What follows belongs to an exercise in optimizing a design on an open flow for a short achievable clock period; a production flow would make more cautious choices.
RTL that was checked went through simulation tests only; none was proved equivalent to the original.
Some runs may be left out. An edit can pass the tests and still lose a function that they never use.
The RTL of runs 1 to 3 was laid out without a check of its function.
In runs 3 to 11 the design's own scripts or RTL, not TritonCTS, make the clock network.
The flow treats the clock pin as an ideal source. Dropping or thinning the clock tree relies on that and would not hold on a real chip.
Power and IR drop assume default switching activity.

### design.v
module alu(OPA, OPB, CIN, INP_VALID, CLK, RST, CMD, CE, MODE, COUT, OFLOW, RES, G, E, L, ERR);
    input [7:0] OPA, OPB;
    input CLK, RST, CE, MODE, CIN;
    input [1:0] INP_VALID;
    input [3:0] CMD;
    output reg [15:0] RES;
    output reg COUT, OFLOW, G, E, L, ERR;
    wire vab = INP_VALID[0] & INP_VALID[1];
    wire va = INP_VALID[0];
    wire vb = INP_VALID[1];
    wire am = CE & MODE;
    wire lm = CE & ~MODE;
    wire d_add = am & vab & (CMD == 4'd0);
    wire d_sub = am & vab & (CMD == 4'd1);
    wire d_addc = am & vab & (CMD == 4'd2);
    wire d_subc = am & vab & (CMD == 4'd3);
    wire d_inca = am & va & (CMD == 4'd4);
    wire d_deca = am & va & (CMD == 4'd5);
    wire d_incb = am & vb & (CMD == 4'd6);
    wire d_decb = am & vb & (CMD == 4'd7);
    wire d_cmp = am & vab & (CMD == 4'd8);
    wire d_sadd = am & vab & (CMD == 4'd11);
    wire d_ssub = am & vab & (CMD == 4'd12);
    wire d_and = lm & vab & (CMD == 4'd0);
    wire d_nand = lm & vab & (CMD == 4'd1);
    wire d_or = lm & vab & (CMD == 4'd2);
    wire d_nor = lm & vab & (CMD == 4'd3);
    wire d_xor = lm & vab & (CMD == 4'd4);
    wire d_xnor = lm & vab & (CMD == 4'd5);
    wire d_nota = lm & va & (CMD == 4'd6);
    wire d_notb = lm & vb & (CMD == 4'd7);
    wire d_shra = lm & va & (CMD == 4'd8);
    wire d_shla = lm & va & (CMD == 4'd9);
    wire d_shrb = lm & vb & (CMD == 4'd10);
    wire d_shlb = lm & vb & (CMD == 4'd11);
    wire d_rol = lm & vab & (CMD == 4'd12);
    wire d_ror = lm & vab & (CMD == 4'd13);
    wire mul_en = am & vab & (CMD[3:2] == 2'b10) & (CMD[1] ^ CMD[0]);
    wire inc = CMD[0];
    wire [9:0] y = {2'b00, OPB};
    wire [9:0] x1 = inc ? {2'b00, OPA} : {1'b0, OPA, 1'b0};
    wire [9:0] x2 = inc ? {1'b0, OPA, 1'b1} : {OPA, 2'b00};
    wire b0_y0 = inc, b0_y1 = y[0], b0_y2 = y[1];
    wire one0 = b0_y1 ^ b0_y0;               
    wire e0 = b0_y2 ^ b0_y1;                 
    wire pos0 = ~b0_y2 & (b0_y1 | b0_y0);
    wire zm0 = b0_y2 & b0_y1 & b0_y0;
    wire [9:0] row0_d = {10{b0_y2}} ^ (one0 ? x1[9:0] : ({10{e0}} & x2[9:0]));
    wire cor0_d = inc ? (pos0 | zm0) : b0_y2;
    wire b1_y0 = y[1], b1_y1 = y[2], b1_y2 = y[3];
    wire one1 = b1_y1 ^ b1_y0;               
    wire e1 = b1_y2 ^ b1_y1;                 
    wire pos1 = ~b1_y2 & (b1_y1 | b1_y0);
    wire zm1 = b1_y2 & b1_y1 & b1_y0;
    wire [9:0] row1_d = {10{b1_y2}} ^ (one1 ? x1[9:0] : ({10{e1}} & x2[9:0]));
    wire cor1_d = inc ? (pos1 | zm1) : b1_y2;
    wire b2_y0 = y[3], b2_y1 = y[4], b2_y2 = y[5];
    wire one2 = b2_y1 ^ b2_y0;               
    wire e2 = b2_y2 ^ b2_y1;                 
    wire pos2 = ~b2_y2 & (b2_y1 | b2_y0);
    wire zm2 = b2_y2 & b2_y1 & b2_y0;
    wire [9:0] row2_d = {10{b2_y2}} ^ (one2 ? x1[9:0] : ({10{e2}} & x2[9:0]));
    wire cor2_d = inc ? (pos2 | zm2) : b2_y2;
    wire b3_y0 = y[5], b3_y1 = y[6], b3_y2 = y[7];
    wire one3 = b3_y1 ^ b3_y0;               
    wire e3 = b3_y2 ^ b3_y1;                 
    wire pos3 = ~b3_y2 & (b3_y1 | b3_y0);
    wire zm3 = b3_y2 & b3_y1 & b3_y0;
    wire [9:0] row3_d = {10{b3_y2}} ^ (one3 ? x1[9:0] : ({10{e3}} & x2[9:0]));
    wire cor3_d = inc ? (pos3 | zm3) : b3_y2;
    wire b4_y0 = y[7], b4_y1 = y[8], b4_y2 = y[9];
    wire one4 = b4_y1 ^ b4_y0;               
    wire e4 = b4_y2 ^ b4_y1;                 
    wire pos4 = ~b4_y2 & (b4_y1 | b4_y0);
    wire zm4 = b4_y2 & b4_y1 & b4_y0;
    wire [7:0] row4_d = {8{b4_y2}} ^ (one4 ? x1[7:0] : ({8{e4}} & x2[7:0]));
    wire cor4_d = inc ? (pos4 | zm4) : b4_y2;
    wire cu_d = CIN & ~CMD[3] & CMD[1] & ~CMD[0];       
    wire cv_d = ~(CIN & ~CMD[3] & CMD[1] & CMD[0]);    
    reg [9:0] row0_q;
    reg inv0_q, cor0_q;
    reg [9:0] row1_q;
    reg inv1_q, cor1_q;
    reg [9:0] row2_q;
    reg inv2_q, cor2_q;
    reg [9:0] row3_q;
    reg inv3_q, cor3_q;
    reg [7:0] row4_q;
    reg inv4_q, cor4_q;
    reg [7:0] a_q, b_q;
    reg [7:0] ug_q, up_q, vg_q, vp_q;
    reg ug0c_q, vg0c_q;
    reg cu_q, cv_q, bmax_cin_q, mul_q;
    reg q_add;
    reg q_sub;
    reg q_addc;
    reg q_subc;
    reg q_inca;
    reg q_deca;
    reg q_incb;
    reg q_decb;
    reg q_cmp;
    reg q_sadd;
    reg q_ssub;
    reg q_and;
    reg q_nand;
    reg q_or;
    reg q_nor;
    reg q_xor;
    reg q_xnor;
    reg q_nota;
    reg q_notb;
    reg q_shra;
    reg q_shla;
    reg q_shrb;
    reg q_shlb;
    reg q_rol;
    reg q_ror;
    always @(posedge CLK) begin
        row0_q <= row0_d;
        inv0_q <= b0_y2;
        cor0_q <= cor0_d;
        row1_q <= row1_d;
        inv1_q <= b1_y2;
        cor1_q <= cor1_d;
        row2_q <= row2_d;
        inv2_q <= b2_y2;
        cor2_q <= cor2_d;
        row3_q <= row3_d;
        inv3_q <= b3_y2;
        cor3_q <= cor3_d;
        row4_q <= row4_d;
        inv4_q <= b4_y2;
        cor4_q <= cor4_d;
        a_q <= OPA;
        ug_q <= OPA & OPB;
        up_q <= OPA ^ OPB;
        vg_q <= OPA & ~OPB;
        vp_q <= ~(OPA ^ OPB);
        ug0c_q <= (OPA[0] & OPB[0]) | ((OPA[0] ^ OPB[0]) & cu_d);
        vg0c_q <= (OPA[0] & ~OPB[0]) | (~(OPA[0] ^ OPB[0]) & cv_d);
        b_q <= OPB;
        cu_q <= cu_d;
        cv_q <= cv_d;
        bmax_cin_q <= CIN & (&OPB);
        mul_q <= mul_en;
        q_add <= d_add;
        q_sub <= d_sub;
        q_addc <= d_addc;
        q_subc <= d_subc;
        q_inca <= d_inca;
        q_deca <= d_deca;
        q_incb <= d_incb;
        q_decb <= d_decb;
        q_cmp <= d_cmp;
        q_sadd <= d_sadd;
        q_ssub <= d_ssub;
        q_and <= d_and;
        q_nand <= d_nand;
        q_or <= d_or;
        q_nor <= d_nor;
        q_xor <= d_xor;
        q_xnor <= d_xnor;
        q_nota <= d_nota;
        q_notb <= d_notb;
        q_shra <= d_shra;
        q_shla <= d_shla;
        q_shrb <= d_shrb;
        q_shlb <= d_shlb;
        q_rol <= d_rol;
        q_ror <= d_ror;
    end
    wire u_G0_1 = ug_q[1] | (up_q[1] & ug0c_q);
    wire u_G0_2 = ug_q[2] | (up_q[2] & ug_q[1]);
    wire u_P0_2 = up_q[2] & up_q[1];
    wire u_G0_3 = ug_q[3] | (up_q[3] & ug_q[2]);
    wire u_P0_3 = up_q[3] & up_q[2];
    wire u_G0_4 = ug_q[4] | (up_q[4] & ug_q[3]);
    wire u_P0_4 = up_q[4] & up_q[3];
    wire u_G0_5 = ug_q[5] | (up_q[5] & ug_q[4]);
    wire u_P0_5 = up_q[5] & up_q[4];
    wire u_G0_6 = ug_q[6] | (up_q[6] & ug_q[5]);
    wire u_P0_6 = up_q[6] & up_q[5];
    wire u_G0_7 = ug_q[7] | (up_q[7] & ug_q[6]);
    wire u_P0_7 = up_q[7] & up_q[6];
    wire u_G1_2 = u_G0_2 | (u_P0_2 & ug0c_q);
    wire u_G1_3 = u_G0_3 | (u_P0_3 & u_G0_1);
    wire u_G1_4 = u_G0_4 | (u_P0_4 & u_G0_2);
    wire u_P1_4 = u_P0_4 & u_P0_2;
    wire u_G1_5 = u_G0_5 | (u_P0_5 & u_G0_3);
    wire u_P1_5 = u_P0_5 & u_P0_3;
    wire u_G1_6 = u_G0_6 | (u_P0_6 & u_G0_4);
    wire u_P1_6 = u_P0_6 & u_P0_4;
    wire u_G1_7 = u_G0_7 | (u_P0_7 & u_G0_5);
    wire u_P1_7 = u_P0_7 & u_P0_5;
    wire u_G2_4 = u_G1_4 | (u_P1_4 & ug0c_q);
    wire u_G2_5 = u_G1_5 | (u_P1_5 & u_G0_1);
    wire u_G2_6 = u_G1_6 | (u_P1_6 & u_G1_2);
    wire u_G2_7 = u_G1_7 | (u_P1_7 & u_G1_3);
    wire v_G0_1 = vg_q[1] | (vp_q[1] & vg0c_q);
    wire v_G0_2 = vg_q[2] | (vp_q[2] & vg_q[1]);
    wire v_P0_2 = vp_q[2] & vp_q[1];
    wire v_G0_3 = vg_q[3] | (vp_q[3] & vg_q[2]);
    wire v_P0_3 = vp_q[3] & vp_q[2];
    wire v_G0_4 = vg_q[4] | (vp_q[4] & vg_q[3]);
    wire v_P0_4 = vp_q[4] & vp_q[3];
    wire v_G0_5 = vg_q[5] | (vp_q[5] & vg_q[4]);
    wire v_P0_5 = vp_q[5] & vp_q[4];
    wire v_G0_6 = vg_q[6] | (vp_q[6] & vg_q[5]);
    wire v_P0_6 = vp_q[6] & vp_q[5];
    wire v_G0_7 = vg_q[7] | (vp_q[7] & vg_q[6]);
    wire v_P0_7 = vp_q[7] & vp_q[6];
    wire v_G1_2 = v_G0_2 | (v_P0_2 & vg0c_q);
    wire v_G1_3 = v_G0_3 | (v_P0_3 & v_G0_1);
    wire v_G1_4 = v_G0_4 | (v_P0_4 & v_G0_2);
    wire v_P1_4 = v_P0_4 & v_P0_2;
    wire v_G1_5 = v_G0_5 | (v_P0_5 & v_G0_3);
    wire v_P1_5 = v_P0_5 & v_P0_3;
    wire v_G1_6 = v_G0_6 | (v_P0_6 & v_G0_4);
    wire v_P1_6 = v_P0_6 & v_P0_4;
    wire v_G1_7 = v_G0_7 | (v_P0_7 & v_G0_5);
    wire v_P1_7 = v_P0_7 & v_P0_5;
    wire v_G2_4 = v_G1_4 | (v_P1_4 & vg0c_q);
    wire v_G2_5 = v_G1_5 | (v_P1_5 & v_G0_1);
    wire v_G2_6 = v_G1_6 | (v_P1_6 & v_G1_2);
    wire v_G2_7 = v_G1_7 | (v_P1_7 & v_G1_3);
    wire [7:0] su = {(up_q[7] ^ u_G2_6), (up_q[6] ^ u_G2_5), (up_q[5] ^ u_G2_4), (up_q[4] ^ u_G1_3), (up_q[3] ^ u_G1_2), (up_q[2] ^ u_G0_1), (up_q[1] ^ ug0c_q), (up_q[0] ^ cu_q)};
    wire cu8 = u_G2_7;
    wire [7:0] sv = {(vp_q[7] ^ v_G2_6), (vp_q[6] ^ v_G2_5), (vp_q[5] ^ v_G2_4), (vp_q[4] ^ v_G1_3), (vp_q[3] ^ v_G1_2), (vp_q[2] ^ v_G0_1), (vp_q[1] ^ vg0c_q), (vp_q[0] ^ cv_q)};
    wire cv8 = v_G2_7;
    wire [7:0] ia = a_q + 8'd1;
    wire [7:0] da = a_q - 8'd1;
    wire [7:0] ib = b_q + 8'd1;
    wire [7:0] db = b_q - 8'd1;
    wire s8a = a_q[7] ^ b_q[7] ^ cu8;      
    wire s8s = a_q[7] ^ ~b_q[7] ^ cv8;     
    wire eq = &vp_q;
    wire zsa = ~(|su) & ~s8a;
    wire zss = ~(|sv) & ~s8s;
    wire [15:0] rolv = {a_q, a_q} << b_q[2:0];
    wire [15:0] rorv = {a_q, a_q} >> b_q[2:0];
    wire berr = |b_q[7:3];
    wire [7:0] lo8 =
          ({8{q_add | q_addc | q_sadd}} & su)
        | ({8{q_sub | q_subc | q_ssub}} & sv)
        | ({8{q_inca}} & ia) | ({8{q_deca}} & da) | ({8{q_incb}} & ib) | ({8{q_decb}} & db)
        | ({8{q_and}} & (a_q & b_q)) | ({8{q_nand}} & ~(a_q & b_q))
        | ({8{q_or}} & (a_q | b_q)) | ({8{q_nor}} & ~(a_q | b_q))
        | ({8{q_xor}} & (a_q ^ b_q)) | ({8{q_xnor}} & ~(a_q ^ b_q))
        | ({8{q_nota}} & ~a_q) | ({8{q_notb}} & ~b_q)
        | ({8{q_shra}} & {1'b0, a_q[7:1]}) | ({8{q_shla}} & {a_q[6:0], 1'b0})
        | ({8{q_shrb}} & {1'b0, b_q[7:1]}) | ({8{q_shlb}} & {b_q[6:0], 1'b0})
        | ({8{q_rol & ~berr}} & rolv[15:8]) | ({8{q_ror & ~berr}} & rorv[7:0]);
    wire hi = (q_sadd & s8a) | (q_ssub & s8s);
    wire [15:0] other = {{8{hi}}, lo8};
    wire cout_d = ((q_add | q_addc) & cu8) | (q_sadd & s8a) | (q_ssub & s8s);
    wire oflow_d = (q_sub & ~cv8) | (q_subc & ~cv8 & ~bmax_cin_q)
        | (q_deca & (a_q == 8'd0)) | (q_decb & (b_q == 8'd0))
        | (q_sadd & (a_q[7] == b_q[7]) & (su[7] != a_q[7]))
        | (q_ssub & (a_q[7] != b_q[7]) & (sv[7] != a_q[7]));
    wire g_d = (q_cmp & cv8 & ~eq) | (q_sadd & ~s8a & ~zsa) | (q_ssub & ~s8s & ~zss);
    wire e_d = (q_cmp & eq) | (q_sadd & zsa) | (q_ssub & zss);
    wire l_d = (q_cmp & ~cv8) | (q_sadd & s8a) | (q_ssub & s8s);
    wire err_d = (q_rol | q_ror) & berr;
    wire t0s = row0_q[6] ^ row1_q[4];
    wire t0c = row0_q[6] & row1_q[4];
    wire t1s = row0_q[7] ^ row1_q[5];
    wire t1c = row0_q[7] & row1_q[5];
    wire t2s = row0_q[8] ^ row1_q[6] ^ row2_q[4];
    wire t2c = (row0_q[8] & row1_q[6]) | (row0_q[8] & row2_q[4]) | (row1_q[6] & row2_q[4]);
    wire t3s = row3_q[2] ^ row4_q[0];
    wire t3c = row3_q[2] & row4_q[0];
    wire t4s = row0_q[9] ^ row1_q[7] ^ row2_q[5];
    wire t4c = (row0_q[9] & row1_q[7]) | (row0_q[9] & row2_q[5]) | (row1_q[7] & row2_q[5]);
    wire t5s = row3_q[3] ^ row4_q[1];
    wire t5c = row3_q[3] & row4_q[1];
    wire t6s = row1_q[8] ^ row2_q[6] ^ row3_q[4];
    wire t6c = (row1_q[8] & row2_q[6]) | (row1_q[8] & row3_q[4]) | (row2_q[6] & row3_q[4]);
    wire t7s = row4_q[2] ^ inv0_q;
    wire t7c = row4_q[2] & inv0_q;
    wire t8s = row1_q[9] ^ row2_q[7] ^ row3_q[5];
    wire t8c = (row1_q[9] & row2_q[7]) | (row1_q[9] & row3_q[5]) | (row2_q[7] & row3_q[5]);
    wire t9s = row4_q[3] ^ inv0_q;
    wire t9c = row4_q[3] & inv0_q;
    wire t10s = row2_q[8] ^ row3_q[6] ^ row4_q[4];
    wire t10c = (row2_q[8] & row3_q[6]) | (row2_q[8] & row4_q[4]) | (row3_q[6] & row4_q[4]);
    wire t11s = ~inv0_q ^ ~inv1_q;
    wire t11c = ~inv0_q & ~inv1_q;
    wire t12s = row2_q[9] ^ row3_q[7] ^ row4_q[5];
    wire t12c = (row2_q[9] & row3_q[7]) | (row2_q[9] & row4_q[5]) | (row3_q[7] & row4_q[5]);
    wire t13s = row0_q[4] ^ row1_q[2];
    wire t13c = row0_q[4] & row1_q[2];
    wire t14s = row0_q[5] ^ row1_q[3];
    wire t14c = row0_q[5] & row1_q[3];
    wire t15s = t0s ^ row2_q[2] ^ row3_q[0];
    wire t15c = (t0s & row2_q[2]) | (t0s & row3_q[0]) | (row2_q[2] & row3_q[0]);
    wire t16s = t0c ^ t1s ^ row2_q[3];
    wire t16c = (t0c & t1s) | (t0c & row2_q[3]) | (t1s & row2_q[3]);
    wire t17s = t1c ^ t2s ^ t3s;
    wire t17c = (t1c & t2s) | (t1c & t3s) | (t2s & t3s);
    wire t18s = t2c ^ t3c ^ t4s;
    wire t18c = (t2c & t3c) | (t2c & t4s) | (t3c & t4s);
    wire t19s = t4c ^ t5c ^ t6s;
    wire t19c = (t4c & t5c) | (t4c & t6s) | (t5c & t6s);
    wire t20s = t6c ^ t7c ^ t8s;
    wire t20c = (t6c & t7c) | (t6c & t8s) | (t7c & t8s);
    wire t21s = t8c ^ t9c ^ t10s;
    wire t21c = (t8c & t9c) | (t8c & t10s) | (t9c & t10s);
    wire t22s = t10c ^ t11c ^ t12s;
    wire t22c = (t10c & t11c) | (t10c & t12s) | (t11c & t12s);
    wire t23s = t12c ^ row3_q[8] ^ row4_q[6];
    wire t23c = (t12c & row3_q[8]) | (t12c & row4_q[6]) | (row3_q[8] & row4_q[6]);
    wire t24s = row3_q[9] ^ row4_q[7];
    wire t24c = row3_q[9] & row4_q[7];
    wire t25s = row0_q[2] ^ row1_q[0];
    wire t25c = row0_q[2] & row1_q[0];
    wire t26s = row0_q[3] ^ row1_q[1];
    wire t26c = row0_q[3] & row1_q[1];
    wire t27s = t13s ^ row2_q[0] ^ cor2_q;
    wire t27c = (t13s & row2_q[0]) | (t13s & cor2_q) | (row2_q[0] & cor2_q);
    wire t28s = t13c ^ t14s ^ row2_q[1];
    wire t28c = (t13c & t14s) | (t13c & row2_q[1]) | (t14s & row2_q[1]);
    wire t29s = t14c ^ t15s ^ cor3_q;
    wire t29c = (t14c & t15s) | (t14c & cor3_q) | (t15s & cor3_q);
    wire t30s = t15c ^ t16s ^ row3_q[1];
    wire t30c = (t15c & t16s) | (t15c & row3_q[1]) | (t16s & row3_q[1]);
    wire t31s = t16c ^ t17s ^ cor4_q;
    wire t31c = (t16c & t17s) | (t16c & cor4_q) | (t17s & cor4_q);
    wire t32s = t17c ^ t18s ^ t5s;
    wire t32c = (t17c & t18s) | (t17c & t5s) | (t18s & t5s);
    wire t33s = t18c ^ t19s ^ t7s;
    wire t33c = (t18c & t19s) | (t18c & t7s) | (t19s & t7s);
    wire t34s = t19c ^ t20s ^ t9s;
    wire t34c = (t19c & t20s) | (t19c & t9s) | (t20s & t9s);
    wire t35s = t20c ^ t21s ^ t11s;
    wire t35c = (t20c & t21s) | (t20c & t11s) | (t21s & t11s);
    wire t36s = t21c ^ t22s ^ 1'b1;
    wire t36c = (t21c & t22s) | (t21c & 1'b1) | (t22s & 1'b1);
    wire t37s = t22c ^ t23s ^ ~inv2_q;
    wire t37c = (t22c & t23s) | (t22c & ~inv2_q) | (t23s & ~inv2_q);
    wire t38s = t23c ^ t24s ^ 1'b1;
    wire t38c = (t23c & t24s) | (t23c & 1'b1) | (t24s & 1'b1);
    wire f_g0 = row0_q[0] & cor0_q & mul_q;
    wire f_p0 = (row0_q[0] ^ cor0_q) & mul_q;
    wire f_g1 = row0_q[1] & 1'b0 & mul_q;
    wire f_p1 = (row0_q[1] ^ 1'b0) & mul_q;
    wire f_g2 = t25s & cor1_q & mul_q;
    wire f_p2 = (t25s ^ cor1_q) & mul_q;
    wire f_g3 = t25c & t26s & mul_q;
    wire f_p3 = (t25c ^ t26s) & mul_q;
    wire f_g4 = t26c & t27s & mul_q;
    wire f_p4 = (t26c ^ t27s) & mul_q;
    wire f_g5 = t27c & t28s & mul_q;
    wire f_p5 = (t27c ^ t28s) & mul_q;
    wire f_g6 = t28c & t29s & mul_q;
    wire f_p6 = (t28c ^ t29s) & mul_q;
    wire f_g7 = t29c & t30s & mul_q;
    wire f_p7 = (t29c ^ t30s) & mul_q;
    wire f_g8 = t30c & t31s & mul_q;
    wire f_p8 = (t30c ^ t31s) & mul_q;
    wire f_g9 = t31c & t32s & mul_q;
    wire f_p9 = (t31c ^ t32s) & mul_q;
    wire f_g10 = t32c & t33s & mul_q;
    wire f_p10 = (t32c ^ t33s) & mul_q;
    wire f_g11 = t33c & t34s & mul_q;
    wire f_p11 = (t33c ^ t34s) & mul_q;
    wire f_g12 = t34c & t35s & mul_q;
    wire f_p12 = (t34c ^ t35s) & mul_q;
    wire f_g13 = t35c & t36s & mul_q;
    wire f_p13 = (t35c ^ t36s) & mul_q;
    wire f_g14 = t36c & t37s & mul_q;
    wire f_p14 = (t36c ^ t37s) & mul_q;
    wire f_g15 = t37c & t38s & mul_q;
    wire f_p15 = (t37c ^ t38s) & mul_q;
    wire f_G0_1 = f_g1 | (f_p1 & f_g0);
    wire f_G0_2 = f_g2 | (f_p2 & f_g1);
    wire f_P0_2 = f_p2 & f_p1;
    wire f_G0_3 = f_g3 | (f_p3 & f_g2);
    wire f_P0_3 = f_p3 & f_p2;
    wire f_G0_4 = f_g4 | (f_p4 & f_g3);
    wire f_P0_4 = f_p4 & f_p3;
    wire f_G0_5 = f_g5 | (f_p5 & f_g4);
    wire f_P0_5 = f_p5 & f_p4;
    wire f_G0_6 = f_g6 | (f_p6 & f_g5);
    wire f_P0_6 = f_p6 & f_p5;
    wire f_G0_7 = f_g7 | (f_p7 & f_g6);
    wire f_P0_7 = f_p7 & f_p6;
    wire f_G0_8 = f_g8 | (f_p8 & f_g7);
    wire f_P0_8 = f_p8 & f_p7;
    wire f_G0_9 = f_g9 | (f_p9 & f_g8);
    wire f_P0_9 = f_p9 & f_p8;
    wire f_G0_10 = f_g10 | (f_p10 & f_g9);
    wire f_P0_10 = f_p10 & f_p9;
    wire f_G0_11 = f_g11 | (f_p11 & f_g10);
    wire f_P0_11 = f_p11 & f_p10;
    wire f_G0_12 = f_g12 | (f_p12 & f_g11);
    wire f_P0_12 = f_p12 & f_p11;
    wire f_G0_13 = f_g13 | (f_p13 & f_g12);
    wire f_P0_13 = f_p13 & f_p12;
    wire f_G0_14 = f_g14 | (f_p14 & f_g13);
    wire f_P0_14 = f_p14 & f_p13;
    wire f_G0_15 = f_g15 | (f_p15 & f_g14);
    wire f_P0_15 = f_p15 & f_p14;
    wire f_G1_2 = f_G0_2 | (f_P0_2 & f_g0);
    wire f_G1_3 = f_G0_3 | (f_P0_3 & f_G0_1);
    wire f_G1_4 = f_G0_4 | (f_P0_4 & f_G0_2);
    wire f_P1_4 = f_P0_4 & f_P0_2;
    wire f_G1_5 = f_G0_5 | (f_P0_5 & f_G0_3);
    wire f_P1_5 = f_P0_5 & f_P0_3;
    wire f_G1_6 = f_G0_6 | (f_P0_6 & f_G0_4);
    wire f_P1_6 = f_P0_6 & f_P0_4;
    wire f_G1_7 = f_G0_7 | (f_P0_7 & f_G0_5);
    wire f_P1_7 = f_P0_7 & f_P0_5;
    wire f_G1_8 = f_G0_8 | (f_P0_8 & f_G0_6);
    wire f_P1_8 = f_P0_8 & f_P0_6;
    wire f_G1_9 = f_G0_9 | (f_P0_9 & f_G0_7);
    wire f_P1_9 = f_P0_9 & f_P0_7;
    wire f_G1_10 = f_G0_10 | (f_P0_10 & f_G0_8);
    wire f_P1_10 = f_P0_10 & f_P0_8;
    wire f_G1_11 = f_G0_11 | (f_P0_11 & f_G0_9);
    wire f_P1_11 = f_P0_11 & f_P0_9;
    wire f_G1_12 = f_G0_12 | (f_P0_12 & f_G0_10);
    wire f_P1_12 = f_P0_12 & f_P0_10;
    wire f_G1_13 = f_G0_13 | (f_P0_13 & f_G0_11);
    wire f_P1_13 = f_P0_13 & f_P0_11;
    wire f_G1_14 = f_G0_14 | (f_P0_14 & f_G0_12);
    wire f_P1_14 = f_P0_14 & f_P0_12;
    wire f_G1_15 = f_G0_15 | (f_P0_15 & f_G0_13);
    wire f_P1_15 = f_P0_15 & f_P0_13;
    wire f_G2_4 = f_G1_4 | (f_P1_4 & f_g0);
    wire f_G2_5 = f_G1_5 | (f_P1_5 & f_G0_1);
    wire f_G2_6 = f_G1_6 | (f_P1_6 & f_G1_2);
    wire f_G2_7 = f_G1_7 | (f_P1_7 & f_G1_3);
    wire f_G2_8 = f_G1_8 | (f_P1_8 & f_G1_4);
    wire f_P2_8 = f_P1_8 & f_P1_4;
    wire f_G2_9 = f_G1_9 | (f_P1_9 & f_G1_5);
    wire f_P2_9 = f_P1_9 & f_P1_5;
    wire f_G2_10 = f_G1_10 | (f_P1_10 & f_G1_6);
    wire f_P2_10 = f_P1_10 & f_P1_6;
    wire f_G2_11 = f_G1_11 | (f_P1_11 & f_G1_7);
    wire f_P2_11 = f_P1_11 & f_P1_7;
    wire f_G2_12 = f_G1_12 | (f_P1_12 & f_G1_8);
    wire f_P2_12 = f_P1_12 & f_P1_8;
    wire f_G2_13 = f_G1_13 | (f_P1_13 & f_G1_9);
    wire f_P2_13 = f_P1_13 & f_P1_9;
    wire f_G2_14 = f_G1_14 | (f_P1_14 & f_G1_10);
    wire f_P2_14 = f_P1_14 & f_P1_10;
    wire f_G2_15 = f_G1_15 | (f_P1_15 & f_G1_11);
    wire f_P2_15 = f_P1_15 & f_P1_11;
    wire f_G3_8 = f_G2_8 | (f_P2_8 & f_g0);
    wire f_G3_9 = f_G2_9 | (f_P2_9 & f_G0_1);
    wire f_G3_10 = f_G2_10 | (f_P2_10 & f_G1_2);
    wire f_G3_11 = f_G2_11 | (f_P2_11 & f_G1_3);
    wire f_G3_12 = f_G2_12 | (f_P2_12 & f_G2_4);
    wire f_G3_13 = f_G2_13 | (f_P2_13 & f_G2_5);
    wire f_G3_14 = f_G2_14 | (f_P2_14 & f_G2_6);
    wire f_G3_15 = f_G2_15 | (f_P2_15 & f_G2_7);
    wire [15:0] res_d = {((f_p15 | other[15]) ^ f_G3_14), ((f_p14 | other[14]) ^ f_G3_13), ((f_p13 | other[13]) ^ f_G3_12), ((f_p12 | other[12]) ^ f_G3_11), ((f_p11 | other[11]) ^ f_G3_10), ((f_p10 | other[10]) ^ f_G3_9), ((f_p9 | other[9]) ^ f_G3_8), ((f_p8 | other[8]) ^ f_G2_7), ((f_p7 | other[7]) ^ f_G2_6), ((f_p6 | other[6]) ^ f_G2_5), ((f_p5 | other[5]) ^ f_G2_4), ((f_p4 | other[4]) ^ f_G1_3), ((f_p3 | other[3]) ^ f_G1_2), ((f_p2 | other[2]) ^ f_G0_1), ((f_p1 | other[1]) ^ f_g0), ((f_p0 | other[0]) ^ 1'b0)};
    always @(posedge CLK or posedge RST) begin
        if (RST) begin
            RES <= 16'd0;
            COUT <= 1'b0; OFLOW <= 1'b0; G <= 1'b0; E <= 1'b0; L <= 1'b0; ERR <= 1'b0;
        end
        else begin
            RES <= res_d;
            COUT <= cout_d; OFLOW <= oflow_d; G <= g_d; E <= e_d; L <= l_d; ERR <= err_d;
        end
    end
endmodule
### flow/run.sh
#!/bin/bash
# Standard ORFS flow (standard.sh) with: the standard flow's synthesis script wrapped so that
# ABC uses flow/abc_speed.script, no full-adder cell extraction, and repair_timing aiming
# well below the 8 ns constraint.
W=$(pwd)
export MY_ABC_SCRIPT=$W/flow/abc_speed.script
export FLOW_SYNTH_TCL=$W/synth_recipe.tcl
bash standard.sh SYNTH_SCRIPT=$W/flow/my_synth.tcl ADDER_MAP_FILE= ABC_CLOCK_PERIOD_IN_PS=1000 \
  SETUP_SLACK_MARGIN=5.6 finish > flow_make.log 2>&1
### flow/abc_speed.script
strash
&get -n
&st
&if -g -K 6
&syn2
&if -g -K 6
&put
dch -f
map {D}
buffer
upsize {D}
dnsize {D}
stime -p
### flow/my_synth.tcl
# The standard flow's synthesis script (synth_recipe.tcl), with Yosys's abc pass given our own ABC
# script: SOP balancing before a delay-driven standard-cell map.
proc abc {args} {
  set i [lsearch -exact $args -script]
  if {$i >= 0} { lset args [expr {$i + 1}] $::env(MY_ABC_SCRIPT) }
  yosys abc {*}$args
}
source $::env(FLOW_SYNTH_TCL)
### standard.sh
#!/bin/bash
# synth_recipe.tcl (not shown) runs the flow's synth.tcl, then flattens the netlist and writes it again
# the make line also repeats each setting of config.mk as NAME=value (left out here)
make -C /OpenROAD-flow-scripts/flow DESIGN_CONFIG=/design/flow/config.mk WORK_HOME=/design/flow/orfs CLKGATE_MAP_FILE= SYNTH_SCRIPT=/design/flow/synth_recipe.tcl "${@:-finish}"
### config.mk
export PLATFORM = sky130hd
export DESIGN_NAME = alu
export DESIGN_NICKNAME = alu
export VERILOG_FILES = /design/flow/design.v
export SDC_FILE = /design/flow/constraint.sdc
export NUM_CORES = 4
export LEC_CHECK = 0
export CAP_MARGIN = 20
export CORE_MARGIN = 2
export CORE_UTILIZATION = 40
export SLEW_MARGIN = 20
### constraint.sdc
create_clock -name core_clock -period 8.0 [get_ports {CLK}]
set_input_delay 1.6000 -clock core_clock [delete_from_list [all_inputs] [get_ports {CLK}]]
set_output_delay 1.6000 -clock core_clock [all_outputs]
set_load 0.01 [all_outputs]
run_1/met1.png
Scale bar: 50 µm. Supply wires on this layer in grey.
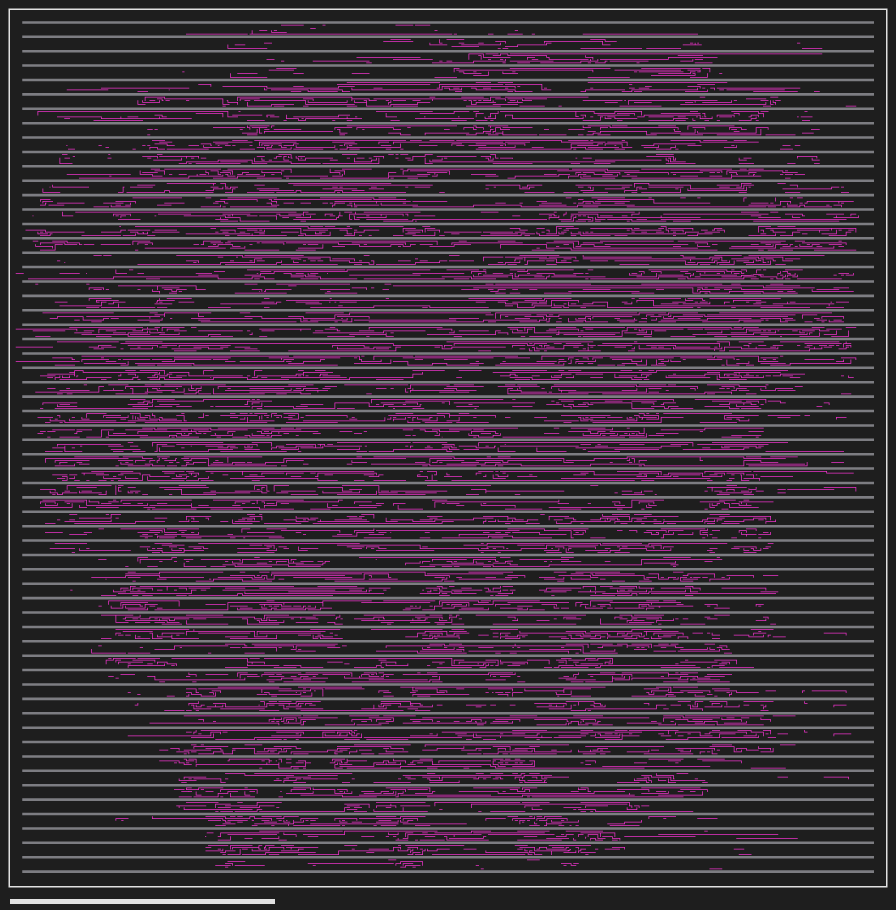
The layer carries 18300 µm of wire. The wires run mostly horizontal. 1641 nets have wire on it.

run_1/met4.png
Scale bar: 50 µm. Supply wires on this layer in grey.
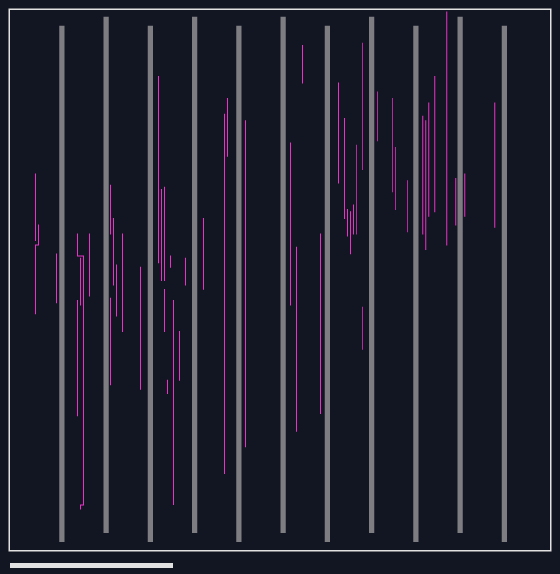
The layer holds 3.7% of the routed length. 45 nets have wire on it.

run_1/final_congestion.png
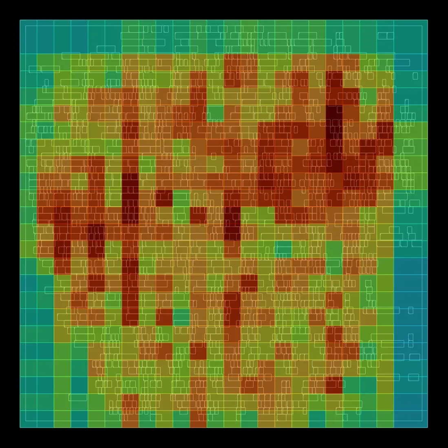
met1 Use GR: 41.4%
Tot GR Track Use: 29.3%

run_1/drive_strength.png
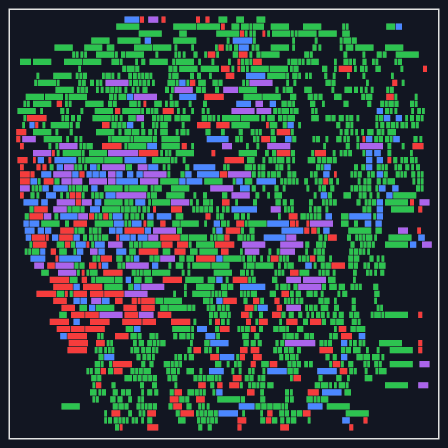
Key: drive 6 and up = purple [cells 70, share 4.0%, most used clkbuf_16]; drive 2 = red [cells 213, share 12%, most used dfxtp_2]; drive 3 to 4 = blue [cells 148, share 8.5%, most used buf_4]; drive 1 or less = green [cells 1300, share 75%, most used nand2_1]

run 1: metal layers:
metal | part of all wire (%) | vias to the layer above
li1 | - | 5893
met1 | 44 | 5813
met2 | 43 | 686
met3 | 9.9 | 110
met4 | 3.7 | 0
met5 | 0 | -
run 1: final timing paths:
path / end / slack, ps
max in group asynchronous: RES[4] / 6080
min reg2reg: ERR / 450
max reg2reg: RES[7] / 5550
min: ERR / 450
min in group asynchronous: COUT / 1570
max: RES[4] / 5460
run 1: cells in the final DEF, fill, tap and decap left out, types with 19 or more instances in the layout:
master     instances
buf_2             24
dfrtp_1           22
nor2_1           157
nand2_2           22
xor2_1            27
dfxtp_1           93
inv_2             24
o221ai_2          19
nor2_4            21
nand2_1          286
dfxtp_2           26
nand3_1          138
o21ai_0           77
clkbuf_16         20
inv_1            133
nand3_2           19
nand4_1           75
a21oi_1           91
buf_4             67
run 1: through the flow:
step	utilization, %	cells	setup WS [ps]	hold slack (ps)
finish	53.4	2066	5460	454
floorplan	-	1595	5450	420
CTS	49.3	2016	5450	452
global placement	44.2	1939	4280	435
global route	53.4	2066	5430	506
detailed placement	44.2	1939	4220	442
==> summary.txt, run 1 <==
Outcome
  – Status: finished clean

STA
  – Final slew viol count: 0
  – Minimum clock period: 2540 ps
  – Max Freq: 393 MHz

Synth
  – Post-synth ARST share: 14.5%
  – Average size of a mapped cell: 6.54 µm²
  – Synth area leaders: dfxtp_1 (25%), nand2_1 (11%), nand3_1 (7.3%)
  – Synth Area in XOR/XNOR: 2.60%
  – Synth area leader: dfxtp_1
  – Post-synthesis adder-cell area fraction: 0%

Finish
  – Area of the multi-input gates: 7340 µm²
  – Buffering overhead: 9.89%
  – Largest Register: RES
  – Multi-input combinational area share: 53.3%
  – Clock Buffer Count: 17
  – Dominant kind of cell: multi-input combinational cells
  – Multi-input gates: 1222

Critical path
  – FF-to-FF Start: b_q[1]
  – Crit Path Max Fanout: 1
  – Critical Path AT: 940 ps
  – CP max stage cell: dfrtp_1
  – Critical Path Start: RES[4]
  – Worst path top cell family by delay: flip-flops
  – Critical path depth: 1
  – Worst r2r path cells: 13
  – Worst Path Required: 6400 ps

Detailed routing
  – DRC Markers: 0
  – 1st-pass router iterations: 5
  – Total vias in the final route: 12500
  – Final WL: 42000 µm

Hold path
  – WHS Path Cells: 2

Floorplanning
  – I/O pins: 49
  – Die H: 166 µm

Pwr
  – Total power: 0.00255 W
  – Top pwr grp: registers
  – Sw Ratio: 39.8%

Placement
  – Port bufs: 48

CTS
  – Clock slew at reported path FFs: 70 ps
  – CTS max path bufs: 2
  – H-Tree Depth: 4
  – # Post-CTS Setup Buffers: 35
  – CTS Sinks: 152

GRT
  – Met3 GRT Util: 6.77%
  – Antenna violations before repair: 0
  – Vias in the first global route: 10800
  – Largest net degree at the start of global routing: 34
==> run 2: changes to the inputs <==
--- a/design.v
+++ b/design.v
@@ -75,6 +75,8 @@
     wire zm4 = b4_y2 & b4_y1 & b4_y0;
     wire [7:0] row4_d = {8{b4_y2}} ^ (one4 ? x1[7:0] : ({8{e4}} & x2[7:0]));
     wire cor4_d = inc ? (pos4 | zm4) : b4_y2;
+    wire [15:0] rol_d = {OPA, OPA} << OPB[2:0];
+    wire [15:0] ror_d = {OPA, OPA} >> OPB[2:0];
     wire cu_d = CIN & ~CMD[3] & CMD[1] & ~CMD[0];       
     wire cv_d = ~(CIN & ~CMD[3] & CMD[1] & CMD[0]);    
     reg [9:0] row0_q;
@@ -88,6 +90,8 @@
     reg [7:0] row4_q;
     reg inv4_q, cor4_q;
     reg [7:0] a_q, b_q;
+    reg [7:0] rol_q, ror_q;    
+    reg err1_q;                
     reg [7:0] ug_q, up_q, vg_q, vp_q;
     reg ug0c_q, vg0c_q;
     reg cu_q, cv_q, bmax_cin_q, mul_q;
@@ -133,6 +137,9 @@
         inv4_q <= b4_y2;
         cor4_q <= cor4_d;
         a_q <= OPA;
+        rol_q <= rol_d[15:8];
+        ror_q <= ror_d[7:0];
+        err1_q <= (d_rol | d_ror) & (|OPB[7:3]);
         ug_q <= OPA & OPB;
         up_q <= OPA ^ OPB;
         vg_q <= OPA & ~OPB;
@@ -237,8 +244,6 @@
     wire eq = &vp_q;
     wire zsa = ~(|su) & ~s8a;
     wire zss = ~(|sv) & ~s8s;
-    wire [15:0] rolv = {a_q, a_q} << b_q[2:0];
-    wire [15:0] rorv = {a_q, a_q} >> b_q[2:0];
     wire berr = |b_q[7:3];
     wire [7:0] lo8 =
           ({8{q_add | q_addc | q_sadd}} & su)
@@ -250,7 +255,7 @@
         | ({8{q_nota}} & ~a_q) | ({8{q_notb}} & ~b_q)
         | ({8{q_shra}} & {1'b0, a_q[7:1]}) | ({8{q_shla}} & {a_q[6:0], 1'b0})
         | ({8{q_shrb}} & {1'b0, b_q[7:1]}) | ({8{q_shlb}} & {b_q[6:0], 1'b0})
-        | ({8{q_rol & ~berr}} & rolv[15:8]) | ({8{q_ror & ~berr}} & rorv[7:0]);
+        | ({8{q_rol & ~berr}} & rol_q) | ({8{q_ror & ~berr}} & ror_q);
     wire hi = (q_sadd & s8a) | (q_ssub & s8s);
     wire [15:0] other = {{8{hi}}, lo8};
     wire cout_d = ((q_add | q_addc) & cu8) | (q_sadd & s8a) | (q_ssub & s8s);
@@ -261,7 +266,7 @@
     wire g_d = (q_cmp & cv8 & ~eq) | (q_sadd & ~s8a & ~zsa) | (q_ssub & ~s8s & ~zss);
     wire e_d = (q_cmp & eq) | (q_sadd & zsa) | (q_ssub & zss);
     wire l_d = (q_cmp & ~cv8) | (q_sadd & s8a) | (q_ssub & s8s);
-    wire err_d = (q_rol | q_ror) & berr;
+    wire err_d = err1_q;
     wire t0s = row0_q[6] ^ row1_q[4];
     wire t0c = row0_q[6] & row1_q[4];
     wire t1s = row0_q[7] ^ row1_q[5];
==> flow/run.sh (replaced) <==
#!/bin/bash
# Standard ORFS flow (standard.sh) with:
#  - the standard flow's synthesis script wrapped so that ABC uses flow/abc_speed.script, and no
#    full-adder cell extraction;
#  - input port buffers resized and a hand-built two-level clock tree
#    (flow/pre_cts.tcl, flow/manual_cts.tcl) in place of TritonCTS;
#  - repair_timing aiming well below the 8 ns constraint.
W=$(pwd)
export MY_FLOW_DIR=$W/flow
export MY_ABC_SCRIPT=$W/flow/abc_speed.script
export FLOW_SYNTH_TCL=$W/synth_recipe.tcl
bash standard.sh SYNTH_SCRIPT=$W/flow/my_synth.tcl ADDER_MAP_FILE= ABC_CLOCK_PERIOD_IN_PS=1000 \
  PRE_CTS_TCL=$W/flow/pre_cts.tcl SETUP_SLACK_MARGIN=5.7 finish > flow_make.log 2>&1
==> flow/pre_cts.tcl (new file) <==
foreach inst [get_cells input*] {
  set m [get_property $inst ref_name]
  if {[string match "sky130_fd_sc_hd__*buf*" $m]} {
    replace_cell $inst sky130_fd_sc_hd__buf_8
  }
}
==> summary.txt, run 2 <==
Critical path
  – CP max stage cell: dfrtp_1
  – FF-to-FF Start: row2_q[4]
  – Crit Path Max Fanout: 1 (unchanged)
  – Worst path top cell family by delay: flip-flops
  – Worst Path Required: 6400 ps (about the same)
  – Critical Path AT: 950 ps (about the same)
  – Worst r2r path cells: 12 (-1)

Detailed routing
  – Total vias in the final route: 12300 (-1.9%)
  – Final WL: 40900 µm (-2.6%)
  – 1st-pass router iterations: 5 (unchanged)

Synth
  – Synth area leader: dfxtp_1
  – Synth area leaders: dfxtp_1 (28%), nand2_1 (10%), nand3_1 (7.1%)

Finish
  – Largest Register: RES
  – Final Non-Filler Cells: 2048 (-0.87%)
  – Commonest non-fill, non-tap cell in the layout: nand2_1
  – Buffering overhead: 10.6% (+0.71 points)
  – Most frequent cells in the layout: nand2_1 (268), inv_1 (136), nor2_1 (131)
  – Multi-input gates: 1189 (-2.7%)
  – Clock Buffer Count: 17 (unchanged)

STA
  – Max Freq: 392 MHz (-0.35%)
  – Minimum clock period: 2550 ps (+8.89 ps)
  – Final slew viol count: 0 (unchanged)
  – WHS: 365 ps (-88.7 ps)

CTS
  – # Post-CTS Setup Buffers: 25 (-29%)
  – Clock slew at reported path FFs: 80 ps (about the same)

Floorplanning
  – I/O pins: 49 (unchanged)
  – Die H: 166 µm (+0.49%)

GRT
  – Vias in the first global route: 10300 (-5.4%)
  – Met1 Use GR: 38.7% (-2.6 points)

Hold path
  – WHS Path Cells: 0 (-2)

Pwr
  – Total power: 0.00270 W (+5.7%)
  – Top pwr grp: registers
  – Sw Ratio: 37.5% (-2.3 points)

Outcome
  – Status: finished clean

Placement
  – DP Cell Count: 1914 (-1.3%)
  – Place WS: 3750 ps (-474 ps)
==> run 2: cell types whose count changed after synthesis, moves of 5 or more <==
cell / previous run / this run
a21oi_1: 104 / 83
a22oi_1: 11 / 17
and3_1: 3 / 8
buf_2: 9 / 3
dfxtp_1: 130 / 147
inv_1: 175 / 170
nand2_1: 298 / 291
nand2_2: 12 / 7
nor2_1: 187 / 174
nor3_1: 22 / 29
nor4_1: 9 / 4
o21ai_0: 93 / 103
o2bb2ai_1: 16 / 4
==> run 2: worst max path at each step <==
| stage | from | endpoint | cells after the start |
|---|---|---|---|
| final | RES[1] | RES[1] | 1 |
| after global routing | RES[1] | RES[1] | 1 |
| after CTS | RES[1] | RES[1] | 1 |
| after detailed placement | OPB[1] | row1_q[3] | 8 |
| after global placement | OPB[1] | row1_q[3] | 8 |
| after floorplan | CMD[0] | row3_q[8] | 6 |
==> run 2: logic make-up after synthesis <==
family	after synthesis	synth area share [%]
buffers and inverters	211	7.62
muxes	1	0.0949
AOI/OAI and AO/OA	378	23.2
xor gates and xnor gates	35	2.91
and+or+nand+nor	770	33.0
DFF	169	33.1
run_2/final_congestion.png
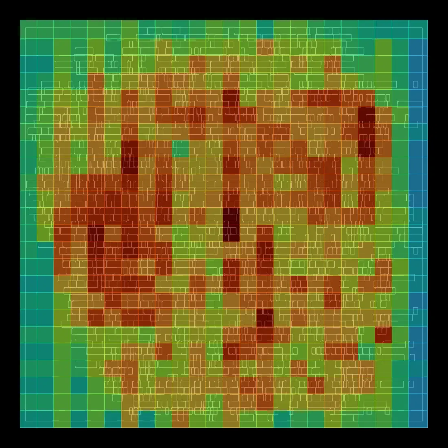
Tot GR Track Use: 26.6%
Routed WL per cell: 20.0 µm
Util after Layout: 55.5%
met2 Resource Use GR: 39.0%

run_2/met4.png
Scale bar: 50 µm. Supply wires on this layer in grey.
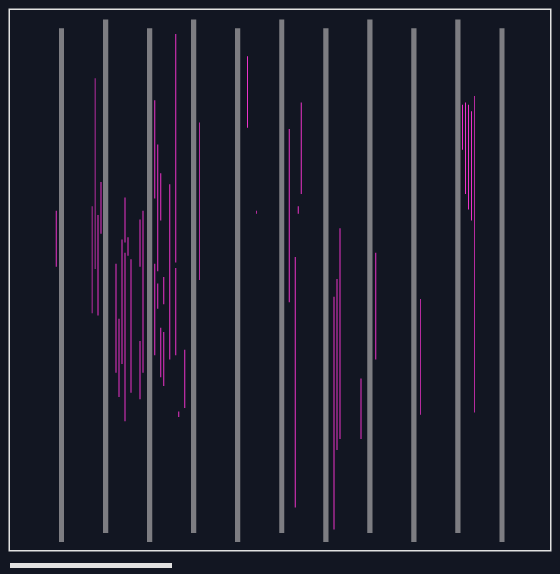
The longest straight run is 97.2 µm. The layer carries 1480 µm of wire. The layer holds 3.6% of the routed length. 41 nets have wire on it. The wires run mostly vertical.

run_2/drive_strength.png
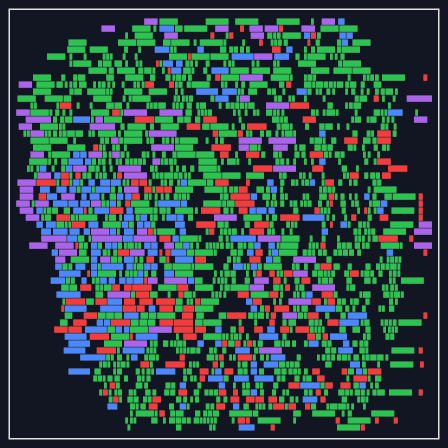
Key: drive 3 to 4 = blue [cells 186, share 11%, most used buf_4]; drive 6 and up = purple [cells 80, share 4.7%, most used buf_8]; drive 1 or less = green [cells 1239, share 72%, most used nand2_1]; drive 2 = red [cells 208, share 12%, most used nand2_2]
Layout area overhead: 36.8%
nonclk buf count: 149
final instance area: 14400 µm²
post-route setup slack: 5450 ps

==> run 3: changes to the inputs <==
--- a/flow/run.sh
+++ b/flow/run.sh
@@ -9,5 +9,7 @@
 export MY_FLOW_DIR=$W/flow
 export MY_ABC_SCRIPT=$W/flow/abc_speed.script
 export FLOW_SYNTH_TCL=$W/synth_recipe.tcl
+export MCTS_NROOT=4
+export MCTS_NLEAF=2
 bash standard.sh SYNTH_SCRIPT=$W/flow/my_synth.tcl ADDER_MAP_FILE= ABC_CLOCK_PERIOD_IN_PS=1000 \
   PRE_CTS_TCL=$W/flow/pre_cts.tcl SETUP_SLACK_MARGIN=5.7 finish > flow_make.log 2>&1
==> flow/manual_cts.tcl (new file) <==
proc mcts_split {items key} {
  set s [lsort -real -index $key $items]
  set h [expr {[llength $s] / 2}]
  return [list [lrange $s 0 [expr {$h - 1}]] [lrange $s $h end]]
}
proc mcts_groups {items n} {
  set groups [list $items]
  set key 1
  while {[llength $groups] < $n} {
    set ng {}
    foreach g $groups { lappend ng {*}[mcts_split $g $key] }
    set groups $ng
    set key [expr {$key == 1 ? 2 : 1}]
  }
  return $groups
}
proc mcts_center {g} {
  set sx 0; set sy 0
  foreach e $g { set sx [expr {$sx + [lindex $e 1]}]; set sy [expr {$sy + [lindex $e 2]}] }
  return [list [expr {int($sx / [llength $g])}] [expr {int($sy / [llength $g])}]]
}
proc mcts_buffer {block master name innet g} {
  lassign [mcts_center $g] cx cy
  set inst [odb::dbInst_create $block $master $name]
  set net [odb::dbNet_create $block "${name}_net"]
  $net setSigType CLOCK
  [$inst findITerm A] connect $innet
  [$inst findITerm X] connect $net
  foreach e $g { set it [lindex $e 0]; $it disconnect; $it connect $net }
  $inst setLocation $cx $cy
  $inst setPlacementStatus PLACED
  return [list [$inst findITerm A] $cx $cy]
}
proc manual_cts {args} {
  set nroot [expr {[info exists ::env(MCTS_NROOT)] ? $::env(MCTS_NROOT) : 4}]
  set nleaf [expr {[info exists ::env(MCTS_NLEAF)] ? $::env(MCTS_NLEAF) : 1}]
  set block [ord::get_db_block]
  set master [[ord::get_db] findMaster sky130_fd_sc_hd__clkbuf_16]
  set clknet [[$block findBTerm CLK] getNet]
  set items {}
  foreach it [$clknet getITerms] {
    set b [[$it getInst] getBBox]
    lappend items [list $it [expr {([$b xMin] + [$b xMax]) / 2}] [expr {([$b yMin] + [$b yMax]) / 2}]]
  }
  puts "manual_cts: [llength $items] sinks, $nroot root buffers, $nleaf leaf buffers each"
  set r 0
  foreach g [mcts_groups $items $nroot] {
    if {$nleaf > 1} {
      # leaf buffers first, on the clock port's net; then the root buffer takes them over
      set leaves {}
      set l 0
      foreach lg [mcts_groups $g $nleaf] {
        lappend leaves [mcts_buffer $block $master "clkbuf_m_${r}_$l" $clknet $lg]
        puts "manual_cts: leaf $r.$l drives [llength $lg] sinks"
        incr l
      }
      mcts_buffer $block $master "clkbuf_m_$r" $clknet $leaves
    } else {
      mcts_buffer $block $master "clkbuf_m_$r" $clknet $g
      puts "manual_cts: root $r drives [llength $g] sinks"
    }
    incr r
  }
}
--- a/flow/pre_cts.tcl
+++ b/flow/pre_cts.tcl
@@ -4,3 +4,8 @@
     replace_cell $inst sky130_fd_sc_hd__buf_8
   }
 }
+# 2. Replace TritonCTS by the clock tree of manual_cts.tcl; the rest of the step
+#    (legalization, timing repair) runs unchanged.
+source $::env(MY_FLOW_DIR)/manual_cts.tcl
+rename clock_tree_synthesis tritoncts_clock_tree_synthesis
+proc clock_tree_synthesis {args} { manual_cts }
==> summary.txt, run 3 <==
GRT
  – Vias in the first global route: 11100 (+8.0%)

Critical path
  – Critical Path Start: CMD[0]
  – Worst Setup EP: row2_q[1]
  – Worst r2r path cells: 8 (-4)
  – Critical Path AT: 2810 ps (+1860 ps)
  – Worst Path Required: 8160 ps (+1760 ps)
  – CP max stage cell: o21ai_1
  – Crit Path Max Fanout: 7 (+6)

Finish
  – Util after Layout: 58.4% (+2.9 points)
  – Commonest non-fill, non-tap cell in the layout: nand2_1
  – Largest Register: RES
  – Layout area overhead: 44.0%
  – Most frequent cells in the layout: nand2_1 (265), nand3_1 (131), inv_1 (121)

STA
  – Max Freq: 377 MHz (-3.7%)
  – Final slew viol count: 0 (unchanged)
  – WHS: 395 ps (+29.7 ps)
  – Post-route setup slack: 5350 ps (-98.1 ps)
  – Minimum clock period: 2650 ps (+98.1 ps)

Floorplanning
  – Die H: 166 µm (unchanged)

Detailed routing
  – Total vias in the final route: 12900 (+5.1%)
  – 1st-pass router iterations: 6 (+1)

Placement
  – Place WS: 3750 ps (unchanged)

Pwr
  – Top pwr grp: registers

Synth
  – Synth area leaders: dfxtp_1 (28%), nand2_1 (10%), nand3_1 (7.1%)

Outcome
  – Status: finished clean
## run 3: cell counts after synthesis
Identical to the previous run, type by type.
## run 3: repair_timing
item / CTS / global route
endpoints found under the setup margin: 176 / 110
gates cloned: 9 / 2
pin swaps: 72 / 68
buffers inserted: 92 / 56
resized for setup: 328 / 231
## run 3: logic make-up after synthesis
group,Yosys count,synth area share (%)
flip-flops,169,33.1
AO/OA/AOI/OAI,378,23.2
AND/OR/NAND/NOR,770,33.0
multiplexers,1,0.0949
buffers and inverters,211,7.62
XOR/XNOR,35,2.91
## run 3: how the worst min path moves through the flow
stage | start | to | slack [ps] | cells after the start
after global placement | err1_q | ERR | 370 | 0
after floorplan | err1_q | ERR | 320 | 0
after CTS | err1_q | ERR | 370 | 0
after detailed placement | err1_q | ERR | 370 | 0
after global routing | err1_q | ERR | 380 | 0
final | err1_q | ERR | 390 | 0
## run 3: metal layers
layer | wire length [µm] | vias to the layer above | part of all wire [%]
li1 | - | 5918 | -
met1 | 18700 | 6041 | 41
met2 | 19900 | 737 | 44
met3 | 4630 | 189 | 10
met4 | 2440 | 0 | 5.3
met5 | 0 | - | 0
run_3/drive_strength.png
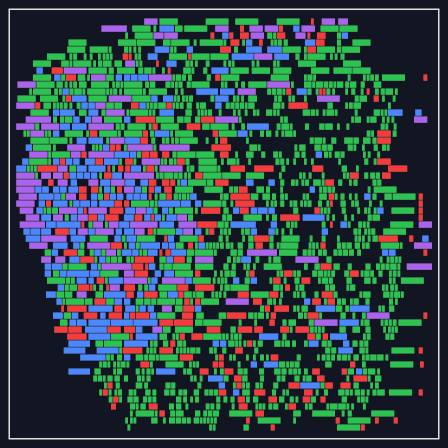
Key: drive 1 or less = green [cells 1174, share 67%, most used nand2_1]; drive 6 and up = purple [cells 96, share 5.5%, most used buf_6]; drive 2 = red [cells 241, share 14%, most used nand2_2]; drive 3 to 4 = blue [cells 239, share 14%, most used buf_4]

run_3/met2.png
Scale bar: 50 µm.
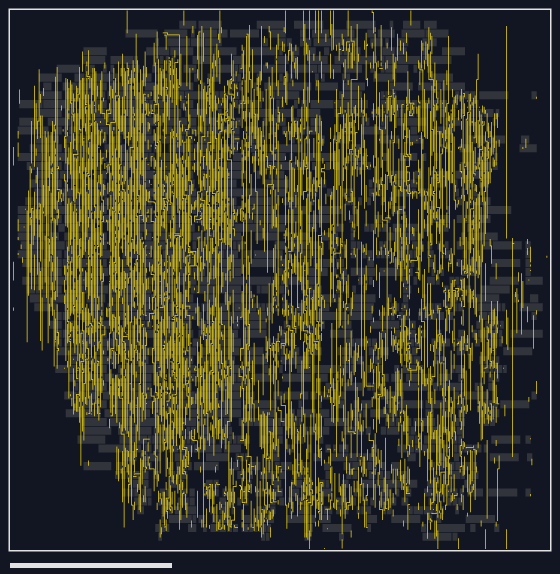
The longest straight run is 72.2 µm. The layer holds 44% of the routed length.

run_3/final_congestion.png
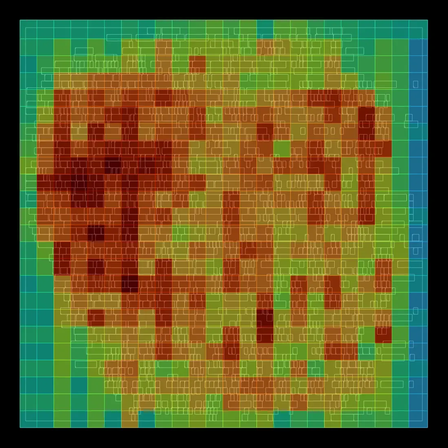
Routed WL per cell: 21.9 µm
met2 Resource Use GR: 43.9%
met1 Use GR: 40.2%

--- run 4: outline of the changes from run 3 ---
design.v: 474 -> 661 lines; modules unchanged: 0
  alu: edited, 474 -> 661 lines
--- a/flow/run.sh
+++ b/flow/run.sh
@@ -13,3 +13,3 @@
 export MCTS_NLEAF=2
 bash standard.sh SYNTH_SCRIPT=$W/flow/my_synth.tcl ADDER_MAP_FILE= ABC_CLOCK_PERIOD_IN_PS=1000 \
-  PRE_CTS_TCL=$W/flow/pre_cts.tcl SETUP_SLACK_MARGIN=5.7 finish > flow_make.log 2>&1
+  PRE_CTS_TCL=$W/flow/pre_cts.tcl SETUP_SLACK_MARGIN=5.7 CORE_UTILIZATION=50 finish > flow_make.log 2>&1
==> summary.txt, run 4 <==
Hold path
  – Hold_sp: err1_q
  – WHS Path Cells: 0 (unchanged)
  – Hold Path Sink: ERR

GRT
  – Met1 Use GR: 58.9% (+19 points)
  – Met2 Resource Use GR: 64.0% (+20 points)
  – Vias in the first global route: 14800 (+33%)
  – Largest net degree at the start of global routing: 24

Floorplanning
  – Die footprint: 26000 µm²
  – Die H: 161 µm (-3.1%)

Synth
  – Post-synth ARST share: 12.4%
  – Synth area leaders: dfxtp_1 (25%), nand2_1 (11%), nand3_1 (9.7%)
  – Most common cell in the netlist: nand2_1

Placement
  – Place WS: 3870 ps (+123 ps)
  – Final HPWL DP: 36400 µm

Detailed routing
  – Top layer in use: met5
  – 1st-pass router iterations: 10 (+4)
  – Met3 WL: 11300 µm (+140%)
  – Routed WL per cell: 28.1 µm (+28%)
  – Total vias in the final route: 17800 (+38%)
  – DR WL met2: 28100 µm (+41%)
  – Met1 WL: 24300 µm (+30%)

Finish
  – Commonest non-fill, non-tap cell in the layout: nand2_1
  – Most frequent cells in the layout: nand2_1 (299), buf_4 (188), nand3_1 (165)
  – Layout area overhead: 53.1%
  – Largest Register: RES
  – Util after Layout: 78.0% (+20 points)

Critical path
  – Critical Path Start: OPA[1]
  – Worst r2r path cells: 13 (+5)
  – Worst Setup EP: ror_q[0]
  – Crit Path Max Fanout: 4 (-3)
  – Critical Path AT: 2900 ps (+90 ps)
  – Worst Path Required: 8190 ps (+30 ps)

STA
  – Final slew viol count: 0 (unchanged)
  – WHS: 335 ps (-59.5 ps)
  – Clk_skew: 50.0 ps
  – Final Cycle Share: 33.9%
  – Max Freq: 369 MHz (-2.3%)

Outcome
  – Status: finished clean
## run 4: layout make-up
| cell class | instances | area, µm² |
|---|---|---|
| multi-input cells | 1483 | 10400 |
| diodes | 4 | 10.0 |
| repair inverters | 6 | 55.1 |
| plain buffers | 12 | 300 |
| fillers | 1522 | 5350 |
| well taps | 324 | 405 |
| inverters | 170 | 846 |
| flip-flops and latches | 178 | 3780 |
| repair buffers | 305 | 3080 |
## run 4: cell families (layout without fill, tap and decap cells)
group,count (synthesis),after routing,share of synthesized area (%)
AO/OA/AOI/OAI,408,408,22.3
buffers and inverters,228,493,7.15
XOR/XNOR,23,23,1.63
AND/OR/NAND/NOR,1047,1051,39.1
flip-flops,178,178,29.8
other,0,4,0
multiplexers,1,1,0.0811
## run 4: power by group
part / internal (W) / switching [W]
logic: 0.000494 / 0.000859
clock network: 0.000271 / 0.000316
registers: 0.000953 / 0.000100
## run 4: critical path, cell delays in order
cell	delay, ps
buf_12	90
clkinvlp_4	330
nor2_4	310
a21oi_4	60
o21ai_2	210
nand2_1	110
o21ai_1	190
## run 4: timing repair
item	CTS	global route
pin swaps	114	161
endpoints found under the setup margin	194	78
resized for setup	461	374
buffers inserted	147	94
gates cloned	14	5
run_4/met2.png
Scale bar: 50 µm.
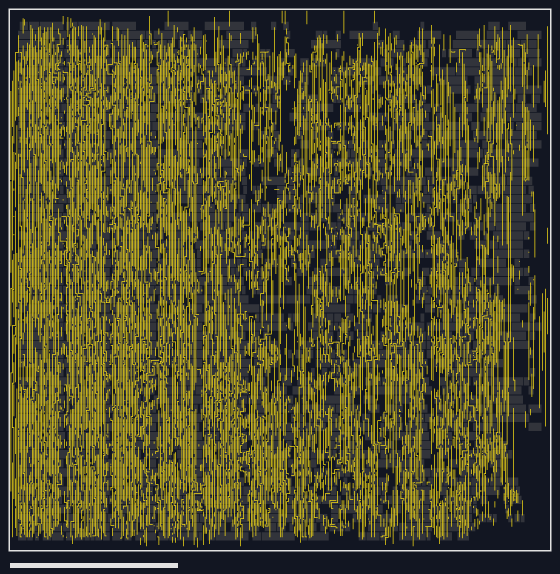
1996 nets have wire on it. The layer holds 40% of the routed length. The longest straight run is 57.5 µm. The wires run mostly vertical.

run_4/met4.png
Scale bar: 50 µm. Supply wires on this layer in grey.
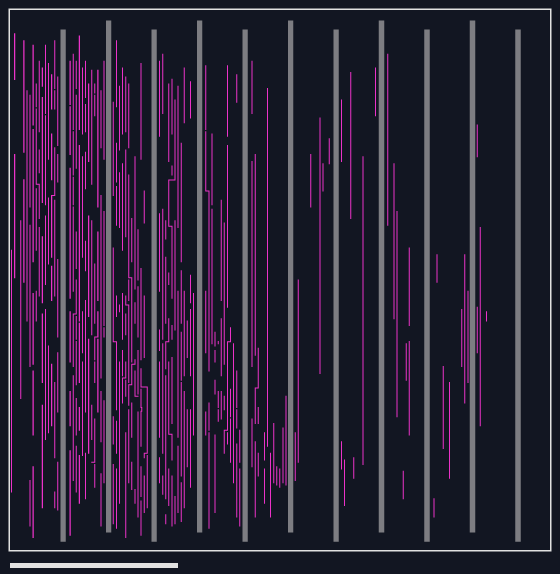
The wires run mostly vertical. 232 nets have wire on it. The layer carries 5980 µm of wire. The longest straight run is 107 µm.

run_4/drive_strength.png
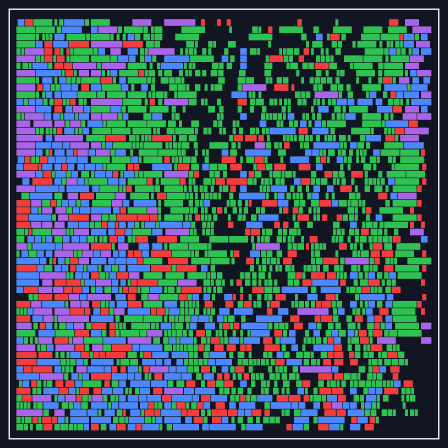
Key: drive 1 or less = green [cells 1300, share 60%, most used nand2_1]; drive 2 = red [cells 329, share 15%, most used nand3_2]; drive 6 and up = purple [cells 122, share 5.7%, most used buf_6]; drive 3 to 4 = blue [cells 403, share 19%, most used buf_4]

==> run 5: changes to the inputs <==
--- a/flow/run.sh
+++ b/flow/run.sh
@@ -12,4 +12,4 @@
 export MCTS_NROOT=4
 export MCTS_NLEAF=2
 bash standard.sh SYNTH_SCRIPT=$W/flow/my_synth.tcl ADDER_MAP_FILE= ABC_CLOCK_PERIOD_IN_PS=1000 \
-  PRE_CTS_TCL=$W/flow/pre_cts.tcl SETUP_SLACK_MARGIN=5.7 CORE_UTILIZATION=50 finish > flow_make.log 2>&1
+  PRE_CTS_TCL=$W/flow/pre_cts.tcl SETUP_SLACK_MARGIN=5.7 finish > flow_make.log 2>&1
==> summary.txt, run 5 <==
Outcome
  – Status: finished clean

STA
  – Max Freq: 412 MHz (+12%)
  – Clk_skew: 27.9 ps (-22.1 ps)
  – Final slew viol count: 0 (unchanged)
  – Final Cycle Share: 30.3% (-3.6 points)

GRT
  – Largest net degree at the start of global routing: 24 (unchanged)
  – Vias in the first global route: 14400 (-2.7%)
  – Met1 Use GR: 46.7% (-12 points)

Floorplanning
  – Die footprint: 32300 µm² (+24%)
  – Die H: 180 µm (+12%)

Detailed routing
  – Met3 WL: 6050 µm (-47%)
  – DR WL met2: 24700 µm (-12%)
  – Top layer in use: met5
  – 1st-pass router iterations: 6 (-4)
  – Met1 WL: 24400 µm (+0.30%)

Synth
  – Post-synth ARST share: 12.4% (unchanged)
  – Synth area leaders: dfxtp_1 (25%), nand2_1 (11%), nand3_1 (9.7%)
  – Most common cell in the netlist: nand2_1

Critical path
  – Worst path top cell family by delay: flip-flops
  – Crit Path Max Fanout: 1 (-3)
  – Critical path depth: 1 (-6)
  – CP cell instances: clkbuf_2
  – Worst Path Required: 6400 ps (-1790 ps)
  – Worst r2r path cells: 13 (unchanged)

Finish
  – Diode count: 0 (-4)
  – Util after Layout: 60.2% (-18 points)
  – Most frequent cells in the layout: nand2_1 (305), nand3_1 (177), buf_4 (146)
  – Largest Register: RES

Hold path
  – WHS Path Cells: 0 (unchanged)
  – Hold_sp: err1_q

CTS
  – Post_cts resized: 542 (+18%)
==> run 5: cell counts after synthesis <==
Identical to the previous run, type by type.
==> run 5: worst max-delay path by stage <==
stage / from / to
detailed placement: OPB[0] / row0i_q[1]
global placement: OPB[0] / row0i_q[1]
CTS: CE / err1_q
global route: row1_q[4] / RES[12]
floorplan: OPB[5] / row3_q[6]
finish: RES[3] / RES[3]
==> run 5: kinds of logic (layout without fill, tap and decap cells) <==
logic type	after synthesis	in the layout	share of synthesized area [%]
compound gates	408	408	22.3
xor+xnor	23	23	1.63
buf+inv	228	460	7.15
flops	178	178	29.8
mux	1	1	0.0811
simple gates	1047	1047	39.1
==> run 5: report_power, final <==
part           total, W  switching [W]  internal (W)  leakage [nW]
Sequential      0.00105      0.0000944      0.000954          1.61
Combinational   0.00117       0.000725      0.000446          5.87
Clock          0.000553       0.000284      0.000270         0.148
==> run 5: final cells by class <==
cell class	instances	area (µm²)
Fill cell	2614	12100
Multi-Input combinational cell	1479	10100
Sequential cell	178	3780
Timing Repair Buffer	271	2850
Inverter	170	823
Tap cell	396	495
Buffer	12	300
Timing Repair inverter	7	48.8
run_5/final_congestion.png
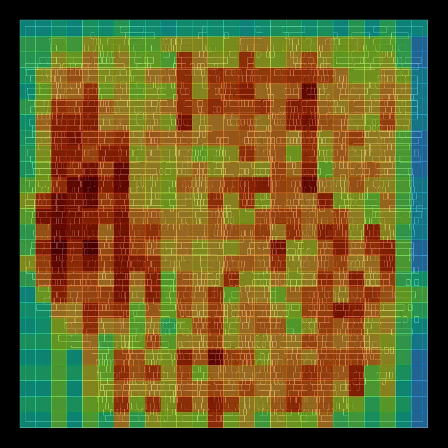
layer with the highest usage: met2
Routed WL per cell: 22.8 µm

run_5/met1.png
Scale bar: 50 µm. Supply wires on this layer in grey.
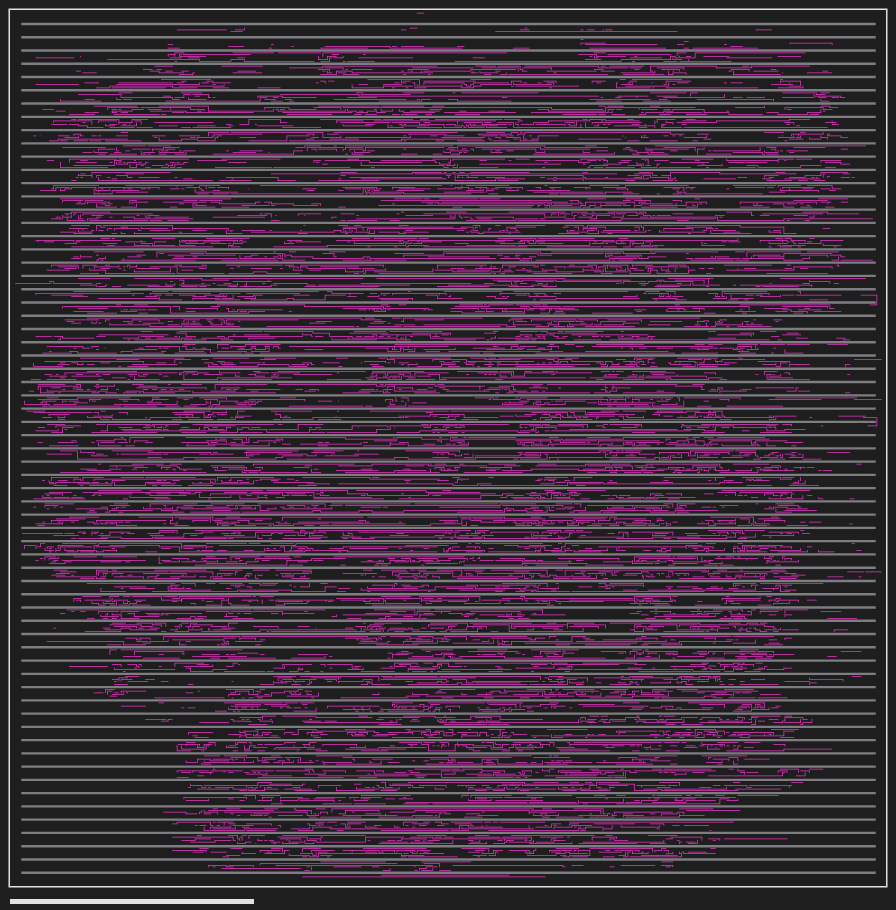
The longest straight run is 56.1 µm. The layer carries 24.4 mm of wire.

run_5/drive_strength.png
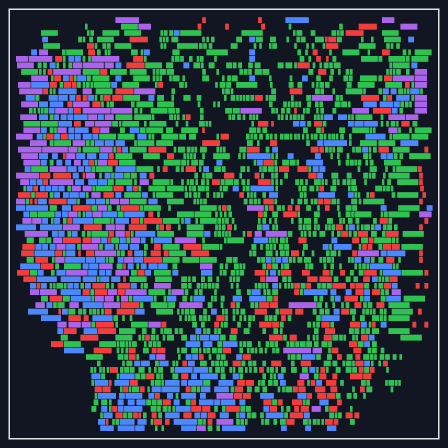
Key: drive 6 and up = purple [cells 124, share 5.9%, most used buf_6]; drive 2 = red [cells 327, share 15%, most used nand3_2]; drive 1 or less = green [cells 1332, share 63%, most used nand2_1]; drive 3 to 4 = blue [cells 334, share 16%, most used buf_4]
final instance area: 18400 µm²
Layout area overhead: 48.8%
post-route setup slack: 5570 ps

==> run 6: changes to the inputs <==
--- a/design.v
+++ b/design.v
@@ -101,7 +101,7 @@
     reg err1_q;                
     reg [7:0] ug_q, up_q, vg_q, vp_q;
     reg ug0c_q, vg0c_q;
-    reg cu_q, cv_q, bmax_cin_q;
+    reg cu_q, cv_q, bmax_cin_q, za_q, zb_q;
     reg q_add;
     reg q_sub;
     reg q_addc;
@@ -159,6 +159,8 @@
         cu_q <= cu_d;
         cv_q <= cv_d;
         bmax_cin_q <= CIN & (&OPB);
+        za_q <= (OPA == 8'd0);
+        zb_q <= (OPB == 8'd0);
         q_add <= d_add;
         q_sub <= d_sub;
         q_addc <= d_addc;
@@ -247,8 +249,8 @@
     wire [7:0] da = a_q - 8'd1;
     wire [7:0] ib = b_q + 8'd1;
     wire [7:0] db = b_q - 8'd1;
-    wire s8a = a_q[7] ^ b_q[7] ^ cu8;      
-    wire s8s = a_q[7] ^ ~b_q[7] ^ cv8;     
+    wire s8a = up_q[7] ^ cu8;      
+    wire s8s = vp_q[7] ^ cv8;      
     wire eq = &vp_q;
     wire zsa = ~(|su) & ~s8a;
     wire zss = ~(|sv) & ~s8s;
@@ -268,9 +270,9 @@
     wire [15:0] other = {{8{hi}}, lo8};
     wire cout_d = ((q_add | q_addc) & cu8) | (q_sadd & s8a) | (q_ssub & s8s);
     wire oflow_d = (q_sub & ~cv8) | (q_subc & ~cv8 & ~bmax_cin_q)
-        | (q_deca & (a_q == 8'd0)) | (q_decb & (b_q == 8'd0))
-        | (q_sadd & (a_q[7] == b_q[7]) & (su[7] != a_q[7]))
-        | (q_ssub & (a_q[7] != b_q[7]) & (sv[7] != a_q[7]));
+        | (q_deca & za_q) | (q_decb & zb_q)
+        | (q_sadd & ~up_q[7] & (su[7] ^ ug_q[7]))      
+        | (q_ssub & ~vp_q[7] & (sv[7] ^ vg_q[7]));     
     wire g_d = (q_cmp & cv8 & ~eq) | (q_sadd & ~s8a & ~zsa) | (q_ssub & ~s8s & ~zss);
     wire e_d = (q_cmp & eq) | (q_sadd & zsa) | (q_ssub & zss);
     wire l_d = (q_cmp & ~cv8) | (q_sadd & s8a) | (q_ssub & s8s);
==> summary.txt, run 6 <==
Outcome
  – Status: finished clean

Pwr
  – Top pwr grp: combinational logic
  – Sequential share of power: 38.4% (+0.6 points)
  – Seq power: 0.00106 W (about the same)
  – Clock power frac: 20.1% (about the same)
  – Int Pwr: 0.00167 W (about the same)
  – Combinational Power Share: 41.4% (-0.8 points)
  – P_clk: 0.000556 W (about the same)
  – Sw Ratio: 39.5% (-0.24 points)
  – Net Switching: 0.00109 W (-1.0%)

Synth
  – Synth Area in XOR/XNOR: 2.08% (+0.45 points)
  – Post-synthesis adder-cell area fraction: 0% (unchanged)
  – Mux contribution to synthesized area: 0.0819% (+0.00085 points)
  – Synth Area in Compound Gates: 21.1% (-1.2 points)
  – Main combinational cell family by area after synthesis: simple AND/OR/NAND/NOR gates
  – Post-Synth Simple-Gate Area: 39.4% (+0.27 points)
  – Most common cell in the netlist: nand2_1
  – Post-synth ARST share: 12.2% (-0.14 points)
  – Synth area leaders: dfxtp_1 (26%), nand2_1 (11%), nand3_1 (9.4%)

STA
  – Final slew viol count: 0 (unchanged)
  – Max Freq: 373 MHz (-9.6%)
  – Final Setup Violations: 0

Finish
  – Area of the multi-input gates: 9700 µm² (-3.7%)
  – Most frequent cells in the layout: nand2_1 (324), nand3_1 (192), buf_4 (137)
  – Fill cell total of the finished layout: 2564 (-1.9%)
  – FF+latch area: 3810 µm² (+0.89%)
  – Max FFs per register: 16

Critical path
  – Worst r2r path cells: 12 (-1)
  – Critical path depth: 8 (+7)
  – Worst path top cell family by delay: buffers and inverters
  – Worst Setup EP: ror_q[3]
  – Worst Path Required: 8180 ps (+1780 ps)
  – Critical Path Start: OPB[1]

GRT
  – Vias in the first global route: 13500 (-5.7%)
  – Largest net degree at the start of global routing: 24 (unchanged)

Hold path
  – Hold_sp: err1_q
  – WHS Path Cells: 0 (unchanged)

Placement
  – Final HPWL DP: 36500 µm
## run 6: cell count changes after synthesis, moves of 7 or more
| cell | delta |
|---|---|
| nand4_1 | -8 |
| clkbuf_1 | -8 |
| nand3_1 | -10 |
| a21oi_1 | +7 |
| nor3_1 | -10 |
| o21bai_1 | +7 |
| nand3_2 | +7 |
| o211ai_1 | -7 |
| o21ai_0 | -12 |
## run 6: final cells by class
class | instances | area share, %
inverters | 175 | 4.45
well taps | 390 | 2.71
repair inverters | 5 | 0.208
plain buffers | 12 | 1.67
flip-flops and latches | 180 | 21.2
multi-input cells | 1449 | 53.9
repair buffers | 263 | 15.9
## run 6: logic make-up after synthesis
kind of cell	count (synthesis)
and+or+nand+nor	1033
muxes	1
DFF	180
buffers and inverters	222
xor gates and xnor gates	29
AOI/OAI and AO/OA	385
## run 6: per-layer routing
layer | track usage, % | share of wire (%)
met5 | 0 | 0
met4 | 11.7 | 5.1
met3 | 3.80 | 11
met2 | 49.0 | 43
met1 | 47.2 | 41
## run 6: what timing repair did
item                                    4_1_cts  5_1_grt
hold buffers                                  0        0
gates cloned                                 15        2
gates resized for setup                     461      286
endpoints found under the setup margin      196       82
pin swaps                                   100      100
setup buffers                               132       66
run_6/final_congestion.png
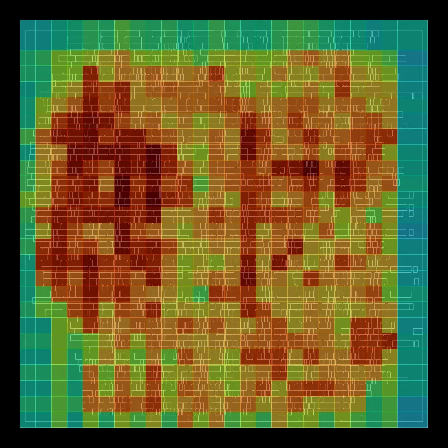
met3 GRT Util: 3.80%
met2 Resource Use GR: 49.0%
met1 Use GR: 47.2%
Util after Layout: 60.3%
Routed WL per cell: 22.8 µm

run_6/met1.png
Scale bar: 50 µm. Supply wires on this layer in grey.
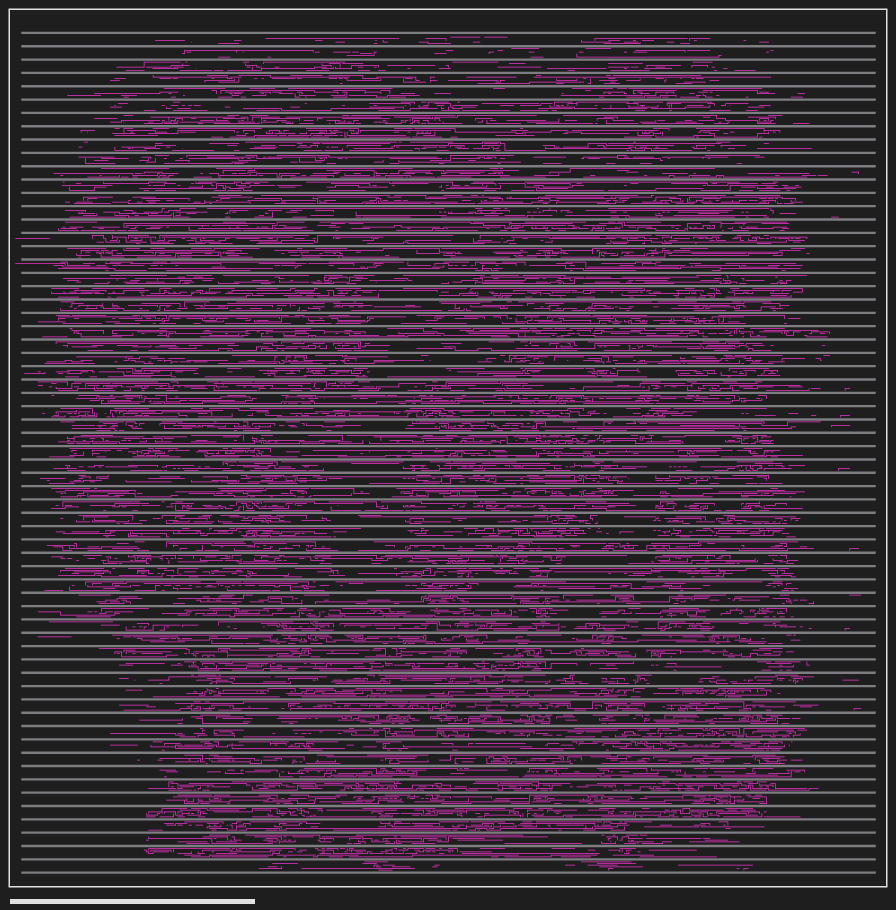
The longest straight run is 52.4 µm. The layer holds 41% of the routed length.

run_6/drive_strength.png
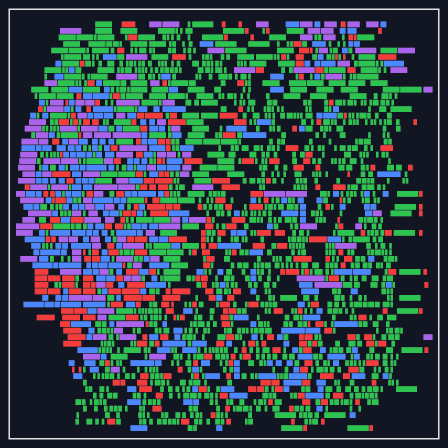
Key: drive 2 = red [cells 316, share 15%, most used nand3_2]; drive 3 to 4 = blue [cells 308, share 15%, most used buf_4]; drive 1 or less = green [cells 1334, share 64%, most used nand2_1]; drive 6 and up = purple [cells 126, share 6.0%, most used buf_6]
post-route setup slack: 5320 ps
Layout area overhead: 47.4%
final instance area: 18000 µm²

==> run 7: changes to the inputs <==
--- a/flow/run.sh
+++ b/flow/run.sh
@@ -12,4 +12,4 @@
 export MCTS_NROOT=4
 export MCTS_NLEAF=2
 bash standard.sh SYNTH_SCRIPT=$W/flow/my_synth.tcl ADDER_MAP_FILE= ABC_CLOCK_PERIOD_IN_PS=1000 \
-  PRE_CTS_TCL=$W/flow/pre_cts.tcl SETUP_SLACK_MARGIN=5.7 finish > flow_make.log 2>&1
+  PRE_CTS_TCL=$W/flow/pre_cts.tcl SETUP_SLACK_MARGIN=5.7 TNS_END_PERCENT=20 finish > flow_make.log 2>&1
==> summary.txt, run 7 <==
Outcome
  – Status: finished clean

Synth
  – Unique cell type count in the Yosys netlist: 68
  – Ys Warns: 1
  – Most common cell in the netlist: nand2_1
  – Average size of a mapped cell: 6.60 µm²
  – Synth top area share: 25.9%
  – Synth area leaders: dfxtp_1 (26%), nand2_1 (11%), nand3_1 (9.4%)
  – Post-synth ARST share: 12.2% (unchanged)

Hold path
  – Hold_sp: err1_q

GRT
  – Vias in the first global route: 13100 (-3.0%)
  – Largest net degree at the start of global routing: 24 (unchanged)
  – Layer with the highest usage: met2

Finish
  – Diode count: 0
  – Multi-input gates: 1449 (unchanged)
  – Area of the multi-input gates: 8660 µm² (-11%)
  – FF+latch area: 3800 µm² (-0.16%)
  – Util after Layout: 52.8% (-7.5 points)
  – Layout area overhead: 29.2%
  – Multi-input combinational area share: 54.9% (+0.98 points)
  – Fill cell total of the finished layout: 2882 (+12%)
  – Num sequential: 180 (unchanged)
  – Seq/total area: 24.1% (+3.0 points)
  – Dominant kind of cell: multi-input combinational cells
  – Final instance area: 15800 µm² (-12%)
  – Most frequent cells in the layout: nand2_1 (337), nand3_1 (211), nor2_1 (166)
  – Max FFs per register: 16 (unchanged)
  – Non-clk invs: 179 (-0.56%)

Critical path
  – CP cell instances: buf_16 > clkinvlp_4 > a21oi_2 > nor2_1 > or2_4 > nand2_1 > o21ai_1
  – Critical Path Start: OPB[0]
  – Crit Path Max Fanout: 6
  – Critical path depth: 7 (-1)
  – Worst path top cell family by delay: simple AND/OR/NAND/NOR gates
  – Worst Path Required: 8170 ps (about the same)
  – Worst r2r path cells: 14 (+2)
  – Worst Setup EP: ror_q[7]

Placement
  – Place WS: 3820 ps
  – Placer Congestion: 0.967
  – Final HPWL DP: 36600 µm (+0.18%)
  – DP Cell Count: 2245

STA
  – Minimum clock period: 2480 ps
  – Max Freq: 404 MHz (+8.3%)
  – Final Setup Violations: 0 (unchanged)
  – Post-route setup slack: 5520 ps (+206 ps)
  – Final slew viol count: 0 (unchanged)

Pwr
  – Clock power frac: 21.6% (+1.5 points)
  – Sw Ratio: 38.8% (-0.75 points)
  – PD cells: 164 nW/µm²
  – Sequential share of power: 41.1% (+2.7 points)
  – Net Switching: 0.00100 W (-8.3%)
  – Int Pwr: 0.00158 W (-5.4%)
  – Combinational Power Share: 37.2% (-4.2 points)

Detailed routing
  – Top layer in use: met5
  – Met3 WL: 5220 µm (-12%)
  – Routed WL per cell: 21.2 µm (-6.9%)
  – DR WL met2: 21500 µm (-12%)

Floorplanning
  – # Taps: 390 (unchanged)

CTS
  – Hold buffers post-CTS: 0 (unchanged)
run 7: cell count changes in the layout (fill, tap and decap cells not counted), sizes merged:
cell	change
dlymetal6s2s	+7
clkbuf	-7
nand2	+1
clkinvlp	-6
bufbuf	-2
buf	-94
inv	+5
nand3	-1
run 7: power by group through the flow:
stage | Combinational, W | Clock, W | Sequential (W)
floorplan | 0.000573 | 0 | 0.00103
global placement | 0.000765 | 0 | 0.00107
detailed placement | 0.000774 | 0 | 0.00107
CTS | 0.000894 | 0.000428 | 0.00107
global route | 0.00104 | 0.000597 | 0.00107
finish | 0.000960 | 0.000558 | 0.00106
run 7: kinds of logic (layout without fill, tap and decap cells):
group                  count (synthesis)  after routing  share of synthesized area (%)
AO/OA/AOI/OAI                        385            385                           21.1
XOR/XNOR                              29             29                           2.08
buffers and inverters                222            358                           7.00
flip-flops                           180            180                           30.4
multiplexers                           1              1                         0.0819
AND/OR/NAND/NOR                     1033           1034                           39.4
run 7: what timing repair did:
action | CTS | global route
cloned | 9 | 0
setup buffers | 92 | 19
pin swaps | 60 | 27
resized for setup | 268 | 134
endpoints found under the setup margin | 194 | 89
run_7/final_congestion.png
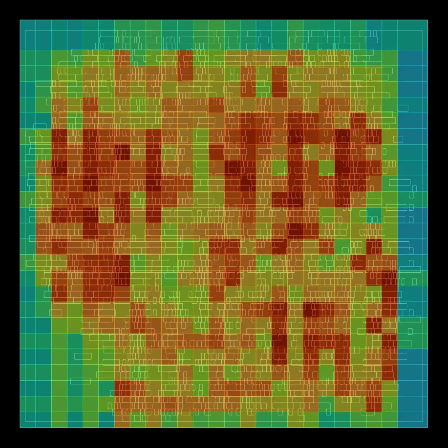
met2 Resource Use GR: 47.3%
met1 Use GR: 44.9%
met3 GRT Util: 3.71%

run_7/met1.png
Scale bar: 50 µm. Supply wires on this layer in grey.
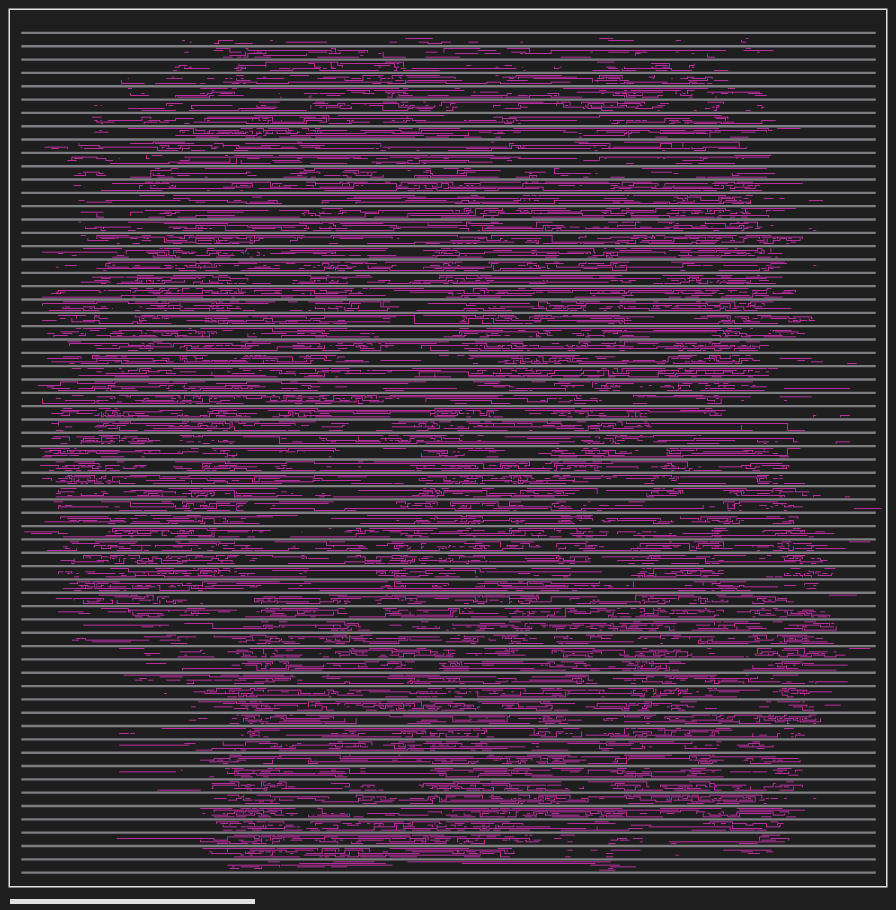
1923 nets have wire on it. The layer carries 22.0 mm of wire.
total vias in the final route: 14800
final WL: 50500 µm

run_7/drive_strength.png
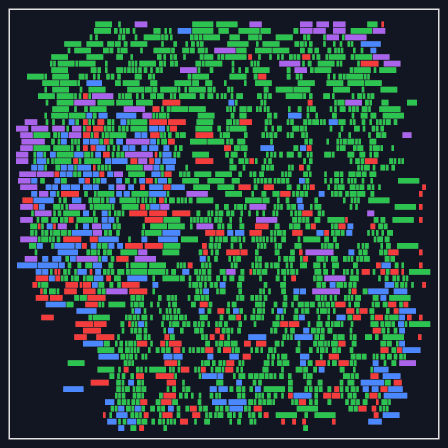
Key: drive 2 = red [cells 201, share 10%, most used nand2_2]; drive 3 to 4 = blue [cells 196, share 9.9%, most used buf_4]; drive 1 or less = green [cells 1521, share 77%, most used nand2_1]; drive 6 and up = purple [cells 69, share 3.5%, most used buf_8]

==> run 8: changes to the inputs <==
--- a/flow/run.sh
+++ b/flow/run.sh
@@ -12,4 +12,4 @@
 export MCTS_NROOT=4
 export MCTS_NLEAF=2
 bash standard.sh SYNTH_SCRIPT=$W/flow/my_synth.tcl ADDER_MAP_FILE= ABC_CLOCK_PERIOD_IN_PS=1000 \
-  PRE_CTS_TCL=$W/flow/pre_cts.tcl SETUP_SLACK_MARGIN=5.7 TNS_END_PERCENT=20 finish > flow_make.log 2>&1
+  PRE_CTS_TCL=$W/flow/pre_cts.tcl POST_CTS_TCL=$W/flow/post_cts.tcl SETUP_SLACK_MARGIN=5.6 finish > flow_make.log 2>&1
==> flow/post_cts.tcl (new file) <==
# End of ORFS's CTS step: size up the weakest logic cells (drive 0, low-power inverters)
# left by repair_timing, run one more round of timing repair, and legalize again.
foreach inst [get_cells *] {
  set m [get_property $inst ref_name]
  if {[regexp {^sky130_fd_sc_hd__([a-z0-9]+)_0$} $m -> base]} {
    catch { replace_cell $inst sky130_fd_sc_hd__${base}_1 }
  } elseif {[regexp {^sky130_fd_sc_hd__clkinvlp_([0-9]+)$} $m -> n]} {
    catch { replace_cell $inst sky130_fd_sc_hd__inv_$n }
  }
}
estimate_parasitics -placement
repair_timing_helper
detailed_placement
check_placement -verbose
==> summary.txt, run 8 <==
Synth
  – Synth top area share: 25.9% (unchanged)
  – Post-synth ARST share: 12.2% (unchanged)
  – Post-synthesis adder-cell area fraction: 0% (unchanged)
  – Ys Warns: 1 (unchanged)
  – Post-Synth Simple-Gate Area: 39.4% (unchanged)
  – Synth area leaders: dfxtp_1 (26%), nand2_1 (11%), nand3_1 (9.4%)
  – Average size of a mapped cell: 6.60 µm² (unchanged)
  – Synth Area in XOR/XNOR: 2.08% (unchanged)
  – Main combinational cell family by area after synthesis: simple AND/OR/NAND/NOR gates
  – Synth Area in Compound Gates: 21.1% (unchanged)

Critical path
  – Worst path top cell family by delay: flip-flops
  – Worst Setup EP: RES[13]
  – Crit Path Max Fanout: 1 (-5)
  – Worst Path Required: 6400 ps (-1770 ps)
  – Worst r2r path cells: 11 (-3)
  – Critical path depth: 1 (-6)

Placement
  – Placer Congestion: 0.946 (-2.2%)
  – Place WS: 3390 ps (-425 ps)
  – Final HPWL DP: 37200 µm (+1.8%)

Pwr
  – Combinational Power Share: 39.0% (+1.8 points)
  – P_clk: 0.000550 W (-1%)
  – Int Pwr: 0.00161 W (+2.1%)
  – Sw Ratio: 38.7% (-0.058 points)
  – Seq power: 0.00106 W (about the same)
  – Net Switching: 0.00102 W (+1.9%)
  – Clock power frac: 20.9% (-0.7 points)
  – Comb group: 0.00103 W (+7%)
  – PD cells: 160 nW/µm² (-2.0%)
  – Sequential share of power: 40.1% (-1.0 points)

Finish
  – Diode count: 0 (unchanged)
  – Max FFs per register: 16 (unchanged)
  – Area of the multi-input gates: 8890 µm² (+2.7%)
  – Most frequent cells in the layout: nand2_1 (341), nand3_1 (207), nor2_1 (143)
  – Fill cell total of the finished layout: 2787 (-3.3%)

STA
  – Minimum clock period: 2430 ps (-45.0 ps)
  – Final Setup Violations: 0 (unchanged)
  – Final slew viol count: 0 (unchanged)
  – Max Freq: 411 MHz (+1.8%)

GRT
  – Largest net degree at the start of global routing: 30 (+25%)
  – Vias in the first global route: 13500 (+2.9%)
  – Layer with the highest usage: met2

Detailed routing
  – Top layer in use: met5
  – Met3 WL: 5080 µm (-2.6%)

Outcome
  – Status: finished clean
run 8: changes by cell type in the layout (fill, tap and decap cells not counted), sizes merged:
cell,previous run,this run
buf,143,175
clkinvlp,17,0
inv,159,175
clkbuf,26,33
dlymetal6s2s,7,0
bufbuf,3,5
nand2,374,373
run 8: worst register-to-register path, cell delays in order, from the launching register on:
cell	delay [ps]
dfxtp_2	330
buf_12	150
xnor2_1	360
nand3_1	230
nand3_2	170
nand3_1	160
a21oi_1	420
a31oi_4	90
o211ai_1	160
nand2_1	100
nand4_1	90
nand2_1	80
run 8: stage by stage:
stage          total power, W  cells  hold WS [ps]
2_1_floorplan         0.00160   1850           316
3_3_place_gp          0.00184   2246           406
6_report              0.00263   2409           406
3_5_place_dp          0.00184   2246           397
5_1_grt               0.00277   2409           404
run 8: area by class of cell:
type                       count  share of cell area (%)
tap                          390                    2.97
inverter                     175                    4.88
buffer                        12                    1.83
timing repair buffer         201                    13.0
multi-input combinational   1448                    54.1
sequential                   180                    23.1
timing repair inverter         3                  0.0990
run_8/drive_strength.png
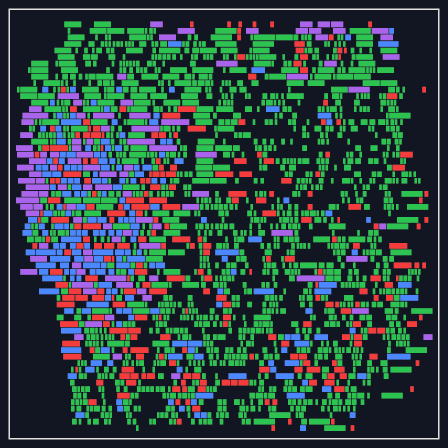
Key: drive 1 or less = green [cells 1459, share 72%, most used nand2_1]; drive 6 and up = purple [cells 100, share 5.0%, most used buf_6]; drive 2 = red [cells 253, share 13%, most used nand3_2]; drive 3 to 4 = blue [cells 207, share 10%, most used buf_4]
post-route setup slack: 5570 ps
final instance area: 16400 µm²
Layout area overhead: 34.5%

run_8/met1.png
Scale bar: 50 µm. Supply wires on this layer in grey.
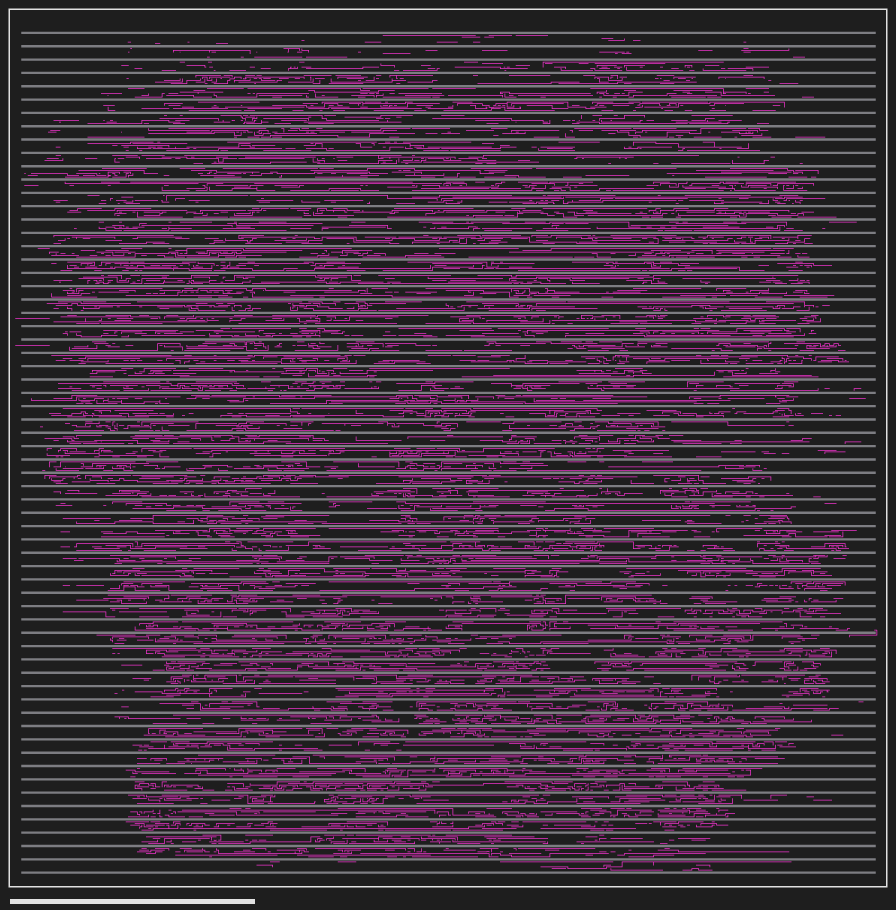
The layer holds 44% of the routed length. The longest straight run is 63.0 µm.
final WL: 52300 µm
met1 Use GR: 47.2%
total vias in the final route: 14900

run_8/final_congestion.png
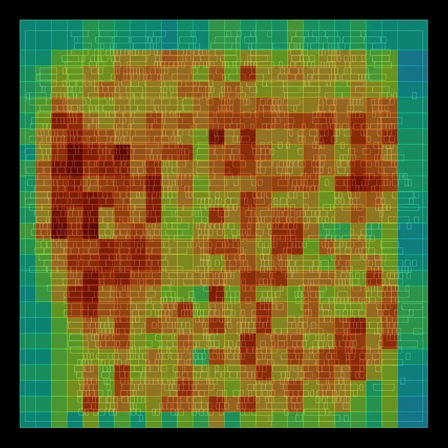
met3 GRT Util: 4.07%
Tot GR Track Use: 32.1%
Routed WL per cell: 21.7 µm
met2 Resource Use GR: 48.2%
Util after Layout: 55.0%

==> run 9: changes to the inputs <==
--- a/flow/run.sh
+++ b/flow/run.sh
@@ -12,4 +12,4 @@
 export MCTS_NROOT=4
 export MCTS_NLEAF=2
 bash standard.sh SYNTH_SCRIPT=$W/flow/my_synth.tcl ADDER_MAP_FILE= ABC_CLOCK_PERIOD_IN_PS=1000 \
-  PRE_CTS_TCL=$W/flow/pre_cts.tcl POST_CTS_TCL=$W/flow/post_cts.tcl SETUP_SLACK_MARGIN=5.6 finish > flow_make.log 2>&1
+  PRE_CTS_TCL=$W/flow/pre_cts.tcl POST_CTS_TCL=$W/flow/post_cts.tcl SETUP_SLACK_MARGIN=5.8 finish > flow_make.log 2>&1
==> summary.txt, run 9 <==
Outcome
  – Status: finished clean

Critical path
  – Most common cell type on the critical path: buf_6
  – Max incr delay on CP: 230 ps
  – Worst r2r path cells: 12 (+1)
  – Worst Path Required: 8180 ps (+1780 ps)
  – Crit Path Max Fanout: 5 (+4)

Placement
  – DP Cell Count: 2245 (-0.045%)
  – Placer Congestion: 0.955 (+0.99%)
  – Place WS: 3640 ps (+247 ps)
  – Final HPWL DP: 37400 µm (+0.38%)

Pwr
  – Sw Ratio: 40.4% (+1.7 points)
  – Comb group: 0.00125 W (+21%)
  – P_clk: 0.000567 W (+3%)
  – Clock power frac: 19.7% (-1.2 points)
  – Seq power: 0.00107 W (about the same)
  – Sequential share of power: 37.0% (-3.1 points)
  – Int Pwr: 0.00172 W (+6.6%)
  – VDD IR max: 214 µV
  – Total power: 0.00289 W (+9.6%)
  – PD cells: 148 nW/µm² (-7.7%)
  – Net Switching: 0.00117 W (+14%)

Synth
  – Average size of a mapped cell: 6.60 µm² (unchanged)
  – Main combinational cell family by area after synthesis: simple AND/OR/NAND/NOR gates
  – Synth area leaders: dfxtp_1 (26%), nand2_1 (11%), nand3_1 (9.4%)
  – Post-Synth Simple-Gate Area: 39.4% (unchanged)
  – Synth Area in XOR/XNOR: 2.08% (unchanged)
  – Post-synth ARST share: 12.2% (unchanged)
  – Synth Area in Compound Gates: 21.1% (unchanged)
  – Ys Warns: 1 (unchanged)
  – Post-synthesis adder-cell area fraction: 0% (unchanged)
  – Synth top area share: 25.9% (unchanged)

GRT
  – Met3 GRT Util: 5.43% (+1.4 points)
  – Tot GR Track Use: 36.6% (+4.5 points)
  – Vias in the first global route: 14900 (+11%)
  – Met2 Resource Use GR: 57.8% (+9.6 points)
  – Layer with the highest usage: met2
  – Largest net degree at the start of global routing: 24 (-20%)

STA
  – Final slew viol count: 0 (unchanged)
  – Final Setup Violations: 0 (unchanged)
  – Post-route setup slack: 5450 ps (-115 ps)
  – Max Freq: 392 MHz (-4.5%)
  – RSZ-0062 raised after global routing: yes

Detailed routing
  – Met3 WL: 6700 µm (+32%)
  – Routed WL per cell: 24.5 µm (+13%)

Finish
  – Most frequent cells in the layout: nand2_1 (300), nand3_1 (183), buf_4 (156)
  – Final Non-Filler Cells: 2549 (+5.8%)
  – Max FFs per register: 16 (unchanged)
  – Diode count: 0 (unchanged)

Floorplanning
  – Site Rows: 63
run 9: cell counts after synthesis:
No cell type changed its count.
run 9: final cells by class:
type,instances,area [µm²]
Timing Repair inverter,6,45.0
Sequential cell,180,3840
Buffer,12,300
Inverter,175,923
Timing Repair Buffer,338,3710
Multi-Input combinational cell,1448,10200
Fill cell,2341,10400
Tap cell,390,488
run 9: worst max-delay path: cells and delay by family:
kind | cells | cell delay [ps]
buf+inv | 5 | 590
compound gates | 2 | 300
simple gates | 1 | 230
run 9: metrics by stage:
stage / util [%] / hold WS, ps
2_1_floorplan: - / 316
3_3_place_gp: 44.4 / 318
3_5_place_dp: 44.4 / 323
5_1_grt: 65.3 / 337
6_report: 65.3 / 334
run 9: path summary, 6_finish.rpt:
kind | startpoint | to | slack (ps)
worst min-delay path | err1_q | ERR | 330
worst min register to register | err1_q | ERR | 330
worst max register to register | b_q[1] | RES[7] | 5580
worst max-delay path | OPB[1] | row1_q[3] | 5450
min in group asynchronous | RST | RES[1] | 1230
max in group asynchronous | RST | RES[0] | 6510
run_9/met1.png
Scale bar: 50 µm. Supply wires on this layer in grey.
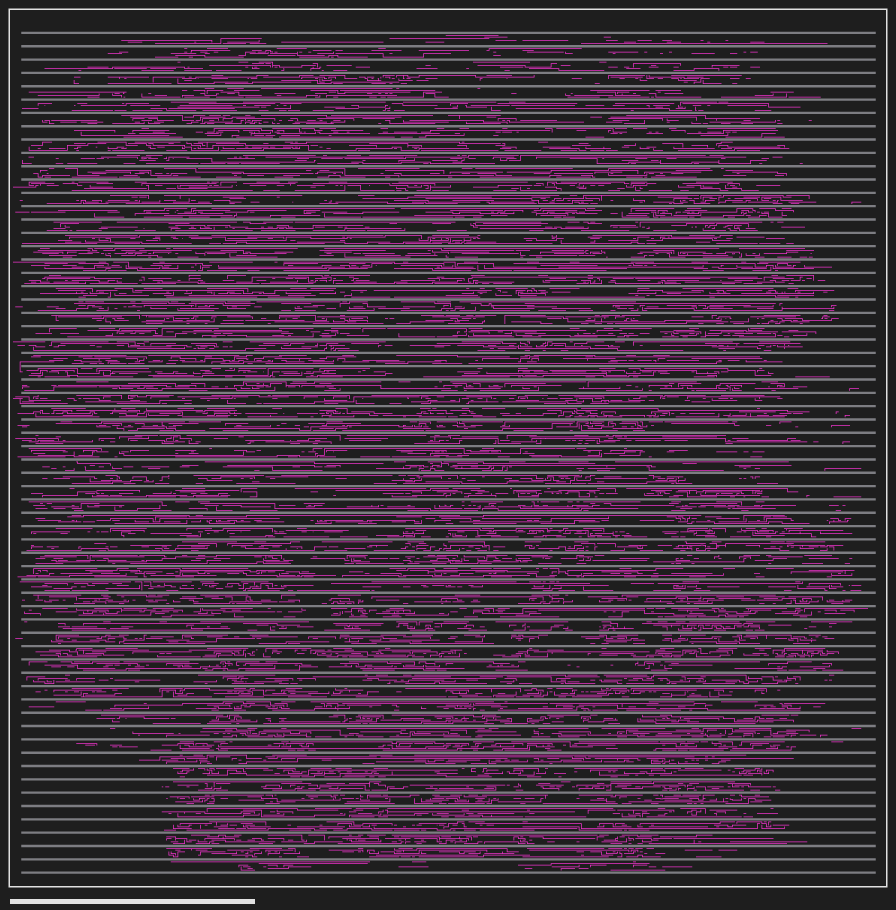
The longest straight run is 67.6 µm. The layer holds 40% of the routed length. The layer carries 24.8 mm of wire.
final WL: 62500 µm
met1 Use GR: 49.9%
total vias in the final route: 16200

run_9/drive_strength.png
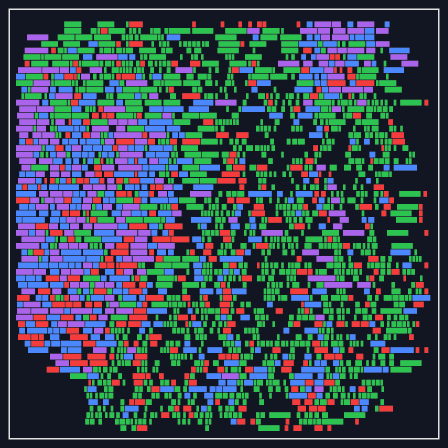
Key: drive 1 or less = green [cells 1246, share 58%, most used nand2_1]; drive 3 to 4 = blue [cells 378, share 18%, most used buf_4]; drive 2 = red [cells 340, share 16%, most used nand3_2]; drive 6 and up = purple [cells 195, share 9.0%, most used buf_6]
Layout area overhead: 59.7%
final instance area: 19500 µm²

run_9/met4.png
Scale bar: 50 µm. Supply wires on this layer in grey.
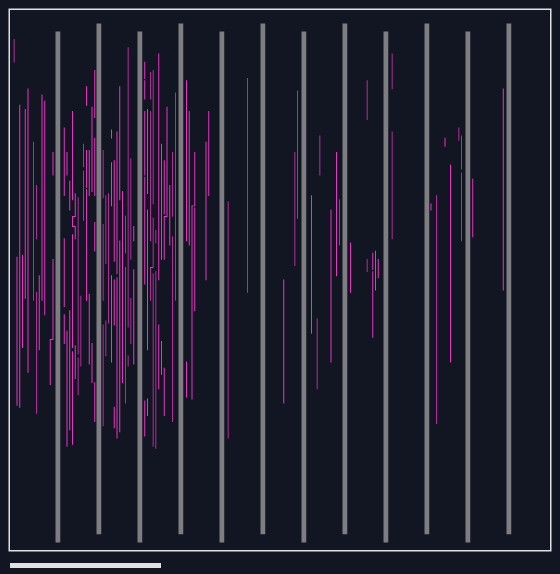
The layer holds 6.3% of the routed length. 116 nets have wire on it. The layer carries 3950 µm of wire. The wires run mostly vertical. The longest straight run is 100 µm.

==> run 10: changes to the inputs <==
--- a/flow/run.sh
+++ b/flow/run.sh
@@ -12,4 +12,4 @@
 export MCTS_NROOT=4
 export MCTS_NLEAF=2
 bash standard.sh SYNTH_SCRIPT=$W/flow/my_synth.tcl ADDER_MAP_FILE= ABC_CLOCK_PERIOD_IN_PS=1000 \
-  PRE_CTS_TCL=$W/flow/pre_cts.tcl POST_CTS_TCL=$W/flow/post_cts.tcl SETUP_SLACK_MARGIN=5.8 finish > flow_make.log 2>&1
+  PRE_CTS_TCL=$W/flow/pre_cts.tcl POST_CTS_TCL=$W/flow/post_cts.tcl SETUP_SLACK_MARGIN=5.7 finish > flow_make.log 2>&1
==> flow/abc_speed.script (replaced) <==
strash
&get -n
&st
&if -g -K 6
&syn2
&if -g -K 6
&syn2
&if -g -K 6
&put
dch -f
map {D}
buffer
upsize {D}
dnsize {D}
stime -p
==> summary.txt, run 10 <==
Finish
  – Final instance area: 18600 µm² (-4.6%)
  – FF+latch area: 3830 µm² (-0.36%)
  – Util after Layout: 62.4% (-2.8 points)
  – Most frequent cells in the layout: nand2_1 (315), nand3_1 (161), buf_4 (140)
  – Final Non-Filler Cells: 2500 (-1.9%)
  – Area of the multi-input gates: 9870 µm² (-3.1%)
  – Max FFs per register: 16 (unchanged)

Outcome
  – Status: finished clean

STA
  – RSZ-0062 raised after global routing: yes
  – Post-route setup slack: 5500 ps (+45.0 ps)
  – WHS: 355 ps (+21.5 ps)
  – Final Setup Violations: 0 (unchanged)

Synth
  – Synth top area share: 26.1% (+0.17 points)
  – Synth area leader: dfxtp_1
  – Synth area leaders: dfxtp_1 (26%), nand2_1 (12%), nand3_1 (8.5%)
  – Ys Warns: 1 (unchanged)

Pwr
  – Int Pwr: 0.00168 W (-2.3%)
  – Clock power frac: 20.1% (+0.4 points)
  – VDD IR max: 151 µV (-30%)
  – PD cells: 151 nW/µm² (+2.1%)
  – Total power: 0.00281 W (-2.6%)
  – Sw Ratio: 40.2% (-0.21 points)

Placement
  – Placer Congestion: 0.971 (+1.6%)
  – Final HPWL DP: 37700 µm (+0.90%)
  – Place WS: 3700 ps (+63.4 ps)
  – DP Cell Count: 2260 (+0.67%)

Floorplanning
  – Die width: 178 µm
  – Site Rows: 63 (unchanged)

GRT
  – Vias in the first global route: 14600 (-2.4%)
  – Tot GR Track Use: 35.0% (-1.6 points)
  – Layer with the highest usage: met2
  – Met3 GRT Util: 6.42% (+0.99 points)
  – Largest net degree at the start of global routing: 24 (unchanged)

Hold path
  – Hold Path Sink: ERR

Critical path
  – Worst path top cell family by delay: buffers and inverters
  – Worst Path Required: 8200 ps (+20 ps)
  – FF-to-FF Start: b_q[1]
  – Max incr delay on CP: 180 ps (-50 ps)
  – Buf/Inv on CP: 7 (+2)
  – Crit Path Max Fanout: 6 (+1)
  – Critical path depth: 11 (+3)
  – Reg2reg end: RES[4]
  – Flop2flop setup slack: 5590 ps (about the same)

Detailed routing
  – Met3 WL: 5740 µm (-14%)
  – Routed WL per cell: 23.1 µm (-6.0%)
-- run 10: layout make-up --
type                    count  area share, %
repair inverters            3          0.282
plain buffers              12           1.61
diodes                      2         0.0269
repair buffers            281           17.0
flip-flops and latches    180           20.6
inverters                 184           4.84
well taps                 390           2.62
multi-input cells        1448           53.1
-- run 10: worst max-delay path by stage --
stage | start | to | slack [ps]
2_1_floorplan | OPA[2] | ror_q[3] | 5520
3_3_place_gp | OPB[0] | ror_q[3] | 3800
3_5_place_dp | OPB[0] | ror_q[7] | 3700
5_1_grt | OPB[2] | row1_q[2] | 5480
6_report | OPB[2] | row1s0_q | 5500
-- run 10: logic make-up (layout without fill, tap and decap cells) --
family | after synthesis | count (layout) | synth area share, %
xor+xnor | 25 | 25 | 1.80
buf+inv | 233 | 480 | 7.58
flops | 180 | 180 | 30.6
simple gates | 1024 | 1025 | 38.8
other cells | 0 | 2 | 0
compound gates | 398 | 398 | 21.3
-- run 10: power groups by stage --
stage	clock network [W]	logic (W)	registers, W
6_report	0.000566	0.00119	0.00105
5_1_grt	0.000596	0.00128	0.00105
3_5_place_dp	0	0.000803	0.00106
3_3_place_gp	0	0.000791	0.00106
2_1_floorplan	0	0.000600	0.00103
run_10/met1.png
Scale bar: 50 µm. Supply wires on this layer in grey.
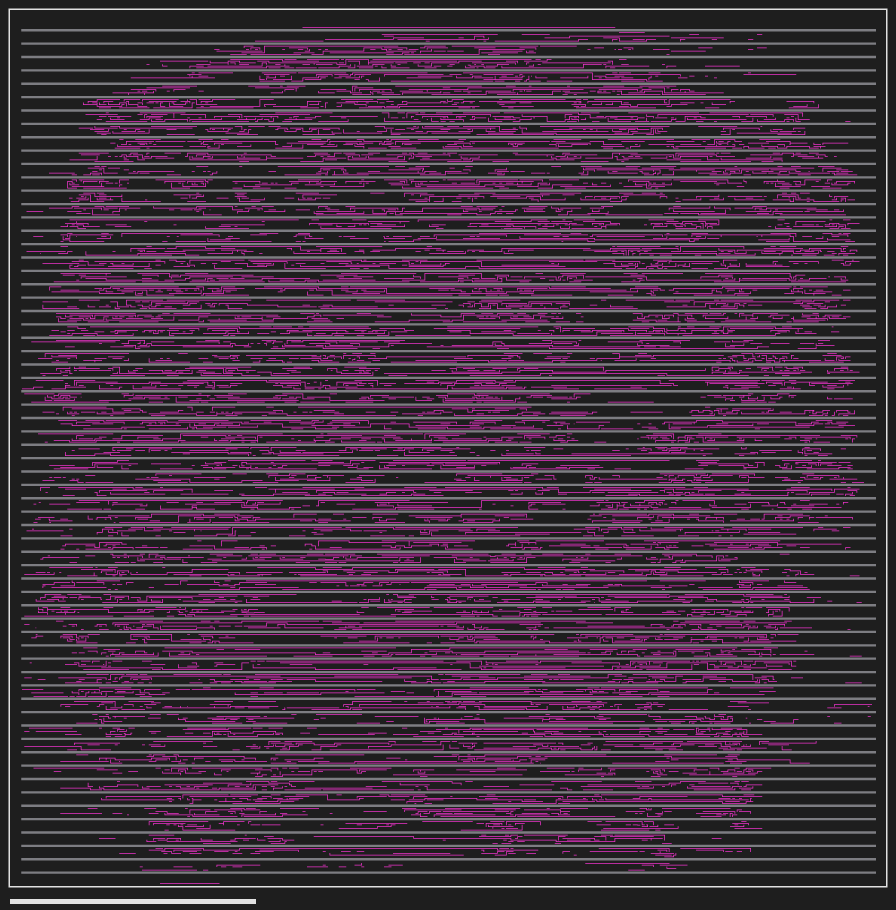
2048 nets have wire on it. The wires run mostly horizontal. The layer holds 42% of the routed length. The layer carries 24.0 mm of wire. The longest straight run is 81.4 µm.
final WL: 57600 µm
met1 Use GR: 47.8%
total vias in the final route: 15600

run_10/met2.png
Scale bar: 50 µm.
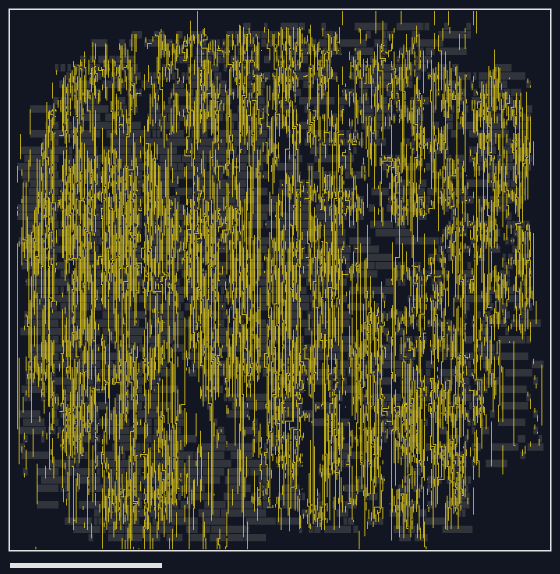
The longest straight run is 74.5 µm. The layer holds 43% of the routed length. The wires run mostly vertical. 1892 nets have wire on it. The layer carries 24.9 mm of wire.
met2 Resource Use GR: 54.6%

run_10/met4.png
Scale bar: 50 µm. Supply wires on this layer in grey.
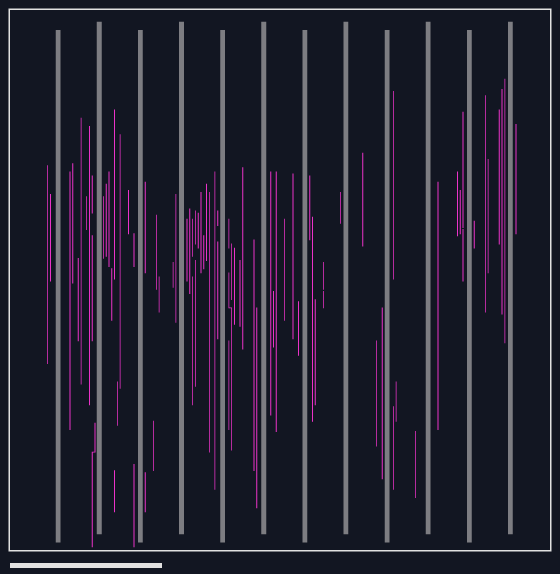
The longest straight run is 105 µm. The layer holds 5.2% of the routed length.

==> run 11: changes to the inputs <==
==> flow/abc_speed.script (replaced) <==
strash
&get -n
&st
&if -g -K 6
&syn2
&if -g -K 6
&put
dch -f
map {D}
buffer
upsize {D}
dnsize {D}
stime -p
==> summary.txt, run 11 <==
Pwr
  – Comb group: 0.00118 W (about the same)
  – Seq power: 0.00106 W (about the same)
  – Clock power frac: 20.0% (about the same)
  – Top pwr grp: combinational logic
  – Sw Ratio: 40.1% (-0.047 points)
  – VDD IR max: 106 µV (-30%)
  – P_clk: 0.000563 W (about the same)
  – PD cells: 152 nW/µm² (+0.61%)
  – Int Pwr: 0.00168 W (about the same)

Synth
  – Synth area leader: dfxtp_1
  – Ys Warns: 1 (unchanged)
  – Synth area leaders: dfxtp_1 (26%), nand2_1 (11%), nand3_1 (9.4%)

GRT
  – Layer with the highest usage: met2

Placement
  – DP Cell Count: 2247 (-0.58%)
  – Placer Congestion: 0.959 (-1.2%)
  – Place WS: 3910 ps (+204 ps)

STA
  – WHS: 348 ps (-6.72 ps)
  – Final Setup Violations: 0 (unchanged)
  – RSZ-0062 raised after global routing: yes

Floorplanning
  – Site Rows: 63 (unchanged)
  – Die width: 179 µm (+0.31%)

Finish
  – Max FFs per register: 16 (unchanged)
  – Area of the multi-input gates: 9910 µm² (+0.41%)
  – Final instance area: 18500 µm² (-0.60%)

Critical path
  – Worst Path Required: 6400 ps (-1800 ps)
  – Crit Path Max Fanout: 1 (-5)

Detailed routing
  – Routed WL per cell: 24.1 µm (+4.5%)

Outcome
  – Status: finished clean
==> run 11: layout make-up <==
cell class | count | area share [%]
multi-input combinational | 1448 | 53.6
timing repair buffer | 278 | 16.7
timing repair inverter | 5 | 0.223
tap | 390 | 2.64
inverter | 175 | 4.59
antenna | 1 | 0.0135
sequential | 180 | 20.6
buffer | 12 | 1.62
==> run 11: kinds of logic after synthesis <==
family / count (synthesis) / synth area share (%)
AND/OR/NAND/NOR: 1033 / 39.4
multiplexers: 1 / 0.0819
flip-flops: 180 / 30.4
XOR/XNOR: 29 / 2.08
AO/OA/AOI/OAI: 385 / 21.1
buffers and inverters: 222 / 7.00
==> run 11: worst paths after layout <==
kind | start | end | slack (ps) | cells past startpoint
worst max-delay path | RES[14] | RES[14] | 5560 | 1
worst min-delay path | err1_q | ERR | 350 | 0
worst max register to register | b_q[1] | RES[13] | 5580 | 13
worst min register to register | err1_q | ERR | 350 | 0
max in group asynchronous | RST | RES[1] | 6510 | 2
min in group asynchronous | RST | RES[2] | 1210 | 2
run_11/final_congestion.png
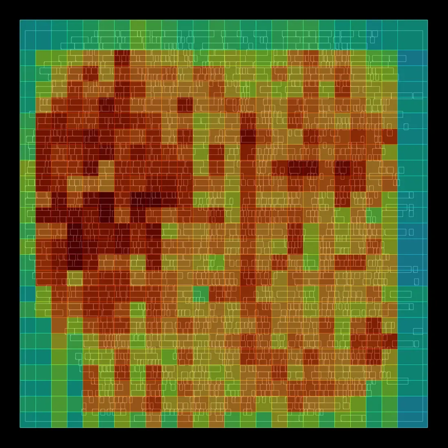
Tot GR Track Use: 35.1%
Util after Layout: 61.9%
met3 GRT Util: 5.79%
met1 Use GR: 48.4%
met2 Resource Use GR: 53.7%

run_11/met2.png
Scale bar: 50 µm.
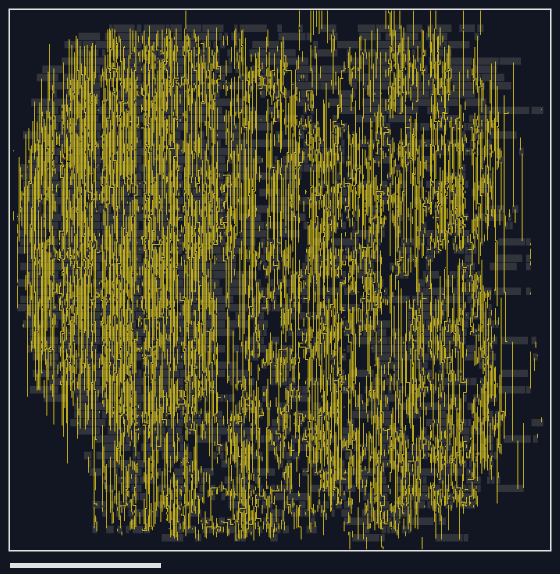
The layer carries 26.0 mm of wire. The layer holds 43% of the routed length. 1874 nets have wire on it. The wires run mostly vertical. The longest straight run is 73.1 µm.
final WL: 60000 µm
total vias in the final route: 15800

run_11/met1.png
Scale bar: 50 µm. Supply wires on this layer in grey.
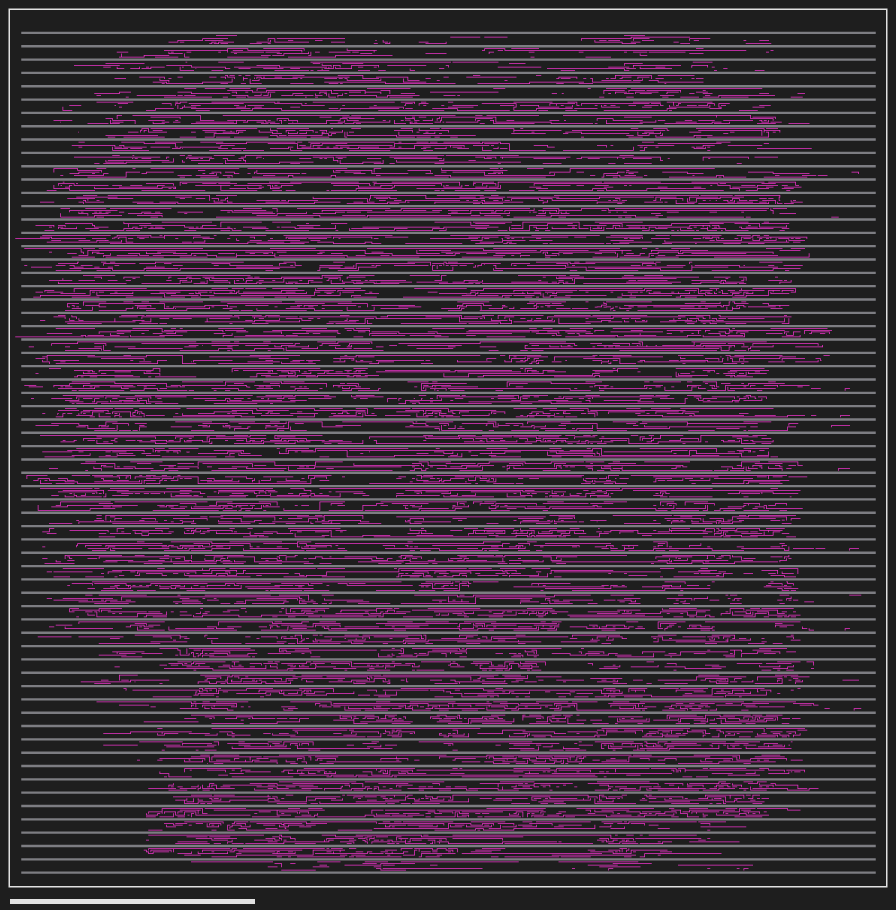
The layer holds 40% of the routed length. The longest straight run is 63.0 µm. The wires run mostly horizontal.

==> run 12: changes to the inputs <==
--- a/design.v
+++ b/design.v
@@ -80,8 +80,8 @@
     wire row4s0_d = b4_y2 ^ (one4 & xa[0]);
     wire cor4i_d = (~b4_y2 & (b4_y1 | b4_y0)) | (b4_y2 & b4_y1 & b4_y0);
     wire cor4s_d = b4_y2;
-    wire [15:0] rol_d = {OPA, OPA} << OPB[2:0];
-    wire [15:0] ror_d = {OPA, OPA} >> OPB[2:0];
+    wire [15:0] rol_d = {OPA, OPA} << OPB[1:0];    
+    wire [15:0] ror_d = {OPA, OPA} >> OPB[1:0];
     wire cu_d = CIN & ~CMD[3] & CMD[1] & ~CMD[0];       
     wire cv_d = ~(CIN & ~CMD[3] & CMD[1] & CMD[0]);    
     reg [8:0] row0i_q, row0s_q;
@@ -94,7 +94,7 @@
     reg row3i0_q, row3s0_q, cor3i_q, cor3s_q;
     reg [7:1] row4_q;
     reg row4i0_q, row4s0_q, cor4i_q, cor4s_q;
-    reg [3:0] sgn_q;         
+    reg [3:0] nsgn_q;        
     reg m_inc_q, m_sft_q;
     reg [7:0] a_q, b_q;
     reg [7:0] rol_q, ror_q;    
@@ -142,7 +142,7 @@
         row4_q <= row4_d;
         row4i0_q <= row4i0_d; row4s0_q <= row4s0_d;
         cor4i_q <= cor4i_d; cor4s_q <= cor4s_d;
-        sgn_q <= {OPB[7], OPB[5], OPB[3], OPB[1]};
+        nsgn_q <= ~{OPB[7], OPB[5], OPB[3], OPB[1]};
         m_inc_q <= mul_en & CMD[0];
         m_sft_q <= mul_en & ~CMD[0];
         a_q <= OPA;
@@ -255,6 +255,8 @@
     wire zsa = ~(|su) & ~s8a;
     wire zss = ~(|sv) & ~s8s;
     wire berr = |b_q[7:3];
+    wire [7:0] rol8 = b_q[2] ? {rol_q[3:0], rol_q[7:4]} : rol_q;
+    wire [7:0] ror8 = b_q[2] ? {ror_q[3:0], ror_q[7:4]} : ror_q;
     wire [7:0] lo8 =
           ({8{q_add | q_addc | q_sadd}} & su)
         | ({8{q_sub | q_subc | q_ssub}} & sv)
@@ -265,7 +267,7 @@
         | ({8{q_nota}} & ~a_q) | ({8{q_notb}} & ~b_q)
         | ({8{q_shra}} & {1'b0, a_q[7:1]}) | ({8{q_shla}} & {a_q[6:0], 1'b0})
         | ({8{q_shrb}} & {1'b0, b_q[7:1]}) | ({8{q_shlb}} & {b_q[6:0], 1'b0})
-        | ({8{q_rol & ~berr}} & rol_q) | ({8{q_ror & ~berr}} & ror_q);
+        | ({8{q_rol & ~berr}} & rol8) | ({8{q_ror & ~berr}} & ror8);
     wire hi = (q_sadd & s8a) | (q_ssub & s8s);
     wire [15:0] other = {{8{hi}}, lo8};
     wire cout_d = ((q_add | q_addc) & cu8) | (q_sadd & s8a) | (q_ssub & s8s);
@@ -287,16 +289,16 @@
     wire t3c = row3_q[2] & row4i0_q;
     wire t4s = row1_q[7] ^ row2_q[5] ^ row3_q[3];
     wire t4c = (row1_q[7] & row2_q[5]) | (row1_q[7] & row3_q[3]) | (row2_q[5] & row3_q[3]);
-    wire t5s = row4_q[1] ^ sgn_q[0];
-    wire t5c = row4_q[1] & sgn_q[0];
+    wire t5s = row4_q[1] ^ ~nsgn_q[0];
+    wire t5c = row4_q[1] & ~nsgn_q[0];
     wire t6s = row1_q[8] ^ row2_q[6] ^ row3_q[4];
     wire t6c = (row1_q[8] & row2_q[6]) | (row1_q[8] & row3_q[4]) | (row2_q[6] & row3_q[4]);
-    wire t7s = row4_q[2] ^ sgn_q[0];
-    wire t7c = row4_q[2] & sgn_q[0];
+    wire t7s = row4_q[2] ^ ~nsgn_q[0];
+    wire t7c = row4_q[2] & ~nsgn_q[0];
     wire t8s = row2_q[7] ^ row3_q[5] ^ row4_q[3];
     wire t8c = (row2_q[7] & row3_q[5]) | (row2_q[7] & row4_q[3]) | (row3_q[5] & row4_q[3]);
-    wire t9s = ~sgn_q[1] ^ ~sgn_q[0];
-    wire t9c = ~sgn_q[1] & ~sgn_q[0];
+    wire t9s = nsgn_q[1] ^ nsgn_q[0];
+    wire t9c = nsgn_q[1] & nsgn_q[0];
     wire t10s = row2_q[8] ^ row3_q[6] ^ row4_q[4];
     wire t10c = (row2_q[8] & row3_q[6]) | (row2_q[8] & row4_q[4]) | (row3_q[6] & row4_q[4]);
     wire t11s = row0i_q[4] ^ row1_q[2];
@@ -343,12 +345,12 @@
     wire t31c = (t17c & t18s) | (t17c & t9s) | (t18s & t9s);
     wire t32s = t18c ^ t19s ^ 1'b1;
     wire t32c = (t18c & t19s) | (t18c & 1'b1) | (t19s & 1'b1);
-    wire t33s = t19c ^ t20s ^ ~sgn_q[2];
-    wire t33c = (t19c & t20s) | (t19c & ~sgn_q[2]) | (t20s & ~sgn_q[2]);
+    wire t33s = t19c ^ t20s ^ nsgn_q[2];
+    wire t33c = (t19c & t20s) | (t19c & nsgn_q[2]) | (t20s & nsgn_q[2]);
     wire t34s = t20c ^ t21s ^ 1'b1;
     wire t34c = (t20c & t21s) | (t20c & 1'b1) | (t21s & 1'b1);
-    wire t35s = t21c ^ row4_q[7] ^ ~sgn_q[3];
-    wire t35c = (t21c & row4_q[7]) | (t21c & ~sgn_q[3]) | (row4_q[7] & ~sgn_q[3]);
+    wire t35s = t21c ^ row4_q[7] ^ nsgn_q[3];
+    wire t35c = (t21c & row4_q[7]) | (t21c & nsgn_q[3]) | (row4_q[7] & nsgn_q[3]);
     wire fi_g0 = row0i_q[0] & cor0i_q & m_inc_q;
     wire fi_p0 = (row0i_q[0] ^ cor0i_q) & m_inc_q;
     wire fi_g1 = row0i_q[1] & 1'b0 & m_inc_q;
@@ -474,16 +476,16 @@
     wire t39c = row3_q[2] & row4s0_q;
     wire t40s = row1_q[7] ^ row2_q[5] ^ row3_q[3];
     wire t40c = (row1_q[7] & row2_q[5]) | (row1_q[7] & row3_q[3]) | (row2_q[5] & row3_q[3]);
-    wire t41s = row4_q[1] ^ sgn_q[0];
-    wire t41c = row4_q[1] & sgn_q[0];
+    wire t41s = row4_q[1] ^ ~nsgn_q[0];
+    wire t41c = row4_q[1] & ~nsgn_q[0];
     wire t42s = row1_q[8] ^ row2_q[6] ^ row3_q[4];
     wire t42c = (row1_q[8] & row2_q[6]) | (row1_q[8] & row3_q[4]) | (row2_q[6] & row3_q[4]);
-    wire t43s = row4_q[2] ^ sgn_q[0];
-    wire t43c = row4_q[2] & sgn_q[0];
+    wire t43s = row4_q[2] ^ ~nsgn_q[0];
+    wire t43c = row4_q[2] & ~nsgn_q[0];
     wire t44s = row2_q[7] ^ row3_q[5] ^ row4_q[3];
     wire t44c = (row2_q[7] & row3_q[5]) | (row2_q[7] & row4_q[3]) | (row3_q[5] & row4_q[3]);
-    wire t45s = ~sgn_q[1] ^ ~sgn_q[0];
-    wire t45c = ~sgn_q[1] & ~sgn_q[0];
+    wire t45s = nsgn_q[1] ^ nsgn_q[0];
+    wire t45c = nsgn_q[1] & nsgn_q[0];
     wire t46s = row2_q[8] ^ row3_q[6] ^ row4_q[4];
     wire t46c = (row2_q[8] & row3_q[6]) | (row2_q[8] & row4_q[4]) | (row3_q[6] & row4_q[4]);
     wire t47s = row0s_q[4] ^ row1_q[2];
@@ -530,8 +532,8 @@
     wire t67c = (t53c & t54s) | (t53c & t45s) | (t54s & t45s);
     wire t68s = t54c ^ t55s ^ 1'b1;
     wire t68c = (t54c & t55s) | (t54c & 1'b1) | (t55s & 1'b1);
-    wire t69s = t55c ^ t56s ^ ~sgn_q[2];
-    wire t69c = (t55c & t56s) | (t55c & ~sgn_q[2]) | (t56s & ~sgn_q[2]);
+    wire t69s = t55c ^ t56s ^ nsgn_q[2];
+    wire t69c = (t55c & t56s) | (t55c & nsgn_q[2]) | (t56s & nsgn_q[2]);
     wire t70s = t56c ^ t57s ^ 1'b1;
     wire t70c = (t56c & t57s) | (t56c & 1'b1) | (t57s & 1'b1);
     wire fs_g0 = 1'b0 & 1'b0 & m_sft_q;
==> summary.txt, run 12 <==
Outcome
  – Status: stopped before the end
  – Last stage reached: synthesis
  – First Error: ERROR: ABC script did not complete successfully

Synth
  – Ys Warns: 1 (unchanged)

-- re-timing with driven ports --
No port has a modelled driver above. Below, the same layouts with a new extraction and two added sets of constraints.
Step 1, drivers: a clkbuf_16 drives CLK and a buf_2 each remaining input, both assumed.
Step 2 moves the port delays by t, midway between the first and last clock arrival at a register: inputs arrive t later, outputs are due t later. That takes back most of the time a late clock gives input paths.
Slacks: no drivers / after step 1 / after step 2; pairs: no drivers / after step 1.
run | t, ns | setup slack, ns | slew at the worst register clock pin (ns)
run 1 | 0.485 | 5.458 / 5.408 / 5.077 | 0.08 / 0.08
run 2 | 0.483 | 5.449 / 5.401 / 5.084 | 0.08 / 0.08
run 3 | 0.387 | 5.351 / 5.389 / 5.002 | 0.10 / 0.10
run 4 | 0.427 | 5.289 / 5.343 / 4.916 | 0.12 / 0.12
run 5 | 0.402 | 5.573 / 5.461 / 5.221 | 0.10 / 0.10
run 6 | 0.392 | 5.316 / 5.360 / 4.968 | 0.11 / 0.11
run 7 | 0.400 | 5.522 / 5.461 / 5.136 | 0.12 / 0.12
run 8 | 0.400 | 5.567 / 5.463 / 5.240 | 0.12 / 0.12
run 9 | 0.394 | 5.452 / 5.474 / 5.103 | 0.12 / 0.12
run 10 | 0.395 | 5.497 / 5.484 / 5.154 | 0.11 / 0.11
run 11 | 0.410 | 5.557 / 5.448 / 5.180 | 0.12 / 0.12
After both steps setup and hold are still met in every run listed. For run 7, which loses most, drivers alone change the setup slack by -0.061 ns; drivers and shift together by -0.386 ns.
